This is an optimization exercise on Yosys and OpenROAD, whose aim is small area and a short achievable clock period, not a production implementation. The RTL was checked by simulation tests, not by an equivalence proof against the original design. The series may have gaps, and a smaller design here may also do less where the tests do not look.

## flow/design.v

```verilog
module UC (opcode, onWriteReg, writeDataMem, onop, onskip, muxEnd,  
ctrlM5, selectSize, selectDado, selectD, HLT, endPCorReg, flagw, outputEnable, notOUT);
input [5:0] opcode;
output reg onWriteReg, writeDataMem, onop, onskip, muxEnd, flagw, outputEnable, notOUT;
output reg [1:0] ctrlM5, selectDado;
output reg [2:0] selectSize;
output reg selectD, HLT, endPCorReg;
parameter adc = 6'b0, sub = 6'b1, adci = 6'b10, subi = 6'b00011, And = 6'b100, Or = 6'b101, Not = 6'b110,
lowo = 6'b00111, stwo = 6'b01000, loi = 6'b1001, mov = 6'b01010, slel = 6'b01011, sril = 6'b1100, jump = 6'b1101,
jmpr = 6'b01110, beq = 6'b01111, bneq = 6'b10000, blz = 6'b10001, slet = 6'b10010, sgrt = 6'b10011, in = 6'b10100,
out = 6'b10101, nop = 6'b10110, hlt = 6'b10111, mult = 6'b11000, multi = 6'b11001, jal = 6'b11010, beqi = 6'b11011, 
bneqi = 6'b11100, div = 6'b11101, divi = 6'b11110, mod = 6'b11111, modi = 6'b100000, sleti = 6'b100001, sgrti = 6'b100010,
exclusiveOR = 6'b100011, notand = 6'b100100, notor = 6'b100101, andi = 6'b100110, ori = 6'b100111, blt = 6'b101000, 
bgrt= 6'b101001, blti = 6'b101010, bgrti = 6'b101011, scan = 6'b101100;
always @ (opcode) begin
	case (opcode) 
		adc: begin
			onWriteReg = 1;
			writeDataMem = 0;	
			outputEnable = 0;	
			flagw = 0;
			notOUT = 1;
			onop = 1;	
			onskip = 0;
			muxEnd = 1;	
			ctrlM5 = 2'b10;	
			selectSize = 3'b0;
			selectDado = 0;	
			selectD = 0;
			HLT = 0;
			endPCorReg = 0;
		end
		sub:  begin
			onWriteReg = 1;
			writeDataMem = 0;	
			outputEnable = 0;	
			flagw = 0;
			notOUT = 1;
			onop = 1;	
			onskip = 0;
			muxEnd = 1;	
			ctrlM5 = 2'b10;	
			selectSize = 3'b0;
			selectDado = 0;	
			selectD = 0;
			HLT = 0;
			endPCorReg = 0;
		end
		adci:  begin
			onWriteReg = 1;
			writeDataMem = 0;	
			outputEnable = 0;
		   flagw = 0;
			notOUT = 1;	
			onop = 1;	
			onskip = 0;
			muxEnd = 1;		
			ctrlM5 = 2'b01;	
			selectSize = 3'b0;
			selectDado = 0;	
			selectD = 1;
			HLT = 0;
			endPCorReg = 0;
		end
		subi:
		begin
			onWriteReg = 1;
			writeDataMem = 0;	
			outputEnable = 0;	
			flagw = 0;
			notOUT = 1;	
			onop = 1;	
			onskip = 0;
			muxEnd = 1;
			ctrlM5 = 2'b01;	
			selectSize = 3'b0;
			selectDado = 0;	
			selectD = 1;
			HLT = 0;
			endPCorReg = 0;
		end
		And: begin
			onWriteReg = 1;
			writeDataMem = 0;	
			outputEnable = 0;
		   flagw = 0;
			notOUT = 1;		
			onop = 1;	
			onskip = 0;
			muxEnd = 1;	
			ctrlM5 = 2'b10;	
			selectSize = 3'b0;
			selectDado = 0;	
			selectD = 0;	
			HLT = 0;
			endPCorReg = 0;
		end
		Or:  begin
			onWriteReg = 1;
			writeDataMem = 0;	
			outputEnable = 0;	
			flagw = 0;
			notOUT = 1;	
			onop = 1;	
			onskip = 0;
			muxEnd = 1;	
			ctrlM5 = 2'b10;	
			selectSize = 3'b0;
			selectDado = 0;	
			selectD = 0;
			HLT = 0;
			endPCorReg = 0;
		end
	Not: begin
			onWriteReg = 1;
			writeDataMem = 0;	
			outputEnable = 0;	
			flagw = 0;
			notOUT = 1;	
			onop = 1;	
			onskip = 0;
			muxEnd = 1;	
			ctrlM5 = 2'b01;	
			selectSize = 3'b0;
			selectDado = 0;	
			selectD = 1'b0;
			HLT = 0;
			endPCorReg = 0;
		end
	lowo: begin
			onWriteReg = 1;
			writeDataMem = 0;	
			outputEnable = 0;	
			flagw = 0;
			notOUT = 1;	
			onop = 1;	
			onskip = 0;
			muxEnd = 1;	
			ctrlM5 = 2'b01;	
			selectSize = 3'b0;
			selectDado = 2'b10;	
			selectD = 1;
			HLT = 0;
			endPCorReg = 0;
		end
		stwo: begin
			onWriteReg = 0;
			writeDataMem = 1;	
			outputEnable = 0;	
			flagw = 0;
			notOUT = 1;	
			onop = 1;	
			onskip = 0;
			muxEnd = 1;	
			ctrlM5 = 2'b0;	
			selectSize = 3'b0;
			selectDado = 2'b0;	
			selectD = 1;
			HLT = 0;
			endPCorReg = 0;
		end
		loi: begin
			onWriteReg = 1;
			writeDataMem = 0;	
			outputEnable = 0;	
			flagw = 0;
			notOUT = 1;	
			onop = 0;	
			onskip = 0;
			muxEnd = 1;	
			ctrlM5 = 0;	
			selectSize = 3'b01;
			selectDado = 2'b11;	
			selectD = 1'b0;
			HLT = 0;
			endPCorReg = 0;
		end
		mov: begin
			onWriteReg = 1;
			writeDataMem = 0;	
			outputEnable = 0;	
			flagw = 0;
			notOUT = 1;	
			onop = 0;	
			onskip = 0;
			muxEnd = 1;	
			ctrlM5 = 2'b01;	
			selectSize = 3'b0;
			selectDado = 2'b01;	
			selectD = 1'b0;
			HLT = 0;
			endPCorReg = 0;
		end
		slel: begin
			onWriteReg = 1;
			writeDataMem = 0;	
			outputEnable = 0;	
			flagw = 0;
			notOUT = 1;	
			onop = 1;	
			onskip = 0;
			muxEnd = 1;	
			ctrlM5 = 2'b01;	
			selectSize = 3'b0;
			selectDado = 0;	
			selectD = 1;
			HLT = 0;
			endPCorReg = 0;
		end
		sril: begin
			onWriteReg = 1;
			writeDataMem = 0;	
			outputEnable = 0;	
			flagw = 0;
			notOUT = 1;	
			onop = 1;	
			onskip = 0;
			muxEnd = 1;	
			ctrlM5 = 1;	
			selectSize = 3'b0;
			selectDado = 0;	
			selectD = 1;
			HLT = 0;
			endPCorReg = 0;
		end
		jump: begin
			onWriteReg = 0;
			writeDataMem = 0;	
			outputEnable = 0;	
			flagw = 0;
			notOUT = 1;	
			onop = 0;	
			onskip = 1;
			muxEnd = 0;	
			ctrlM5 = 2'b0;	
			selectSize = 3'b0;
			selectDado = 2'b0;	
			selectD = 1'b0;
			HLT = 0;
			endPCorReg = 0;
		end
		jmpr: begin
			onWriteReg = 0;
			writeDataMem = 0;	
			outputEnable = 0;	
			flagw = 0;
			notOUT = 1;	
			onop = 0;	
			onskip = 1;
			muxEnd = 0;	
			ctrlM5 = 0;	
			selectSize = 0;
			selectDado = 0;	
			selectD = 0;
			HLT = 0;
			endPCorReg = 1;
		end
		beq: begin
			onWriteReg = 0;
			writeDataMem = 0;	
			outputEnable = 0;	
			flagw = 0;
			notOUT = 1;	
			onop = 1;	
			onskip = 1;
			muxEnd = 0;	
			ctrlM5 = 2'b0;	
			selectSize = 3'b0;
			selectDado = 2'b0;	
			selectD = 0;	
			HLT = 0;
			endPCorReg = 0;
		end
		bneq: begin
			onWriteReg = 0;
			writeDataMem = 0;	
			outputEnable = 0;	
			flagw = 0;
			notOUT = 1;	
			onop = 1;	
			onskip = 1;
			muxEnd = 0;	
			ctrlM5 = 2'b0;	
			selectSize = 3'b0;
			selectDado = 2'b0;	
			selectD = 0;
			HLT = 0;
			endPCorReg = 0;
		end
		blz: begin
			onWriteReg = 0;
			writeDataMem = 0;	
			outputEnable = 0;	
			flagw = 0;
			notOUT = 1;	
			onop = 1;	
			onskip = 1;
			muxEnd = 0;	
			ctrlM5 = 2'b0;	
			selectSize = 3'b0;
			selectDado = 2'b0;	
			selectD = 1'b0;
			HLT = 0;
			endPCorReg = 0;
		end
		slet: begin
			onWriteReg = 1;
			writeDataMem = 0;	
			outputEnable = 0;
		   flagw = 0;
			notOUT = 1;	
			onop = 1;	
			onskip = 0;
			muxEnd = 1;	
			ctrlM5 = 2'b10;	
			selectSize = 3'b0;
			selectDado = 0;	
			selectD = 0;
			HLT = 0;
			endPCorReg = 0;
		end
		sgrt: begin
			onWriteReg = 1;
			writeDataMem = 0;	
			outputEnable = 0;	
			flagw = 0;
			notOUT = 1;	
			onop = 1;	
			onskip = 0;
			muxEnd = 1;	
			ctrlM5 = 2'b10;	
			selectSize = 3'b0;
			selectDado = 0;	
			selectD = 0;
			HLT = 0;
			endPCorReg = 0;
		end
		in: begin
			onWriteReg = 1;
			writeDataMem = 0;	
			outputEnable = 0;	
			flagw = 0;
			notOUT = 1;	
			onop = 0;	
			onskip = 0;
			muxEnd = 1;	
			ctrlM5 = 2'b0;	
			selectSize = 3'b11;
			selectDado = 2'b11;	
			selectD = 1;
			HLT = 0;
			endPCorReg = 0;
		end
		out: begin
			onWriteReg = 0;
			writeDataMem = 0;	
			outputEnable = 1;	
			flagw = 0;
			notOUT = 0;	
			onop = 0;	
			onskip = 0;
			muxEnd = 1;	
			ctrlM5 = 2'b0;	
			selectSize = 3'b0;
			selectDado = 2'b0;	
			selectD = 1'b0;
			HLT = 0;
			endPCorReg = 0;
		end
		nop: 
		begin
			onWriteReg = 0;
			writeDataMem = 0;	
			outputEnable = 0;	
			flagw = 0;
			notOUT = 1;	
			onop = 0;	
			onskip = 0;
			muxEnd = 1;	
			ctrlM5 = 0;
			selectSize = 3'b0;
			selectDado = 0;	
			selectD = 0;
			HLT = 0;
			endPCorReg = 0;
		end
		hlt: begin
			onWriteReg = 0;
			writeDataMem = 0;	
			outputEnable = 0;	
			flagw = 0;
			notOUT = 0;
			onop = 0;	
			onskip = 0;
			muxEnd = 1;
			ctrlM5 = 2'b0;	
			selectSize = 3'b0;
			selectDado = 2'b0;	
			selectD = 1'b0;
			HLT = 1;
			endPCorReg = 0;
		end
		mult: begin
			onWriteReg = 1;
			writeDataMem = 0;	
			outputEnable = 0;	
			flagw = 0;
			notOUT = 1;
			onop = 1;	
			onskip = 0;
			muxEnd = 1;	
			ctrlM5 = 2'b10;	
			selectSize = 3'b0;
			selectDado = 0;	
			selectD = 0;	
			HLT = 0;
			endPCorReg = 0;
		end
		multi: begin
			onWriteReg = 1;
			writeDataMem = 0;	
			outputEnable = 0;	
			flagw = 0;
			notOUT = 1;
			onop = 1;	
			onskip = 0;
			muxEnd = 1;	
			ctrlM5 = 2'b01;	
			selectSize = 3'b0;
			selectDado = 0;	
			selectD = 1;
			HLT = 0;
			endPCorReg = 0;
			end
		jal: begin 
			onWriteReg = 1;
			writeDataMem = 0;	
			outputEnable = 0;	
			flagw = 0;
			notOUT = 1;
			onop = 0;	
			onskip = 1;
			muxEnd = 0;		
			ctrlM5 = 2'b00;	
			selectSize = 3'b10;
			selectDado = 2'b11;	
			selectD = 1'b0;
			HLT = 0;
			endPCorReg = 0;
		end
		beqi: begin
			onWriteReg = 0;
			writeDataMem = 0;	
			outputEnable = 0;	
			flagw = 0;
			notOUT = 1;
			onop = 1;	
			onskip = 1;
			muxEnd = 0;	
			ctrlM5 = 2'b0;	
			selectSize = 3'b100;
			selectDado = 2'b0;	
			selectD = 1;	
			HLT = 0;
			endPCorReg = 0;
		end
		bneqi: begin
			onWriteReg = 0;
			writeDataMem = 0;	
			outputEnable = 0;	
			flagw = 0;
			notOUT = 1;
			onop = 1;	
			onskip = 1;
			muxEnd = 0;	
			ctrlM5 = 2'b0;	
			selectSize = 3'b100;
			selectDado = 2'b0;	
			selectD = 1;
			HLT = 0;
			endPCorReg = 0;
		end
		div: begin
			onWriteReg = 1;
			writeDataMem = 0;	
			outputEnable = 0;	
			flagw = 0;
			notOUT = 1;
			onop = 1;	
			onskip = 0;
			muxEnd = 1;	
			ctrlM5 = 2'b10;	
			selectSize = 3'b0;
			selectDado = 0;	
			selectD = 0;
			HLT = 0;
			endPCorReg = 0;
		end
		divi: begin
			onWriteReg = 1;
			writeDataMem = 0;	
			outputEnable = 0;	
			flagw = 0;
			notOUT = 1;
			onop = 1;	
			onskip = 0;
			muxEnd = 1;	
			ctrlM5 = 2'b01;	
			selectSize = 3'b1;
			selectDado = 0;	
			selectD = 1;
			HLT = 0;
			endPCorReg = 0;
		end
		mod: begin
			onWriteReg = 1;
			writeDataMem = 0;	
			outputEnable = 0;	
			flagw = 0;
			notOUT = 1;
			onop = 1;	
			onskip = 0;
			muxEnd = 1;	
			ctrlM5 = 2'b10;	
			selectSize = 3'b0;
			selectDado = 0;	
			selectD = 0;
			HLT = 0;
			endPCorReg = 0;
		end
		modi: begin
			onWriteReg = 1;
			writeDataMem = 0;	
			outputEnable = 0;	
			flagw = 0;
			notOUT = 1;
			onop = 1;	
			onskip = 0;
			muxEnd = 1;	
			ctrlM5 = 2'b01;	
			selectSize = 3'b1;
			selectDado = 0;	
			selectD = 1;
			HLT = 0;
			endPCorReg = 0;
		end		
		sleti: begin
			onWriteReg = 1;
			writeDataMem = 0;	
			outputEnable = 0;	
			flagw = 0;
			notOUT = 1;
			onop = 1;	
			onskip = 0;
			muxEnd = 1;	
			ctrlM5 = 2'b01;	
			selectSize = 3'b0;
			selectDado = 0;	
			selectD = 1;
			HLT = 0;
			endPCorReg = 0;
		end
		sgrti: begin
			onWriteReg = 1;
			writeDataMem = 0;	
			outputEnable = 0;	
			flagw = 0;
			notOUT = 1;
			onop = 1;	
			onskip = 0;
			muxEnd = 1;	
			ctrlM5 = 2'b1;	
			selectSize = 3'b0;
			selectDado = 0;	
			selectD = 1;
			HLT = 0;
			endPCorReg = 0;
		end
		exclusiveOR: begin
			onWriteReg = 1;
			writeDataMem = 0;	
			outputEnable = 0;	
			flagw = 0;
			notOUT = 1;
			onop = 1;	
			onskip = 0;
			muxEnd = 1;	
			ctrlM5 = 2'b10;	
			selectSize = 3'b0;
			selectDado = 0;	
			selectD = 0;
			HLT = 0;
			endPCorReg = 0;
		end
		notand: begin
			onWriteReg = 1;
			writeDataMem = 0;	
			outputEnable = 0;	
			flagw = 0;
			notOUT = 1;
			onop = 1;	
			onskip = 0;
			muxEnd = 1;	
			ctrlM5 = 2'b10;	
			selectSize = 3'b0;
			selectDado = 0;	
			selectD = 0;
			HLT = 0;
			endPCorReg = 0;
		end
		notor: begin
			onWriteReg = 1;
			writeDataMem = 0;	
			outputEnable = 0;	
			flagw = 0;
			notOUT = 1;
			onop = 1;	
			onskip = 0;
			muxEnd = 1;	
			ctrlM5 = 2'b10;	
			selectSize = 3'b0;
			selectDado = 0;	
			selectD = 0;
			HLT = 0;
			endPCorReg = 0;
		end
		andi: begin
			onWriteReg = 1;
			writeDataMem = 0;	
			outputEnable = 0;	
			flagw = 0;
			notOUT = 1;
			onop = 1;	
			onskip = 0;
			muxEnd = 1;
			ctrlM5 = 2'b01;	
			selectSize = 3'b0;
			selectDado = 0;	
			selectD = 1;
			HLT = 0;
			endPCorReg = 0;
		end
		ori: begin
			onWriteReg = 1;
			writeDataMem = 0;	
			outputEnable = 0;	
			flagw = 0;
			notOUT = 1;
			onop = 1;	
			onskip = 0;
			muxEnd = 1;
			ctrlM5 = 2'b01;	
			selectSize = 3'b0;
			selectDado = 0;	
			selectD = 1;
			HLT = 0;
			endPCorReg = 0;
		end
		blt: begin
			onWriteReg = 0;
			writeDataMem = 0;	
			outputEnable = 0;	
			flagw = 0;
			notOUT = 1;
			onop = 1;	
			onskip = 1;
			muxEnd = 0;	
			ctrlM5 = 2'b0;	
			selectSize = 3'b0;
			selectDado = 2'b0;	
			selectD = 0;	
			HLT = 0;
			endPCorReg = 0;
		end
		bgrt: begin
			onWriteReg = 0;
			writeDataMem = 0;	
			outputEnable = 0;	
			flagw = 0;
			notOUT = 1;
			onop = 1;	
			onskip = 1;
			muxEnd = 0;	
			ctrlM5 = 2'b0;	
			selectSize = 3'b0;
			selectDado = 2'b0;	
			selectD = 0;	
			HLT = 0;
			endPCorReg = 0;
		end
		blti: begin
			onWriteReg = 0;
			writeDataMem = 0;	
			outputEnable = 0;	
			flagw = 0;
			notOUT = 1;
			onop = 1;	
			onskip = 1;
			muxEnd = 0;	
			ctrlM5 = 2'b0;	
			selectSize = 3'b100;
			selectDado = 2'b0;	
			selectD = 1;	
			HLT = 0;
			endPCorReg = 0;
		end
		bgrti: begin
			onWriteReg = 0;
			writeDataMem = 0;	
			outputEnable = 0;	
			flagw = 0;
			notOUT = 1;
			onop = 1;	
			onskip = 1;
			muxEnd = 0;	
			ctrlM5 = 2'b0;	
			selectSize = 3'b100;
			selectDado = 2'b0;	
			selectD = 1;	
			HLT = 0;
			endPCorReg = 0;
		end
		scan: begin
			onWriteReg = 0;
			writeDataMem = 0;	
			outputEnable = 0;	
			flagw = 1;
			notOUT = 0;
			onop = 0;	
			onskip = 0;
			muxEnd = 1;	
			ctrlM5 = 2'b0;	
			selectSize = 3'b0;
			selectDado = 2'b0;	
			selectD = 1;	
			HLT = 0;
			endPCorReg = 0;
		end
		default: begin
			onWriteReg = 0;
			writeDataMem = 0;	
			outputEnable = 0;	
			flagw = 0;
			notOUT = 1;
			onop = 0;	
			onskip = 0;
			muxEnd = 0;	
			ctrlM5 = 0;	
			selectSize = 0;
			selectDado = 0;	
			selectD = 0;
			HLT = 0;
			endPCorReg = 0;
		end
	endcase
end
endmodule
module controle2(nfuncao, onOP, controle);
	input [5:0] nfuncao;
	input onOP;
	output reg [4:0] controle;
	parameter adc = 6'b00000, sub = 6'b00001, adci = 6'b00010, subi = 6'b00011, e = 6'b00100,
	ou = 6'b00101, n = 6'b00110, lowo = 6'b00111 , stwo = 6'b01000, slel = 6'b01011,
	sril = 6'b01100, beq = 6'b01111, bneq = 6'b10000, blz = 6'b10001, slet = 6'b10010,
	sgrt = 6'b10011, mult = 6'b11000, multi = 6'b11001, beqi = 6'b11011, bneqi = 6'b11100,
	div = 6'b11101, divi = 6'b11110, mod = 6'b11111, modi = 6'b100000, sleti = 6'b100001, 
	sgrti = 6'b100010, exclusiveOR = 6'b100011, notand = 6'b100100, notor = 6'b100101, 
	andi = 6'b100110, ori = 6'b100111, blt = 6'b101000, bgrt= 6'b101001, blti = 6'b101010, 
	bgrti = 6'b101011;
	always @(*) begin
		if(onOP) begin
			case (nfuncao)
				adc: controle = 5'b0;
				sub: controle = 5'b1;
				adci: controle = 5'b0;
				subi: controle = 5'b1;
				e: controle = 5'b10;
				ou: controle = 5'b11;
				n: controle = 5'b100;
				lowo: controle = 5'b0;
				stwo: controle = 5'b0;
				slel: controle = 5'b101;
				sril: controle = 5'b110;
				beq: controle = 5'b111;
				bneq: controle = 5'b1000;
				blz: controle = 5'b1001;
				slet: controle = 5'b1010;
				sgrt: controle = 5'b1011;
				mult: controle = 5'b1100;
				multi: controle = 5'b1100;
				beqi: controle = 5'b111;
				bneqi: controle = 5'b1000;
				div: controle = 5'b1101;
				divi: controle = 5'b1101;
				mod: controle = 5'b1110;
				modi: controle = 5'b1110;
				sleti: controle = 5'b1010;
				sgrti: controle = 5'b1011;
				exclusiveOR: controle = 5'b1111;
				notand: controle = 5'b10000;
				notor: controle = 5'b10001;
				andi: controle = 5'b10;
				ori: controle = 5'b11;
				blt: controle = 5'b10010;
				bgrt: controle = 5'b10011;
				blti: controle = 5'b10010;
				bgrti: controle = 5'b10011;
				default: controle = 5'b11111;
				endcase
			end
		else controle = 5'b11111;
	end
endmodule 
module ULA  (controle, DA, DB, ULAresult, negativo, zero, overflow);
  input [4:0] controle;
  input [31:0] DA;
  input [31:0] DB;
  output reg [31:0] ULAresult;
  output zero;
  output negativo;
  integer i;
  reg [63:0] multResult;
  output reg overflow;
  reg [32:0] resultOF;
	parameter adc = 5'b0, sub = 5'b1, e = 5'b10, ou = 5'b11, n = 5'b100, 
	slel = 5'b101, sril = 5'b110, beq = 5'b111, bneq = 5'b1000, 
	blz = 5'b1001, slet =5'b1010, sgrt = 5'b1011, mult = 5'b1100, div = 5'b1101, 
	mod = 5'b1110, exor = 5'b1111, notand = 5'b10000, notor = 5'b10001, blt = 5'b10010, bgrt = 5'b10011;
  always @ (*) begin
    resultOF = 0;
    multResult = 0;
    i = 0;
    case(controle)
      adc: begin 
		resultOF = DA + DB;  
		overflow = 0;
		if(resultOF[32] == 1) begin
			overflow = 1;
			resultOF = 0;
		end
		ULAresult = resultOF;
		end
      sub: begin  
			ULAresult = DA - DB;	
			overflow = 0;
			end
      e: begin ULAresult = DA & DB;  
			overflow = 0;
			end
      ou: begin ULAresult = DA | DB;  
			overflow = 0;
			end
      n: begin ULAresult = !DA;
			overflow = 0;
			end
		sril: begin ULAresult = DA >> DB;  
				overflow = 0;
				end
      slel: begin 
			ULAresult = DA << DB;
			overflow = 0;
		end
      beq: begin 
				if (DA == DB) ULAresult = 0;  
				else ULAresult = 1;
				overflow = 0;
			 end
      bneq: begin
					if(DA != DB) ULAresult = 1;  
					else ULAresult = 0;
					overflow = 0;
				end
      blz: begin 
			  ULAresult = DA;
			  overflow = 0;
			  end
      sgrt: begin if (DA > DB) ULAresult = 1;  
				else ULAresult =0;
				overflow = 0;
				end
      slet:  begin if (DA < DB) ULAresult = 1;  
				else ULAresult =0;
				overflow = 0;
				end
		mult: begin
			overflow = 0;
				multResult = DA * DB;
				for (i = 32; i <= 63; i = i + 1) begin
					if (multResult[i]) begin
						overflow = 1;
						multResult = 0;
					end
				end
				ULAresult = multResult [31:0];
		end
		div: begin
			if (DB == 0) ULAresult = 32'hFFFFFFFF;
			else ULAresult = DA / DB;
			overflow = 0;
		end
		mod: begin
			if (DB == 0) ULAresult = DA;
			else ULAresult = DA % DB;
			overflow = 0;
		end
		exor: begin 
			ULAresult = DA  ^ DB;
			overflow = 0;
		end
		notand: begin 
			ULAresult = ~(DA & DB);
			overflow = 0;
		end
		notor: begin 
			ULAresult = ~(DA | DB);
			overflow = 0;
		end
		blt: begin
			if(DA<DB)
				ULAresult = 0;
			else
				ULAresult = 1;
			overflow = 0;
		end
		bgrt: begin 
			if(DA>DB)
				ULAresult = 0;
			else 
				ULAresult = 1;
			overflow = 0;
		end
		default: begin
			ULAresult = 0;
			overflow = 0;
		end
    endcase
    end
	assign zero = (ULAresult==0);
	assign negativo = ($signed (ULAresult) < 0);
endmodule
module regFile(readReg1, readReg2, writeReg, writeData, writeAddress,  readData1, readData2, ck);
	input [4:0] readReg1, readReg2;
	input [31:0] writeData;
	input [4:0] writeAddress;
	input ck, writeReg;
	output  [31:0] readData1, readData2;
	reg [31:0] registers[31:0];
	always @ (posedge ck) begin
		if (writeReg) 
			registers[writeAddress] <= writeData;
	end
		assign readData1 = registers[readReg1];
	   assign readData2 = registers[readReg2];
endmodule
module MEMdados(ck, ONescrita, dadoEscrita, endereco, dadoLeitura);
	input ck, ONescrita;
	input [8:0] endereco;
	input [31:0] dadoEscrita;
	output reg[31:0] dadoLeitura;	
	reg [31:0] memoria [31:0];
	always @ (negedge ck) begin	
		if (ONescrita) begin
			memoria[endereco[4:0]] <= dadoEscrita;
			dadoLeitura <= 0;
		end
		else
			dadoLeitura <= memoria[endereco[4:0]];
	end	
endmodule
module controle1 (ONcontrole1, controle, jump, pc, endereco, zero, negativo, endout);
	input ONcontrole1;
	input [5:0] controle;
	input [8:0] endereco, pc;
	input zero, negativo;
	output reg jump;
	output reg [8:0] endout;
	reg [8:0] add;
	parameter beq = 6'b01111, bneq = 6'b10000, blz = 6'b10001, jmp = 6'b01101, jmpr = 6'b01110, jal = 6'b11010,
	beqi = 6'b11011, bneqi = 6'b11100, blt = 6'b101000, bgrt= 6'b101001, blti = 6'b101010, bgrti = 6'b101011;
	always @ (*) begin 
		add = pc;
		endout = add;
		jump = 0;
		if (ONcontrole1) begin
		case (controle)
			beq:  
				if(zero==1) begin
					endout = add + endereco;
					jump =0;
				end
				else begin 
					endout = add;
					jump = 0;
				end
			beqi:  
				if(zero==1) begin
					endout = add + endereco;
					jump =0;
				end
				else begin 
					endout = add;
					jump = 0;
				end
			bneq:  
				if(zero == 0) begin
					endout = add + endereco;
					jump =0;
				end
				else begin 
					endout = add;
					jump = 0;
				end
			bneqi:  
				if(zero == 0) begin
					endout = add + endereco;
					jump =0;
				end
				else begin 
					endout = add;
					jump = 0;
				end
			blz:  
				if(negativo==1) begin
					endout = add + endereco;
					jump = 0;
				end
				else begin 
					endout = add;
					jump = 0;
				end
			jmp: begin  
				endout = endereco;
				jump = 1;
			end
			jmpr: begin
				endout = endereco;
				jump = 1;
			end
			jal: begin  
				endout = endereco;
				jump = 1;
			end
			blt: begin  
				if(zero==1) 
					endout = add + endereco;
				else
					endout = add;
				jump = 0;
			end
			bgrt: begin  
				if(zero==1) 
					endout = add + endereco;
				else
					endout = add;
				jump = 0;
			end
			blti: begin  
				if(zero==1) 
					endout = add + endereco;
				else 
					endout = add;
				jump = 0;
			end
			bgrti: begin  
				if(zero==1) 
					endout = add + endereco;
				else 
					endout = add;
				jump = 0;
			end
		endcase	
	end
	end
endmodule 
module extensorSinal (selectSize, imm12, imm16, imm21, imm9, imm18, out32);
	input [2:0] selectSize;
	input [11:0] imm12;
	input [15:0] imm16;
	input [20:0] imm21;
	input [8:0] imm9;
	input [17:0] imm18;
	output reg [31:0] out32;
	parameter i16 = 3'b0, i21 = 3'b01, i9 = 3'b10, i18 = 3'b11, i12 = 3'b100;
	always @ (*) begin
		case (selectSize)
			i16: out32 = {16'b0, imm16};
			i21: out32 = {11'b0, imm21};
			i9: out32 =  {23'b0, imm9};
			i18: out32 = {14'b0, imm18};
			i12: out32 = {10'b0, imm12};
			default: out32 = 32'b0;
		endcase
	end
endmodule
module muxEndereco (ctrl, jIN, EA,EB, jOUT, Eout);
	input ctrl, jIN;
	input [8:0] EA, EB;
	output reg jOUT;
	output reg [8:0] Eout;
	always @(*) begin
		case (ctrl)
			1'b0: begin Eout = EA;	
							jOUT = jIN;
					end
			1'b1: begin Eout = EB;
							jOUT = 0;
					end
		endcase
	end
endmodule
module muxEnd (ctrl,EA,EB,Eout);
	input ctrl;
	input [8:0] EA, EB;
	output reg [8:0] Eout;
	always @(*) begin
		case (ctrl)
			1'b0: Eout = EA;				
			1'b1:  Eout = EB;
		endcase
	end
endmodule
module MUX(select, DA, DB, outMUX);
	input [31:0] DA, DB;
	input select;
	output reg[31:0] outMUX;
	always @ (*) begin
		case (select)
			1'b0: outMUX = DA;
			1'b1: outMUX = DB;
		endcase;
	end
endmodule
module mux4 (select, DA, DB,DC, DD, outD);
input [1:0] select;
input [31:0] DA, DB, DC, DD;
output reg [31:0] outD;
always @ (*) begin
 case (select)
	2'b0: outD = DA;
	2'b01: outD = DB;
	2'b10: outD = DC;
	2'b11: outD = DD;
 endcase
end
endmodule
module mux5bits (ctl, DA, DB, DC, outD);
	input [1:0] ctl;
	input [4:0] DA, DB, DC;
	output reg [4:0] outD;
	always @ (*) begin
		case (ctl) 
			2'b00: outD = DA;
			2'b01: outD = DB;
			2'b10: outD = DC;
			default: outD = 0;
		endcase
	end
endmodule
module binToBCD(flagw, outputEnable, notOUT, HLT, dataBin, dmilhao, milhao, cmilhar, dmilhar, milhar, centesimal, decimal, unidade);
	input flagw, outputEnable, notOUT, HLT;
	input [31:0] dataBin;
	output reg [3:0] dmilhao , milhao, cmilhar, dmilhar, centesimal, milhar, decimal, unidade;
	integer i;
	always @(*) begin
	dmilhao = 4'b1010;
	milhao = 4'b1010;
	cmilhar = 4'b1010;
	dmilhar = 4'b1010;
	milhar = 4'b1010;
	centesimal = 4'b1010;
	decimal = 4'b1010;
	unidade = 4'b1010;
	i = 0;
	if (notOUT == 1) begin
		unidade = 4'b1010;
		decimal = 4'b1010;
		centesimal = 4'b1010;
		milhar = 4'b1010;
		dmilhar = 4'b1010;
		cmilhar = 4'b1010;
		milhao = 4'b1010;
		dmilhao = 4'b1010;
	end
	if(flagw ==1) begin
		unidade = 4'b1011;
		decimal = 4'b1011;
		centesimal = 4'b1011;
		milhar = 4'b1011;
		dmilhar = 4'b1011;
		cmilhar = 4'b1011;
		milhao = 4'b1011;
		dmilhao =4'b1011;
	end
	if(HLT ==1) begin
		unidade = 4'b1110;
		decimal = 4'b1101;
		centesimal = 4'b1100;
		milhar = 4'b1010;
		dmilhar = 4'b1010;
		cmilhar = 4'b1010;
		milhao = 4'b1010;
		dmilhao = 4'b1010;
	end		
	if (outputEnable ==1) begin
	dmilhao = 4'd0;
	milhao = 4'd0;
	cmilhar =  4'd0;
	dmilhar = 4'd0;
	milhar = 4'd0;
	centesimal = 4'd0;
	decimal = 4'd0;
	unidade = 4'd0;
	for(i = 31; i>=0; i = i-1 ) begin
		if(dmilhao > 4)
			dmilhao = dmilhao + 3;
		if(milhao > 4)
			milhao = milhao + 3;
		if(cmilhar > 4)
			cmilhar = cmilhar + 3;
		if(dmilhar > 4)
			dmilhar = dmilhar + 3;
		if(milhar > 4)
			milhar = milhar + 3;
		if(centesimal > 4)
			centesimal = centesimal + 3;
		if(decimal > 4)
			decimal = decimal + 3;
		if (unidade > 4)
			unidade = unidade + 3;
		dmilhao = dmilhao << 1;
		dmilhao [0] = milhao [3];
		milhao = milhao << 1;
		milhao [0] = cmilhar [3];
		cmilhar = cmilhar << 1;
		cmilhar [0] = dmilhar [3];
		dmilhar = dmilhar << 1;
		dmilhar[0] = milhar [3];
		milhar = milhar << 1;
		milhar [0] = centesimal [3];
		centesimal = centesimal << 1;
		centesimal [0] = decimal [3];
		decimal = decimal << 1;
		decimal [0] = unidade [3];
		unidade = unidade <<1;
		unidade [0] = dataBin[i];
	end
	end
end	
endmodule
module display7segmentos(numero, outDisplay);	
	input [3:0] numero;
	output reg [6:0] outDisplay;
	always@(*)
		case(numero)
			4'b0000 : outDisplay = ~7'b1111110; 
			4'b0001 : outDisplay = ~7'b0110000; 
			4'b0010 : outDisplay = ~7'b1101101; 
			4'b0011 : outDisplay = ~7'b1111001; 
			4'b0100 : outDisplay = ~7'b0110011; 
			4'b0101 : outDisplay = ~7'b1011011; 
			4'b0110 : outDisplay = ~7'b1011111; 
			4'b0111 : outDisplay = ~7'b1110000; 
			4'b1000 : outDisplay = ~7'b1111111; 
			4'b1001 : outDisplay = ~7'b1111011; 
			4'b1010 : outDisplay = ~7'b0000000; 
			4'b1011 : outDisplay = ~7'b0000001; 
			4'b1100 : outDisplay = ~7'b0110111; 
			4'b1101 : outDisplay = ~7'b0001110;  
			4'b1110 : outDisplay = ~7'b1000110;  
			default : outDisplay = ~7'b0000000; 
		endcase
endmodule 
module programCounter(ck, jump, endereco, nHLT, reset, OUTendereco, hlt);
	input ck, jump, nHLT, reset, hlt;
	input [8:0] endereco;
	output reg [8:0] OUTendereco;
	always @ (posedge ck) begin
		if (reset)
			OUTendereco <= 9'b0;
		else if (hlt && !nHLT)
			OUTendereco <= OUTendereco;
		else if (jump)
			OUTendereco <= endereco;
		else
			OUTendereco <= endereco + 9'd1;
	end
endmodule
module unidadeProcessamento(clk, instr, switches, reset, zero, neg, overflow, nHLT, endereco, result,
sdmilhao, smilhao, scmilhar, sdmilhar, smilhar ,scentesimal, sdecimal, sunidade) ;
	output  [8:0] endereco;
	input [31:0] instr;
	input [17:0] switches;
	input nHLT;
	input clk;
	input wire reset;
	wire [31:0] DA, DB;
	wire [31:0] instrucao, wd, outIM, outmuxdado;
	wire onWriteReg, writeDataMem, outputEnable, onop, onskip, muxEnd;
	wire hlt, endPCorReg, flagw, notOUT ;
	wire [1:0] ctrlM5, selectDado;
	wire [2:0] selectSize;
	wire selectD;
	wire [4:0] gravaEnd, reg1, ende;
	wire [31:0] outmux, outIOunit;
	wire [31:0] dadoLeitura;
	wire [8:0] outskip, skipEnd, pcin;
	wire  j, jmp;
	output wire zero, neg;
	wire [4:0] controle;
	output wire overflow;
	wire [31:0] outOC;
	wire [3:0] dmilhao , milhao, cmilhar, dmilhar, centesimal, milhar, decimal, unidade;
	output [6:0] sdmilhao, smilhao, scmilhar, sdmilhar, smilhar ,scentesimal, sdecimal, sunidade;
	output [31:0]result;
	wire neg_nHLT;
	wire neg_reset;
	assign neg_nHLT =  ~nHLT;
	assign neg_reset = ~reset;
	assign instrucao = instr;
	UC unidade_de_controle(.opcode(instrucao[31:26]), 
		 .onWriteReg(onWriteReg), 
		 .writeDataMem(writeDataMem), 
		 .onop(onop), 
		 .onskip(onskip), 
		 .muxEnd(muxEnd), 
		 .ctrlM5(ctrlM5), 
		 .selectSize(selectSize), 
		 .selectDado(selectDado), 
		 .selectD(selectD), 
		 .HLT(hlt),
		 .endPCorReg(endPCorReg),
		 .flagw (flagw), 
		 .outputEnable(outputEnable), 
		 .notOUT(notOUT)
);
	programCounter Program_counter(.ck(clk), 
							 .jump(jmp), 
							 .endereco(pcin),
							 .nHLT(neg_nHLT),
							 .reset(neg_reset),
							 .OUTendereco(endereco),
							 .hlt(hlt)
);
	muxEndereco selecionaProxEndereco(.ctrl(muxEnd), 
					 .jIN(j), 
					 .EA(outskip),
					 .EB(endereco), 
					 .jOUT(jmp), 
					 .Eout(pcin)
	);
	mux5bits selecionaOndeGrava(.ctl(ctrlM5), 
				 .DA(instrucao[25:21]), 
				 .DB(instrucao[20:16]), 
				 .DC(instrucao[15:11]),
				 .outD(gravaEnd)
	);
	regFile Banco_de_Registradores(.readReg1(instrucao[25:21]), 
			  .readReg2(instrucao[20:16]), 
			  .writeReg(onWriteReg), 
			  .writeData(outmux), 
			  .writeAddress(gravaEnd), 
			  .readData1(DA), 
			  .readData2(DB), 
			  .ck(clk)
	);
	extensorSinal Extensor_de_Sinal(.selectSize(selectSize), 
											  .imm12(instrucao[20:9]),
											  .imm16(instrucao[15:0]), 
											  .imm21(instrucao[20:0]), 
											  .imm9(endereco),
											  .imm18(switches),
											  .out32(wd)
	);
	MUX selecionaImediatoOuReg (.select(selectD), 
				.DA(DB), 
				.DB(wd), 
				.outMUX(outIM)
	);
	controle2 OPcontrol(.nfuncao(instrucao[31:26]), 
				 .onOP(onop), 
				 .controle(controle)
	);
	ULA Unidade_Logica_Aritmetica(.controle(controle), 
		 .DA(DA), 
		 .DB(outIM), 
		 .ULAresult(result), 
		 .negativo(neg), 
		 .zero(zero),
		 .overflow(overflow)
	);
	muxEnd PCorREG(.ctrl(endPCorReg),
						.EA(instrucao[8:0]),
						.EB(DA[8:0]),
						.Eout(skipEnd));
	controle1 skip (.ONcontrole1(onskip), 
				  .controle(instrucao[31:26]), 
				  .jump(j), 
				  .pc(endereco), 
				  .endereco(skipEnd), 
				  .zero(zero), 
				  .negativo(neg), 
				  .endout(outskip));
	MEMdados memoria_de_dados(.ck(clk), 
									  .ONescrita(writeDataMem), 
									  .dadoEscrita(DB), 
									  .endereco(result[8:0]), 
									  .dadoLeitura(dadoLeitura)
	);
	mux4 selecionaOdadoQueVaiSerGravadoNoBanco(.select(selectDado), 
			.DA(result), 
			.DB(DA),
			.DC(dadoLeitura), 
			.DD(wd), 
			.outD(outmux)
	);
	binToBCD conversorBCD(.flagw(flagw), 
				.outputEnable(outputEnable), 
				.notOUT(notOUT),
				.HLT(hlt),
				.dataBin(DA), 
				.dmilhao(dmilhao), 
				.milhao(milhao), 
				.cmilhar(cmilhar), 
				.dmilhar(dmilhar), 
				.milhar(milhar), 
				.centesimal(centesimal), 
				.decimal(decimal), 
				.unidade(unidade));
	display7segmentos H (.numero(dmilhao), .outDisplay(sdmilhao));
	display7segmentos G (.numero(milhao), .outDisplay(smilhao));
	display7segmentos F (.numero(cmilhar), .outDisplay(scmilhar));
	display7segmentos E (.numero(dmilhar), .outDisplay(sdmilhar));
	display7segmentos D (.numero(milhar), .outDisplay(smilhar));
	display7segmentos C (.numero(centesimal), .outDisplay(scentesimal));
	display7segmentos B (.numero(decimal), .outDisplay(sdecimal));
	display7segmentos A (.numero(unidade), .outDisplay(sunidade));
endmodule
```

## flow/run.sh

```bash
#!/bin/bash
# synth_recipe.tcl (not shown) runs the flow's synth.tcl, then flattens the netlist and writes it again
# the make line also repeats each setting of config.mk as NAME=value (left out here)
make -C /OpenROAD-flow-scripts/flow DESIGN_CONFIG=/design/flow/config.mk WORK_HOME=/design/flow/orfs CLKGATE_MAP_FILE= SYNTH_SCRIPT=/design/flow/synth_recipe.tcl finish
```

## flow/config.mk

```make
export PLATFORM = sky130hd
export DESIGN_NAME = unidadeProcessamento
export DESIGN_NICKNAME = unidadeProcessamento
export VERILOG_FILES = /design/flow/design.v
export SDC_FILE = /design/flow/constraint.sdc
export NUM_CORES = 4
export LEC_CHECK = 0
export CAP_MARGIN = 20
export CORE_MARGIN = 2
export CORE_UTILIZATION = 40
export SLEW_MARGIN = 20
```

## flow/constraint.sdc

```tcl
create_clock -name core_clock -period 550.0 [get_ports {clk}]
set_input_delay 110.0000 -clock core_clock [delete_from_list [all_inputs] [get_ports {clk}]]
set_output_delay 110.0000 -clock core_clock [all_outputs]
set_load 0.01 [all_outputs]
```

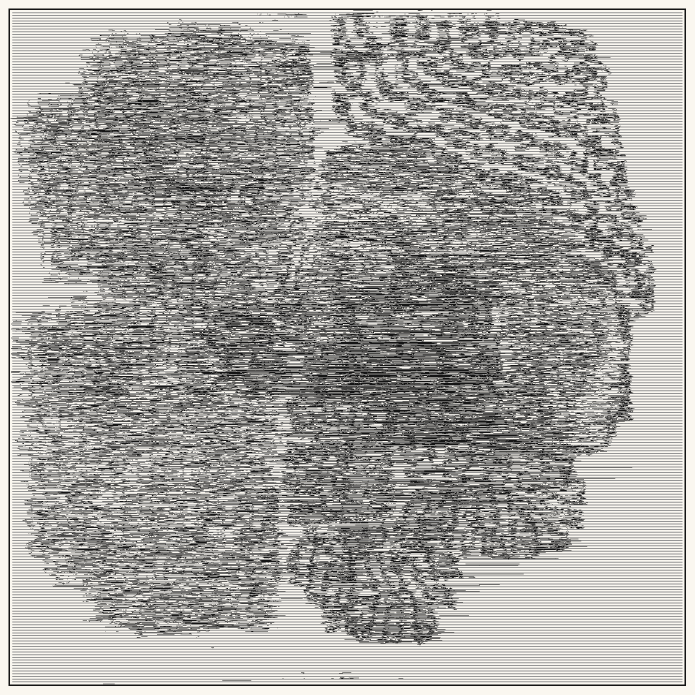
(run_1/layer_met1.png)
(1 px per um) Supply wires on this layer in gray.
The layer carries 260 mm of wire. The layer holds 39% of the routed length. 19194 nets have wire on it. The longest straight run is 135 um.
Total Wirelength: 669500 um
met1 usage: 36.78%
total via count after detailed routing: 147537

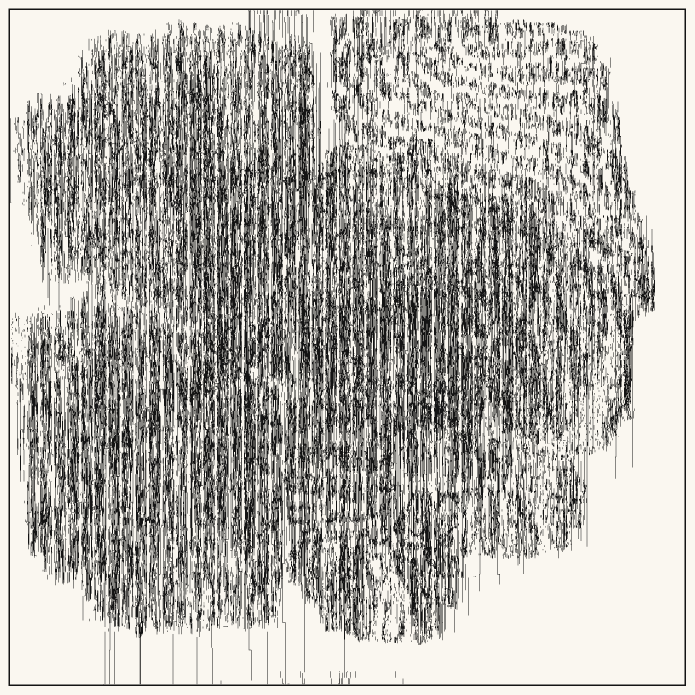
(run_1/layer_met2.png)
(1 px per um)
The layer carries 295 mm of wire. The wires run mostly vertical. The layer holds 44% of the routed length.
met2 layer usage reported by global route: 44.41%

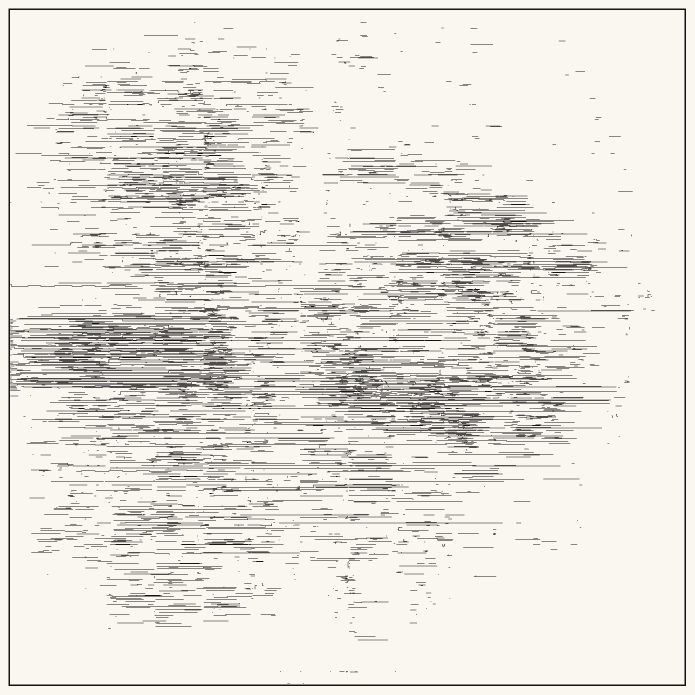
(run_1/layer_met3.png)
(1 px per um)
The layer carries 72.5 mm of wire. The longest straight run is 267 um.
met3 Resource Use GR: 7.502%

==> out/metrics.sh, run 1 <==
FINAL.SETUP_SKEW_NS=0.09438
WORSTSETUPPATHTYPE='input port to flop'
STATUS='complete, no violations'
POST_SYNTH_NUM_CELL_TYPES=140
CRITICAL_PATH.STARTPOINT='instr[16]'
POST_SYNTHESIS_SEQUENTIAL_ELEMENT_COUNT=2089
CLOCK_TREE.ROOT_CELL='sky130_fd_sc_hd__clkbuf_16'
SYNTH.NET_COUNT=19416
WHS_NS=0.5802
FIN_TNS_SETUP_NS=0
NUMPLACEDINSTANCES=22874
TIMING.CRITICAL_PATH.DEPTH=625
WORST_R2R_STARTPOINT='Banco_de_Registradores.registers[14][28]$_DFFE_PP_'
DRT-VIAS-PER-INSTANCE=6.074
CRIT_REQUIRED_NS=275.49
SYNTH.TOP_CELLS.BY_COUNT='2208 x sky130_fd_sc_hd__nand2_1, 2048 x sky130_fd_sc_hd__edfxtp_1, 1435 x sky130_fd_sc_hd__nor2_1'
CPMAXSTAGEDELAYCELL='sky130_fd_sc_hd__nor2_2'
R2R_CELLS=623
MOST_USED_FLIP_FLOP_CELL_AFTER_SYNTHESIS='sky130_fd_sc_hd__edfxtp_1'
SYNTH.CELL_AREA_SQ_UM=179900
DRV.MAX_CAP_VIOLATION_COUNT=0
CLOCK_PATH_BUFFERS=4
CTS-HOLD-FIX-BUFFERS=0
FINALMAXSLEWVIOLATIONS=0
SYN_TO_FINAL_GROWTH_PCT=11.46
INITIAL_UTILIZATION_PCT=40.11
ANTENNA_FOUND_INITIAL=47
POST_DRT_WL_PER_CELL_UM=27.56
CP.BUFFERS_INVERTERS=29
GRT_SETUP_UNREPAIRED='false'
SLEW-LIMIT-HEADROOM_PCT=13.99
DRCVIOLATIONCOUNT=0
INITIALDRTVIOLATIONCOUNT=17050
FINAL_CRITICAL_PATH_SETUP_SLACK_NS=27.39
DIE_WIDTH_UM=674.6
-- run 1: cell usage in the layout (no fill, tap or decap), types with 473 or more instances in the layout --
master and n:
sky130_fd_sc_hd__inv_1 2384, sky130_fd_sc_hd__o21a_1 473, sky130_fd_sc_hd__mux2_2 536, sky130_fd_sc_hd__nand2_1 2206, sky130_fd_sc_hd__o21ai_0 477, sky130_fd_sc_hd__nor3_1 543, sky130_fd_sc_hd__mux4_2 615, sky130_fd_sc_hd__ha_1 1257
sky130_fd_sc_hd__nor2_1 1362, sky130_fd_sc_hd__fa_1 900, sky130_fd_sc_hd__edfxtp_1 2048, sky130_fd_sc_hd__a21oi_1 535
-- run 1: registers in the layout, indices dropped and copies added, names as in the netlist --
register and cells:
Banco_de_Registradores.registers 1024, memoria_de_dados.memoria 1024, memoria_de_dados.dadoLeitura 32, Program_counter.OUTendereco 9
-- run 1: logic make-up after synthesis --
kind of cell | synth area share, %
adders and majority gates | 18.76
buffers and inverters | 4.743
DFF | 34.65
and+or+nand+nor | 13.98
muxes | 12.67
xor gates and xnor gates | 1.185
AOI/OAI and AO/OA | 14.01
-- run 1: layout make-up --
type / count / area (sq um)
clock inverters: 1188 / 5241
diodes: 15 / 37.54
well taps: 5952 / 7447
inverters: 1362 / 5127
fillers: 41695 / 248000
clock buffers: 204 / 4935
multi-input cells: 12893 / 110300
repair buffers: 586 / 5066
flip-flops and latches: 2089 / 62320
-- run 1: stage by stage --
| stage | area [sq um] |
|---|---|
| 2_1_floorplan | 179900 |
| 3_3_place_gp | 189900 |
| 3_5_place_dp | 190000 |
| 4_1_cts | 200200 |
| 5_1_grt | 200400 |
| 6_report | 200500 |
-- run 1: layer usage --
metal	GRT usage, %	vias up	wire length [um]
li1	-	65453	-
met1	36.78	73059	259600
met2	44.41	7524	294900
met3	7.502	1469	72540
met4	15.65	32	42250
met5	0	-	216
==> run_1/layer_met4.png <==
(1 px per um) Supply wires on this layer in gray. Cells faint in the background.
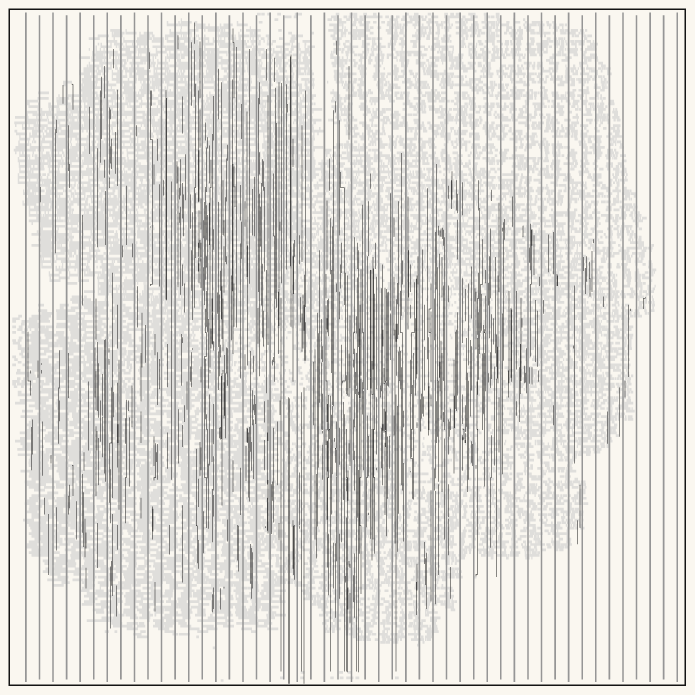

## Run 2: large edit since run 1, in outline
flow/design.v: 1437 -> 1275 lines; modules unchanged: 0
  rca: new, 14 lines
  divu32: new, 69 lines
  mul32lo: new, 928 lines
  ULA: edited, 127 -> 58 lines
  regFile: edited, 14 -> 20 lines
  mx32: new, 5 lines
  MEMdados: edited, 15 -> 18 lines
  binToBCD: edited, 91 -> 33 lines
  add3: new, 8 lines
  add3s: new, 8 lines
  display7segmentos: edited, 23 -> 17 lines
  unidadeProcessamento: edited, 150 -> 97 lines
  removed: UC, controle2, controle1, extensorSinal, muxEndereco, muxEnd, MUX, mux4, mux5bits, programCounter
==> module binToBCD as of run 2 <==
module binToBCD(dataBin, bcd);
	input [31:0] dataBin;
	output [31:0] bcd;
	wire [31:0] st [0:32];
	assign st[0] = 32'd0;
	function integer maxdig;
		input integer t, k;
		reg [63:0] v, p;
		integer i;
		begin
			v = (64'd1 << t) - 64'd1;
			p = 64'd1;
			for (i = 0; i < k; i = i + 1) p = p * 64'd10;
			if (v >= p * 64'd10) maxdig = 9;
			else maxdig = v / p;
		end
	endfunction
	genvar t, k;
	generate for (t = 0; t < 32; t = t + 1) begin : sh
		wire [31:0] c;    
		for (k = 0; k < 8; k = k + 1) begin : dg
			if (maxdig(t, k) >= 8) begin : full
				add3 a (.a(st[t][4*k +: 4]), .o(c[4*k +: 4]));
			end else if (maxdig(t, k) >= 5) begin : three
				add3s a (.a(st[t][4*k +: 3]), .o(c[4*k +: 4]));
			end else begin : none
				assign c[4*k +: 4] = st[t][4*k +: 4];
			end
		end
		assign st[t+1] = {c[30:0], dataBin[31-t]};
	end endgenerate
	assign bcd = st[32];
endmodule
==> module regFile as of run 2 <==
module regFile(ck, we, wa, wd, ra1, ra2, rd1, rd2);
	input ck, we;
	input [4:0] wa, ra1, ra2;
	input [31:0] wd;
	output [31:0] rd1, rd2;
	reg [31:0] registers [0:31];
	always @(posedge ck)
		if (we) registers[wa] <= wd;
	wire [31:0] s1 = 32'd1 << ra1;
	wire [31:0] s2 = 32'd1 << ra2;
	genvar b, w;
	generate for (b = 0; b < 32; b = b + 1) begin : bt
		wire [31:0] col;
		for (w = 0; w < 32; w = w + 1) begin : wd_
			assign col[w] = registers[w][b];
		end
		mx32 m1 (.d(col), .s(s1), .y(rd1[b]));
		mx32 m2 (.d(col), .s(s2), .y(rd2[b]));
	end endgenerate
endmodule
==> module add3 as of run 2 <==
module add3(a, o);
	input [3:0] a;
	output [3:0] o;
	assign o[3] = a[3] | (a[2] & (a[1] | a[0]));
	assign o[2] = (a[2] & ~a[1] & ~a[0]) | (a[3] & a[0]);
	assign o[1] = (a[1] & ~a[2]) | (a[1] & a[0]) | (a[3] & ~a[0]);
	assign o[0] = (~a[0] & ((a[2] & a[1]) | a[3])) | (a[0] & ~a[2] & ~a[3]);
endmodule
==> module MEMdados as of run 2 <==
module MEMdados(ck, we, addr, wd, rd);
	input ck, we;
	input [4:0] addr;
	input [31:0] wd;
	output [31:0] rd;
	reg [31:0] memoria [0:31];
	always @(posedge ck)
		if (we) memoria[addr] <= wd;
	wire [31:0] s = 32'd1 << addr;
	genvar b, w;
	generate for (b = 0; b < 32; b = b + 1) begin : bt
		wire [31:0] col;
		for (w = 0; w < 32; w = w + 1) begin : wd_
			assign col[w] = memoria[w][b];
		end
		mx32 m (.d(col), .s(s), .y(rd[b]));
	end endgenerate
endmodule
==> module display7segmentos as of run 2 <==
module display7segmentos(numero, outDisplay);
	input [3:0] numero;
	output reg [6:0] outDisplay;
	always @(*)
		case (numero)
			4'd0: outDisplay = ~7'b1111110;
			4'd1: outDisplay = ~7'b0110000;
			4'd2: outDisplay = ~7'b1101101;
			4'd3: outDisplay = ~7'b1111001;
			4'd4: outDisplay = ~7'b0110011;
			4'd5: outDisplay = ~7'b1011011;
			4'd6: outDisplay = ~7'b1011111;
			4'd7: outDisplay = ~7'b1110000;
			4'd8: outDisplay = ~7'b1111111;
			default: outDisplay = ~7'b1111011;
		endcase
endmodule
==> module ULA as of run 2 <==
module ULA(op, DA, DB, imm, result, overflow, eq, lt, gt);
	input [5:0] op;
	input [31:0] DA, DB;
	input [20:0] imm;
	output reg [31:0] result;
	output reg overflow;
	output eq, lt, gt;
	wire i16 = (op == 6'd2) | (op == 6'd3) | (op == 6'd7) | (op == 6'd8) | (op == 6'd11) |
	           (op == 6'd12) | (op == 6'd25) | (op == 6'd33) | (op == 6'd34) | (op == 6'd38) | (op == 6'd39);
	wire i21 = (op == 6'd30) | (op == 6'd32);
	wire i12 = (op == 6'd27) | (op == 6'd28) | (op == 6'd42) | (op == 6'd43);
	wire [31:0] B = i16 ? {16'd0, imm[15:0]} : i21 ? {11'd0, imm} : i12 ? {20'd0, imm[20:9]} : DB;
	wire isadd = (op == 6'd0) | (op == 6'd2) | (op == 6'd7) | (op == 6'd8);
	wire [31:0] sum;
	wire cy;
	rca #(32) as (.a(DA), .b(isadd ? B : ~B), .ci(~isadd), .s(sum), .co(cy));
	assign eq = ~|sum;
	assign lt = ~cy;
	assign gt = cy & ~eq;
	wire [31:0] prod;
	wire movf;
	mul32lo mu (.a(DA), .b(B), .p(prod), .ovf(movf));
	wire [31:0] quo, rem;
	divu32 dv (.n(DA), .d(B), .q(quo), .r(rem));
	wire right = (op == 6'd12);
	reg [31:0] rin, rout;
	integer t;
	always @(*)
		for (t = 0; t < 32; t = t + 1) rin[t] = right ? DA[31-t] : DA[t];
	wire [31:0] sh = (|imm[15:5]) ? 32'd0 : (rin << imm[4:0]);
	always @(*)
		for (t = 0; t < 32; t = t + 1) rout[t] = right ? sh[31-t] : sh[t];
	always @(*) begin
		result = 32'd0;
		overflow = 1'b0;
		case (op)
			6'd0, 6'd2, 6'd7, 6'd8: begin result = cy ? 32'd0 : sum; overflow = cy; end
			6'd1, 6'd3: result = sum;
			6'd4, 6'd38: result = DA & B;
			6'd5, 6'd39: result = DA | B;
			6'd6: result = {31'd0, ~|DA};
			6'd11, 6'd12: result = rout;
			6'd15, 6'd16, 6'd27, 6'd28: result = {31'd0, ~eq};
			6'd17: result = DA;
			6'd18, 6'd33: result = {31'd0, lt};
			6'd19, 6'd34: result = {31'd0, gt};
			6'd24, 6'd25: begin result = movf ? 32'd0 : prod; overflow = movf; end
			6'd29, 6'd30: result = quo;
			6'd31, 6'd32: result = rem;
			6'd35: result = DA ^ B;
			6'd36: result = ~(DA & B);
			6'd37: result = ~(DA | B);
			6'd40, 6'd42: result = {31'd0, ~lt};
			6'd41, 6'd43: result = {31'd0, ~gt};
			default: ;
		endcase
	end
endmodule
==> module mx32 as of run 2 <==
module mx32(d, s, y);
	input [31:0] d, s;
	output y;
	assign y = |(d & s);
endmodule
==> module rca as of run 2 <==
module rca #(parameter W = 32) (a, b, ci, s, co);
	input [W-1:0] a, b;
	input ci;
	output [W-1:0] s;
	output co;
	wire [W:0] c;
	assign c[0] = ci;
	genvar i;
	generate for (i = 0; i < W; i = i + 1) begin : fab
		assign s[i] = a[i] ^ b[i] ^ c[i];
		assign c[i+1] = (a[i] & b[i]) | (c[i] & (a[i] ^ b[i]));
	end endgenerate
	assign co = c[W];
endmodule
==> module unidadeProcessamento as of run 2 <==
module unidadeProcessamento(clk, instr, switches, reset, zero, neg, overflow, nHLT, endereco, result,
sdmilhao, smilhao, scmilhar, sdmilhar, smilhar ,scentesimal, sdecimal, sunidade) ;
	input clk;
	input [31:0] instr;
	input [17:0] switches;
	input reset;
	input nHLT;
	output zero, neg, overflow;
	output [8:0] endereco;
	output [31:0] result;
	output [6:0] sdmilhao, smilhao, scmilhar, sdmilhar, smilhar ,scentesimal, sdecimal, sunidade;
	wire [5:0] op = instr[31:26];
	wire [4:0] fA = instr[25:21];
	wire [4:0] fB = instr[20:16];
	wire [4:0] fC = instr[15:11];
	reg [8:0] pc;
	assign endereco = pc;
	wire [31:0] DA, DB, rdMem;
	wire eq, lt, gt;
	ULA Unidade_Logica_Aritmetica(.op(op), .DA(DA), .DB(DB), .imm(instr[20:0]),
		.result(result), .overflow(overflow), .eq(eq), .lt(lt), .gt(gt));
	assign zero = ~|result;
	assign neg = result[31];
	reg we;
	reg [1:0] dsel;    
	reg [2:0] wsel;    
	always @(*) begin
		we = 1'b1; dsel = 2'd1; wsel = 3'd0;
		case (op)
			6'd0, 6'd1, 6'd4, 6'd5, 6'd18, 6'd19, 6'd24, 6'd29, 6'd31, 6'd35, 6'd36, 6'd37: dsel = 2'd2;
			6'd2, 6'd3, 6'd6, 6'd11, 6'd12, 6'd25, 6'd30, 6'd32, 6'd33, 6'd34, 6'd38, 6'd39: dsel = 2'd1;
			6'd7: wsel = 3'd2;
			6'd9: begin dsel = 2'd0; wsel = 3'd3; end
			6'd10: wsel = 3'd1;
			6'd20: begin dsel = 2'd0; wsel = 3'd4; end
			6'd26: begin dsel = 2'd0; wsel = 3'd5; end
			default: we = 1'b0;
		endcase
	end
	wire [4:0] wa = (dsel == 2'd0) ? fA : (dsel == 2'd1) ? fB : fC;
	reg [31:0] wd;
	always @(*)
		case (wsel)
			3'd1: wd = DA;
			3'd2: wd = rdMem;
			3'd3: wd = {11'd0, instr[20:0]};
			3'd4: wd = {14'd0, switches};
			3'd5: wd = {23'd0, pc};
			default: wd = result;
		endcase
	regFile Banco_de_Registradores(.ck(clk), .we(we), .wa(wa), .wd(wd),
		.ra1(fA), .ra2(fB), .rd1(DA), .rd2(DB));
	MEMdados memoria_de_dados(.ck(clk), .we(op == 6'd8), .addr(result[4:0]), .wd(DB), .rd(rdMem));
	reg taken;
	always @(*)
		case (op)
			6'd15, 6'd27: taken = eq;
			6'd16, 6'd28: taken = ~eq;
			6'd17: taken = DA[31];
			6'd40, 6'd42: taken = lt;
			6'd41, 6'd43: taken = gt;
			default: taken = 1'b0;
		endcase
	wire [8:0] pc1 = pc + 9'd1;
	always @(posedge clk) begin
		if (~reset)
			pc <= 9'd0;
		else if (op == 6'd23 && nHLT)
			pc <= pc;
		else if (op == 6'd13 || op == 6'd26)
			pc <= instr[8:0];
		else if (op == 6'd14)
			pc <= DA[8:0];
		else if (taken)
			pc <= pc1 + instr[8:0];
		else
			pc <= pc1;
	end
	wire [31:0] bcd;
	binToBCD conversorBCD(.dataBin(DA), .bcd(bcd));
	wire [55:0] segd;
	genvar g;
	generate for (g = 0; g < 8; g = g + 1) begin : dg
		display7segmentos d7 (.numero(bcd[4*g +: 4]), .outDisplay(segd[7*g +: 7]));
	end endgenerate
	localparam [6:0] BLANK = ~7'b0000000, DASH = ~7'b0000001,
		HH = ~7'b0110111, LL = ~7'b0001110, TT = ~7'b1000110;
	reg [55:0] seg;
	always @(*)
		case (op)
			6'd21: seg = segd;
			6'd44: seg = {8{DASH}};
			6'd23: seg = {{5{BLANK}}, HH, LL, TT};
			default: seg = {8{BLANK}};
		endcase
	assign {sdmilhao, smilhao, scmilhar, sdmilhar, smilhar, scentesimal, sdecimal, sunidade} = seg;
endmodule
==> module divu32 as of run 2 <==
module divu32(n, d, q, r);
	input [31:0] n, d;
	output [31:0] q, r;
	wire [33:0] d1 = {2'b00, d};
	wire [33:0] d3 = d1 + {1'b0, d, 1'b0};
	wire [34:0] hz1, hz3;    
	assign hz1[34] = 1'b1;
	assign hz3[34] = 1'b1;
	genvar k;
	generate for (k = 33; k >= 0; k = k - 1) begin : hz
		assign hz1[k] = hz1[k+1] & ~d1[k];
		assign hz3[k] = hz3[k+1] & ~d3[k];
	end endgenerate
	wire [31:0] rm [0:16];
	assign rm[16] = 32'd0;
	genvar s, m, l, i;
	generate for (s = 15; s >= 0; s = s - 1) begin : st
		localparam W = 32 - 2 * s;
		wire [W-1:0] x;
		if (W == 2) begin : top
			assign x = n[31:30];
		end else begin : oth
			assign x = {rm[s+1][W-3:0], n[2*s+1], n[2*s]};
		end
		wire [W-1:0] f [1:3];
		wire [3:1] ge;
		for (m = 1; m <= 3; m = m + 1) begin : cm
			localparam B = (m == 2) ? 1 : 0;       
			localparam V = W - B;
			localparam L = (V <= 2) ? 1 : (V <= 4) ? 2 : (V <= 8) ? 3 : (V <= 16) ? 4 : 5;
			wire [V-1:0] xv = x[W-1:B];
			wire [V-1:0] yv = (m == 3) ? d3[V-1:0] : d1[V-1:0];
			wire [V-1:0] g [0:L];
			wire [V-1:0] p [0:L];
			wire [V-1:0] pp = ~(xv ^ yv);
			assign g[0] = (xv & ~yv) | {{(V-1){1'b0}}, pp[0]};
			assign p[0] = pp;
			for (l = 0; l < L; l = l + 1) begin : lv
				for (i = 0; i < V; i = i + 1) begin : bt
					if (((i >> l) & 1) == 1) begin : cb
						localparam integer J = ((i >> (l + 1)) << (l + 1)) + (1 << l) - 1;
						assign g[l+1][i] = g[l][i] | (p[l][i] & g[l][J]);
						assign p[l+1][i] = p[l][i] & p[l][J];
					end else begin : ps
						assign g[l+1][i] = g[l][i];
						assign p[l+1][i] = p[l][i];
					end
				end
			end
			wire [V:0] c = {g[L], 1'b1};
			if (B == 1) begin : sh
				assign f[m] = {pp ^ c[V-1:0], x[0]};
			end else begin : ns
				assign f[m] = pp ^ c[V-1:0];
			end
			wire hz = (m == 3) ? hz3[W] : (m == 2) ? hz1[W-1] : hz1[W];
			assign ge[m] = hz & c[V];
		end
		assign q[2*s+1] = ge[2];
		assign q[2*s] = ge[3] | (ge[1] & ~ge[2]);
		wire [W-1:0] nr = ge[3] ? f[3] : ge[2] ? f[2] : ge[1] ? f[1] : x;
		if (W == 32) begin : last
			assign rm[s] = nr;
		end else begin : mid
			assign rm[s] = {{(32-W){1'b0}}, nr};
		end
	end endgenerate
	assign r = rm[0];
endmodule
==> module add3s as of run 2 <==
module add3s(a, o);
	input [2:0] a;
	output [3:0] o;
	assign o[3] = a[2] & (a[1] | a[0]);
	assign o[2] = a[2] & ~a[1] & ~a[0];
	assign o[1] = (a[1] & ~a[2]) | (a[1] & a[0]);
	assign o[0] = (~a[0] & a[2] & a[1]) | (a[0] & ~a[2]);
endmodule
--- a/flow/config.mk
+++ b/flow/config.mk
@@ -6,6 +6,9 @@
 export NUM_CORES = 4
 export LEC_CHECK = 0
+export ABC_AREA = 1
 export CAP_MARGIN = 20
 export CORE_MARGIN = 2
-export CORE_UTILIZATION = 40
+export CORE_UTILIZATION = 62
+export PLACE_DENSITY = 0.7
 export SLEW_MARGIN = 20
+export SYNTH_HIERARCHICAL = 1
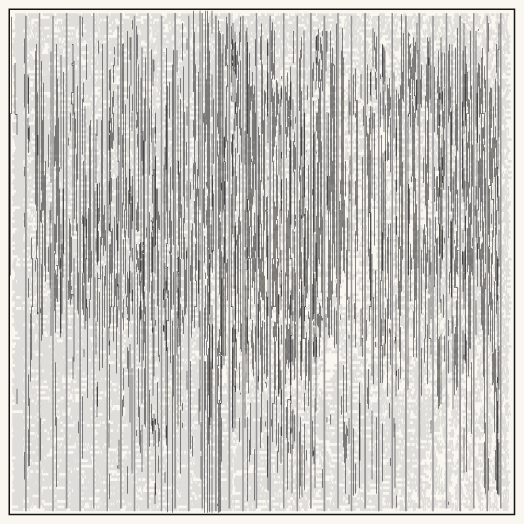
(run_2/layer_met4.png)
(1 px per um) Supply wires on this layer in gray. Cells faint in the background.
The layer holds 11% of the routed length. The longest straight run is 277 um. 743 nets have wire on it.
Total Wirelength: 612200 um
total via count after detailed routing: 142446

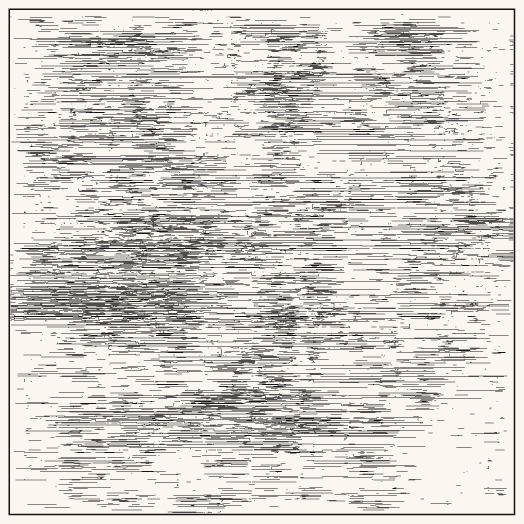
(run_2/layer_met3.png)
(1 px per um)
The longest straight run is 328 um. The layer carries 86.4 mm of wire. 2034 nets have wire on it. The layer holds 14% of the routed length.
met3 Resource Use GR: 16.28%

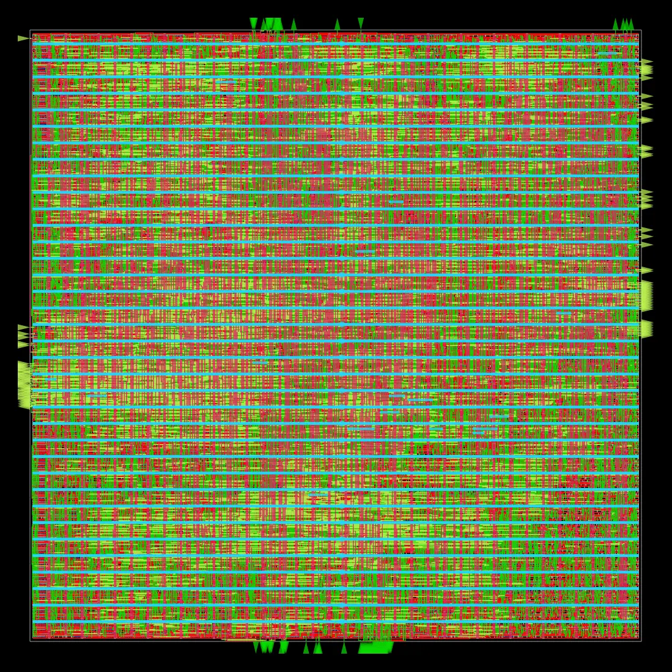
(run_2/layout.png)
end-of-flow core utilization: 68.25%
Die Area: 253700 sq um
number of core rows: 183
Finished Cell Area: 169500 sq um
number of top-level design ports: 153

==> out/metrics.sh, run 2 <==
GRT_SETUP_UNREPAIRED='false'
SYNTH.CELL_AREA_SQ_UM=154800
CP-END-KIND='output pin'
FINAL_CELL_MIX='8104 x sky130_fd_sc_hd__nand2_1, 2048 x sky130_fd_sc_hd__edfxtp_1, 1605 x sky130_fd_sc_hd__nor2_1'
CLOCK_LATENCY_NS=0.92
DRT-VIAS-PER-INSTANCE=6.098
CPLARGESTDELAYFAMILY='compound AO/OA/AOI/OAI gates'
SYNTH.NET_COUNT=20799
SLEW-LIMIT-HEADROOM_PCT=19.06
STATUS='complete, no violations'
LAYOUT.CELLS.MOST_COMMON='sky130_fd_sc_hd__nand2_1'
FIRST_GLOBAL_VIAS=132337
CPMAXSTAGEDELAYCELL='sky130_fd_sc_hd__nor2_2'
CTS_SINKS=2057
FINAL.SETUP_SKEW_NS=0.1033
DRV.MAX_CAP_VIOLATION_COUNT=0
FIN_TNS_SETUP_NS=0
CTS-HTREE-LEVELS=4
CRITICAL_PATH.STARTPOINT='instr[19]'
CRITICAL_PATH_ARRIVAL_NS=181.36
HOLD_PATH.STARTPOINT='pc[1]$_SDFFE_PN0N_'
ANTENNA_FOUND_INITIAL=58
FINAL_WEIGHTED_CONGESTION_OF_ROUTABILITY_DRIVEN_GLOBAL_PLACEMENT=1.082
DRCVIOLATIONCOUNT=0
DIE_WIDTH_UM=503.7
LAYOUT-DRIVE-GT1-SHARE_PCT=9.176
TIMING.FINAL.SETUP_VIOLATIONS=0
CLOCK_TREE.ROOT_CELL='sky130_fd_sc_hd__clkbuf_16'
WORST_R2R_STARTPOINT='Banco_de_Registradores.registers[16][12]$_DFFE_PP_'
HOLD_CLASS='flop to flop'
POST_DRT_WL_PER_CELL_UM=26.21
GRT_START_MAX_NET_PINS=68
GR-USAGE-ALL-LAYERS_PCT=47.60
CLOCK_PATH_BUFFERS=3
INITIALDRTVIOLATIONCOUNT=18858
TIMING.CRITICAL_PATH.FANOUT_MAX=42
WORSTSETUPPATHTYPE='input port to output pin'
INITIAL_UTILIZATION_PCT=62.31
CTS-HOLD-FIX-BUFFERS=0
SYN_TO_FINAL_GROWTH_PCT=9.520
TIME_THE_FINAL_WORST_PATH_NEEDS_WITH_I_O_DELAYS_AND_SETUP_NS=291.36
GRT_OVERFLOW=0
GRT_FIRST_PASS_WIRELENGTH_UM=870300
CTS_CLOCK_PIN_SLEW_FOR_THE_WORST_SETUP_AND_HOLD_PATHS_NS=0.06
DIE_H_UM=503.7
PLACE_AREA_SQ_UM=162900
MAX_FREQ_GHz=0.003432
ANT_NETS=0
FINALMAXSLEWVIOLATIONS=0
CP.BUFFERS_INVERTERS=41
SYNTH_CELLS=19384
CORE_REGION_AREA_SQ_UM=248400
CRIT_REQUIRED_NS=440.00
run 2: final cells by class:
type	instances	area (sq um)
clock buffers	232	4955
flip-flops and latches	2057	61680
well taps	3330	4167
fillers	20323	78890
multi-input cells	15421	86290
diodes	34	85.08
inverters	1564	5903
clock inverters	126	1488
repair buffers	597	4980
run 2: final timing paths:
path / end / slack, ns / depth (start not counted)
worst min register to register: pc[1]$_SDFFE_PN0N_ / 0.62 / 2
worst min-delay path: pc[1]$_SDFFE_PN0N_ / 0.62 / 2
worst max-delay path: zero / 258.64 / 429
worst max register to register: Banco_de_Registradores.registers[28][31]$_DFFE_PP_ / 478.26 / 429
run 2: routing by layer:
metal	GRT usage [%]	up-vias	wire length, um
li1	-	64754	-
met1	55.59	65530	205000
met2	69.60	9525	254400
met3	16.28	2603	86380
met4	42.27	34	66240
met5	0.01903	-	219
run 2: metrics by stage:
step	instances	utilization (%)	hold WS, ns	worst slack, ns
6_report	23361	68.25	0.6171	258.64
5_1_grt	23335	68.22	0.6568	253.38
4_1_cts	23323	68.17	0.6148	260.45
3_5_place_dp	22965	65.57	0.6053	260.65
3_3_place_gp	22961	65.54	0.5967	262.16
2_1_floorplan	19384	-	0.5891	274.42
run 2: tightest hold or removal path, delay by kind of cell (launching register included):
kind,cells,cell delay [ns]
flops,1,0.36
compound gates,2,0.22
==> run 3, diff against run 2 <==
--- a/flow/design.v
+++ b/flow/design.v
@@ -1,29 +1,19 @@
-module rca #(parameter W = 32) (a, b, ci, s, co);
-	input [W-1:0] a, b;
-	input ci;
-	output [W-1:0] s;
-	output co;
-	wire [W:0] c;
-	assign c[0] = ci;
-	genvar i;
-	generate for (i = 0; i < W; i = i + 1) begin : fab
-		assign s[i] = a[i] ^ b[i] ^ c[i];
-		assign c[i+1] = (a[i] & b[i]) | (c[i] & (a[i] ^ b[i]));
-	end endgenerate
-	assign co = c[W];
-endmodule
-module divu32(n, d, q, r);
+module divu32(n, d, q, r, rz);
 	input [31:0] n, d;
 	output [31:0] q, r;
+	output rz;       
 	wire [33:0] d1 = {2'b00, d};
 	wire [33:0] d3 = d1 + {1'b0, d, 1'b0};
-	wire [34:0] hz1, hz3;    
+	wire [34:0] hz1;         
 	assign hz1[34] = 1'b1;
-	assign hz3[34] = 1'b1;
 	genvar k;
 	generate for (k = 33; k >= 0; k = k - 1) begin : hz
 		assign hz1[k] = hz1[k+1] & ~d1[k];
-		assign hz3[k] = hz3[k+1] & ~d3[k];
+	end endgenerate
+	wire [32:0] hz3;
+	generate for (k = 2; k <= 32; k = k + 2) begin : h3
+		localparam [63:0] K = ((64'd1 << k) - 64'd1) / 64'd3;
+		assign hz3[k] = hz1[k-1] & (d[k-2:0] <= K[k-2:0]);
 	end endgenerate
 	wire [31:0] rm [0:16];
 	assign rm[16] = 32'd0;
@@ -75,6 +65,8 @@
 		wire [W-1:0] nr = ge[3] ? f[3] : ge[2] ? f[2] : ge[1] ? f[1] : x;
 		if (W == 32) begin : last
 			assign rm[s] = nr;
+			wire z1 = ~|f[1], z2 = ~|f[2], z3 = ~|f[3], z0 = ~|x;
+			assign rz = ge[3] ? z3 : ge[2] ? z2 : ge[1] ? z1 : z0;
 		end else begin : mid
 			assign rm[s] = {{(32-W){1'b0}}, nr};
 		end
@@ -1009,13 +1001,15 @@
 	end endgenerate
 	assign ovf = (|g) | pr[32];
 endmodule
-module ULA(op, DA, DB, imm, result, overflow, eq, lt, gt);
+module ULA(op, DA, DB, imm, result, overflow, zero, eq, lt, gt, maddr);
 	input [5:0] op;
 	input [31:0] DA, DB;
 	input [20:0] imm;
 	output reg [31:0] result;
 	output reg overflow;
+	output zero;
 	output eq, lt, gt;
+	output [4:0] maddr;      
 	wire i16 = (op == 6'd2) | (op == 6'd3) | (op == 6'd7) | (op == 6'd8) | (op == 6'd11) |
 	           (op == 6'd12) | (op == 6'd25) | (op == 6'd33) | (op == 6'd34) | (op == 6'd38) | (op == 6'd39);
 	wire i21 = (op == 6'd30) | (op == 6'd32);
@@ -1024,7 +1018,15 @@
 	wire isadd = (op == 6'd0) | (op == 6'd2) | (op == 6'd7) | (op == 6'd8);
 	wire [31:0] sum;
 	wire cy;
-	rca #(32) as (.a(DA), .b(isadd ? B : ~B), .ci(~isadd), .s(sum), .co(cy));
+	wire [31:0] bb = isadd ? B : ~B;
+	wire [32:0] ac;
+	assign ac[0] = ~isadd;
+	genvar ai;
+	generate for (ai = 0; ai < 32; ai = ai + 1) begin : addb
+		assign sum[ai] = DA[ai] ^ bb[ai] ^ ac[ai];
+		assign ac[ai+1] = (DA[ai] & bb[ai]) | (ac[ai] & (DA[ai] ^ bb[ai]));
+	end endgenerate
+	assign cy = ac[32];
 	assign eq = ~|sum;
 	assign lt = ~cy;
 	assign gt = cy & ~eq;
@@ -1032,7 +1034,9 @@
 	wire movf;
 	mul32lo mu (.a(DA), .b(B), .p(prod), .ovf(movf));
 	wire [31:0] quo, rem;
-	divu32 dv (.n(DA), .d(B), .q(quo), .r(rem));
+	wire remz;
+	divu32 dv (.n(DA), .d(B), .q(quo), .r(rem), .rz(remz));
+	assign maddr = cy ? 5'd0 : sum[4:0];
 	wire right = (op == 6'd12);
 	reg [31:0] rin, rout;
 	integer t;
@@ -1041,31 +1045,36 @@
 	wire [31:0] sh = (|imm[15:5]) ? 32'd0 : (rin << imm[4:0]);
 	always @(*)
 		for (t = 0; t < 32; t = t + 1) rout[t] = right ? sh[31-t] : sh[t];
+	reg [31:0] rest;
 	always @(*) begin
-		result = 32'd0;
+		rest = 32'd0;
 		overflow = 1'b0;
 		case (op)
-			6'd0, 6'd2, 6'd7, 6'd8: begin result = cy ? 32'd0 : sum; overflow = cy; end
-			6'd1, 6'd3: result = sum;
-			6'd4, 6'd38: result = DA & B;
-			6'd5, 6'd39: result = DA | B;
-			6'd6: result = {31'd0, ~|DA};
-			6'd11, 6'd12: result = rout;
-			6'd15, 6'd16, 6'd27, 6'd28: result = {31'd0, ~eq};
-			6'd17: result = DA;
-			6'd18, 6'd33: result = {31'd0, lt};
-			6'd19, 6'd34: result = {31'd0, gt};
-			6'd24, 6'd25: begin result = movf ? 32'd0 : prod; overflow = movf; end
-			6'd29, 6'd30: result = quo;
-			6'd31, 6'd32: result = rem;
-			6'd35: result = DA ^ B;
-			6'd36: result = ~(DA & B);
-			6'd37: result = ~(DA | B);
-			6'd40, 6'd42: result = {31'd0, ~lt};
-			6'd41, 6'd43: result = {31'd0, ~gt};
+			6'd0, 6'd2, 6'd7, 6'd8: begin rest = cy ? 32'd0 : sum; overflow = cy; end
+			6'd1, 6'd3: rest = sum;
+			6'd4, 6'd38: rest = DA & B;
+			6'd5, 6'd39: rest = DA | B;
+			6'd6: rest = {31'd0, ~|DA};
+			6'd11, 6'd12: rest = rout;
+			6'd15, 6'd16, 6'd27, 6'd28: rest = {31'd0, ~eq};
+			6'd17: rest = DA;
+			6'd18, 6'd33: rest = {31'd0, lt};
+			6'd19, 6'd34: rest = {31'd0, gt};
+			6'd24, 6'd25: begin rest = movf ? 32'd0 : prod; overflow = movf; end
+			6'd35: rest = DA ^ B;
+			6'd36: rest = ~(DA & B);
+			6'd37: rest = ~(DA | B);
+			6'd40, 6'd42: rest = {31'd0, ~lt};
+			6'd41, 6'd43: rest = {31'd0, ~gt};
 			default: ;
 		endcase
 	end
+	wire isdiv = (op == 6'd29) | (op == 6'd30);
+	wire ismod = (op == 6'd31) | (op == 6'd32);
+	always @(*)
+		result = isdiv ? quo : ismod ? rem : rest;
+	wire hzd = ~|B;
+	assign zero = isdiv ? (lt & ~hzd) : ismod ? remz : ~|rest;
 endmodule
 module regFile(ck, we, wa, wd, ra1, ra2, rd1, rd2);
 	input ck, we;
@@ -1195,9 +1204,9 @@
 	assign endereco = pc;
 	wire [31:0] DA, DB, rdMem;
 	wire eq, lt, gt;
+	wire [4:0] maddr;
 	ULA Unidade_Logica_Aritmetica(.op(op), .DA(DA), .DB(DB), .imm(instr[20:0]),
-		.result(result), .overflow(overflow), .eq(eq), .lt(lt), .gt(gt));
-	assign zero = ~|result;
+		.result(result), .overflow(overflow), .zero(zero), .eq(eq), .lt(lt), .gt(gt), .maddr(maddr));
 	assign neg = result[31];
 	reg we;
 	reg [1:0] dsel;    
@@ -1228,7 +1237,7 @@
 		endcase
 	regFile Banco_de_Registradores(.ck(clk), .we(we), .wa(wa), .wd(wd),
 		.ra1(fA), .ra2(fB), .rd1(DA), .rd2(DB));
-	MEMdados memoria_de_dados(.ck(clk), .we(op == 6'd8), .addr(result[4:0]), .wd(DB), .rd(rdMem));
+	MEMdados memoria_de_dados(.ck(clk), .we(op == 6'd8), .addr(maddr), .wd(DB), .rd(rdMem));
 	reg taken;
 	always @(*)
 		case (op)
==> flow/flow/run.sh (new file) <==
#!/bin/bash
set -euo pipefail
HERE=$(pwd)
python3 "$HERE/flow/make_synth.py" "$FLOW_HOME/scripts/synth.tcl" "$HERE/synth_recipe.tcl" "$HERE" > "$HERE/make_synth.log" 2>&1
bash "$HERE/standard.sh" SYNTH_SCRIPT="$HERE/mixed_synth_recipe.tcl" finish > "$HERE/standard_make.log" 2>&1
==> flow/flow/make_synth.py (new file) <==
#!/usr/bin/env python3
"""Write mixed_synth.tcl (ORFS synth.tcl with ABC run per module) and
mixed_synth_recipe.tcl (synth_recipe.tcl sourcing it) into the work folder."""
import sys
orfs_synth, synth_recipe, out = sys.argv[1:4]
AREA_MODULES = "divu32 mul32lo"
s = open(orfs_synth).read()
old = "  log_cmd abc {*}$abc_args\n"
assert s.count(old) == 1, "abc call not found"
new = (
    "  set abc_rest [lrange $abc_args 2 end]\n"
    "  log_cmd abc -script $::env(SCRIPTS_DIR)/abc_area.script {*}$abc_rest " + AREA_MODULES + "\n"
    "  log_cmd abc -script $::env(SCRIPTS_DIR)/abc_speed.script {*}$abc_rest * "
    + " ".join(m + " %d" for m in AREA_MODULES.split()) + "\n"
)
s = s.replace(old, new)
open(out + "/mixed_synth.tcl", "w").write(s)
b = open(synth_recipe).read()
src = "source $::env(SCRIPTS_DIR)/synth.tcl"
assert b.count(src) == 1, "synth.tcl source line not found"
b = b.replace(src, "source " + out + "/mixed_synth.tcl")
open(out + "/mixed_synth_recipe.tcl", "w").write(b)
print("wrote", out + "/mixed_synth.tcl", out + "/mixed_synth_recipe.tcl")
==> flow/standard.sh (new file) <==
#!/bin/bash
# synth_recipe.tcl (not shown) runs the flow's synth.tcl, then flattens the netlist and writes it again
# the make line also repeats each setting of config.mk as NAME=value (left out here)
make -C /OpenROAD-flow-scripts/flow DESIGN_CONFIG=/design/flow/config.mk WORK_HOME=/design/flow/orfs CLKGATE_MAP_FILE= SYNTH_SCRIPT=/design/flow/synth_recipe.tcl "${@:-finish}"
--- a/flow/config.mk
+++ b/flow/config.mk
@@ -5,10 +5,12 @@
 export SDC_FILE = /design/flow/constraint.sdc
 export NUM_CORES = 4
 export LEC_CHECK = 0
-export ABC_AREA = 1
+export ABC_AREA = 0
 export CAP_MARGIN = 20
 export CORE_MARGIN = 2
-export CORE_UTILIZATION = 62
-export PLACE_DENSITY = 0.7
+export CORE_UTILIZATION = 70
+export CTS_CLUSTER_DIAMETER = 90
+export CTS_CLUSTER_SIZE = 30
+export PLACE_DENSITY = 0.78
 export SLEW_MARGIN = 20
 export SYNTH_HIERARCHICAL = 1
removed: flow/run.sh
==> out/metrics.sh, run 3 <==
DIE_H_UM=463.0
SYNTH_CELLS=14380
PORTBUFFERS=152
STOP_STAGE='5_1_grt'
CTS-HTREE-LEVELS=3
CTS-HOLD-FIX-BUFFERS=0
CTS-BUFFERS-INSERTED=80
TOOLERRORMSG='[ERROR GRT-0232] Routing congestion too high. Check the congestion heatmap in the GUI.'
SYNTH.NET_COUNT=15837
FINAL_WEIGHTED_CONGESTION_OF_ROUTABILITY_DRIVEN_GLOBAL_PLACEMENT=1.128
GRT_START_MAX_NET_PINS=48
POSTCTSRESIZEDCELLS=0
GR-USAGE-ALL-LAYERS_PCT=79.26
CLOCK_PATH_BUFFERS=3
POSTCTSSETUPREPAIRBUFS=0
INITIAL_UTILIZATION_PCT=70.36
CTS_SINKS=2057
PLACE_AREA_SQ_UM=155300
STATUS='aborted with a tool error'
DP_HPWL_UM=437400
CLOCK_TREE.ROOT_CELL='sky130_fd_sc_hd__clkbuf_16'
IOS=153
SYNTH.CELL_AREA_SQ_UM=147500
ANTENNA_FOUND_INITIAL=163
GRT_OVERFLOW=325
SYN-MEAN-INSTANCE-AREA_SQ_UM=10.25
YOSYS_WARNINGS=13
DIE_WIDTH_UM=463.0
PLACEMENT_ROWS=168
## run 3: how the worst max path moves through the flow
stage | startpoint | to
3_5_place_dp | instr[19] | result[0]
2_1_floorplan | instr[16] | neg
3_3_place_gp | instr[19] | result[0]
4_1_cts | instr[18] | result[21]
## run 3: routing by layer
metal	overflow	global-route usage, %
met5	8	45.97
met4	130	76.08
met3	45	68.59
met2	108	93.28
met1	34	78.31
## run 3: metrics by stage
stage	setup WS [ns]	hold slack, ns	cells
2_1_floorplan	276.51	0.5621	14380
3_5_place_dp	264.14	0.6264	17386
3_3_place_gp	265.97	0.6190	17373
4_1_cts	263.89	0.6439	17488

-- afterwards: timing with drivers on the ports --
No port has a modelled driver above. Below, the same layout with a new extraction and two added sets of constraints. Step 1, drivers: a clkbuf_16 drives clk and a buf_2 each remaining input, both assumed. Step 2 moves the port delays by t, midway between the first and last clock arrival at a register: inputs arrive t later, outputs are due t later. That takes back most of the time a late clock gives input paths. Three values: ideal ports, drivers, drivers and shift; two values: the first two.
run: run 2
t, ns: 0.977
slack for setup (ns): 258.644 / 258.623 / 258.623
slew at the worst register clock pin (ns): 0.08 / 0.08
After both steps run 2 still meets setup and hold. The setup slack of run 2 moves by -0.021 ns with the drivers and by -0.021 ns with both steps.
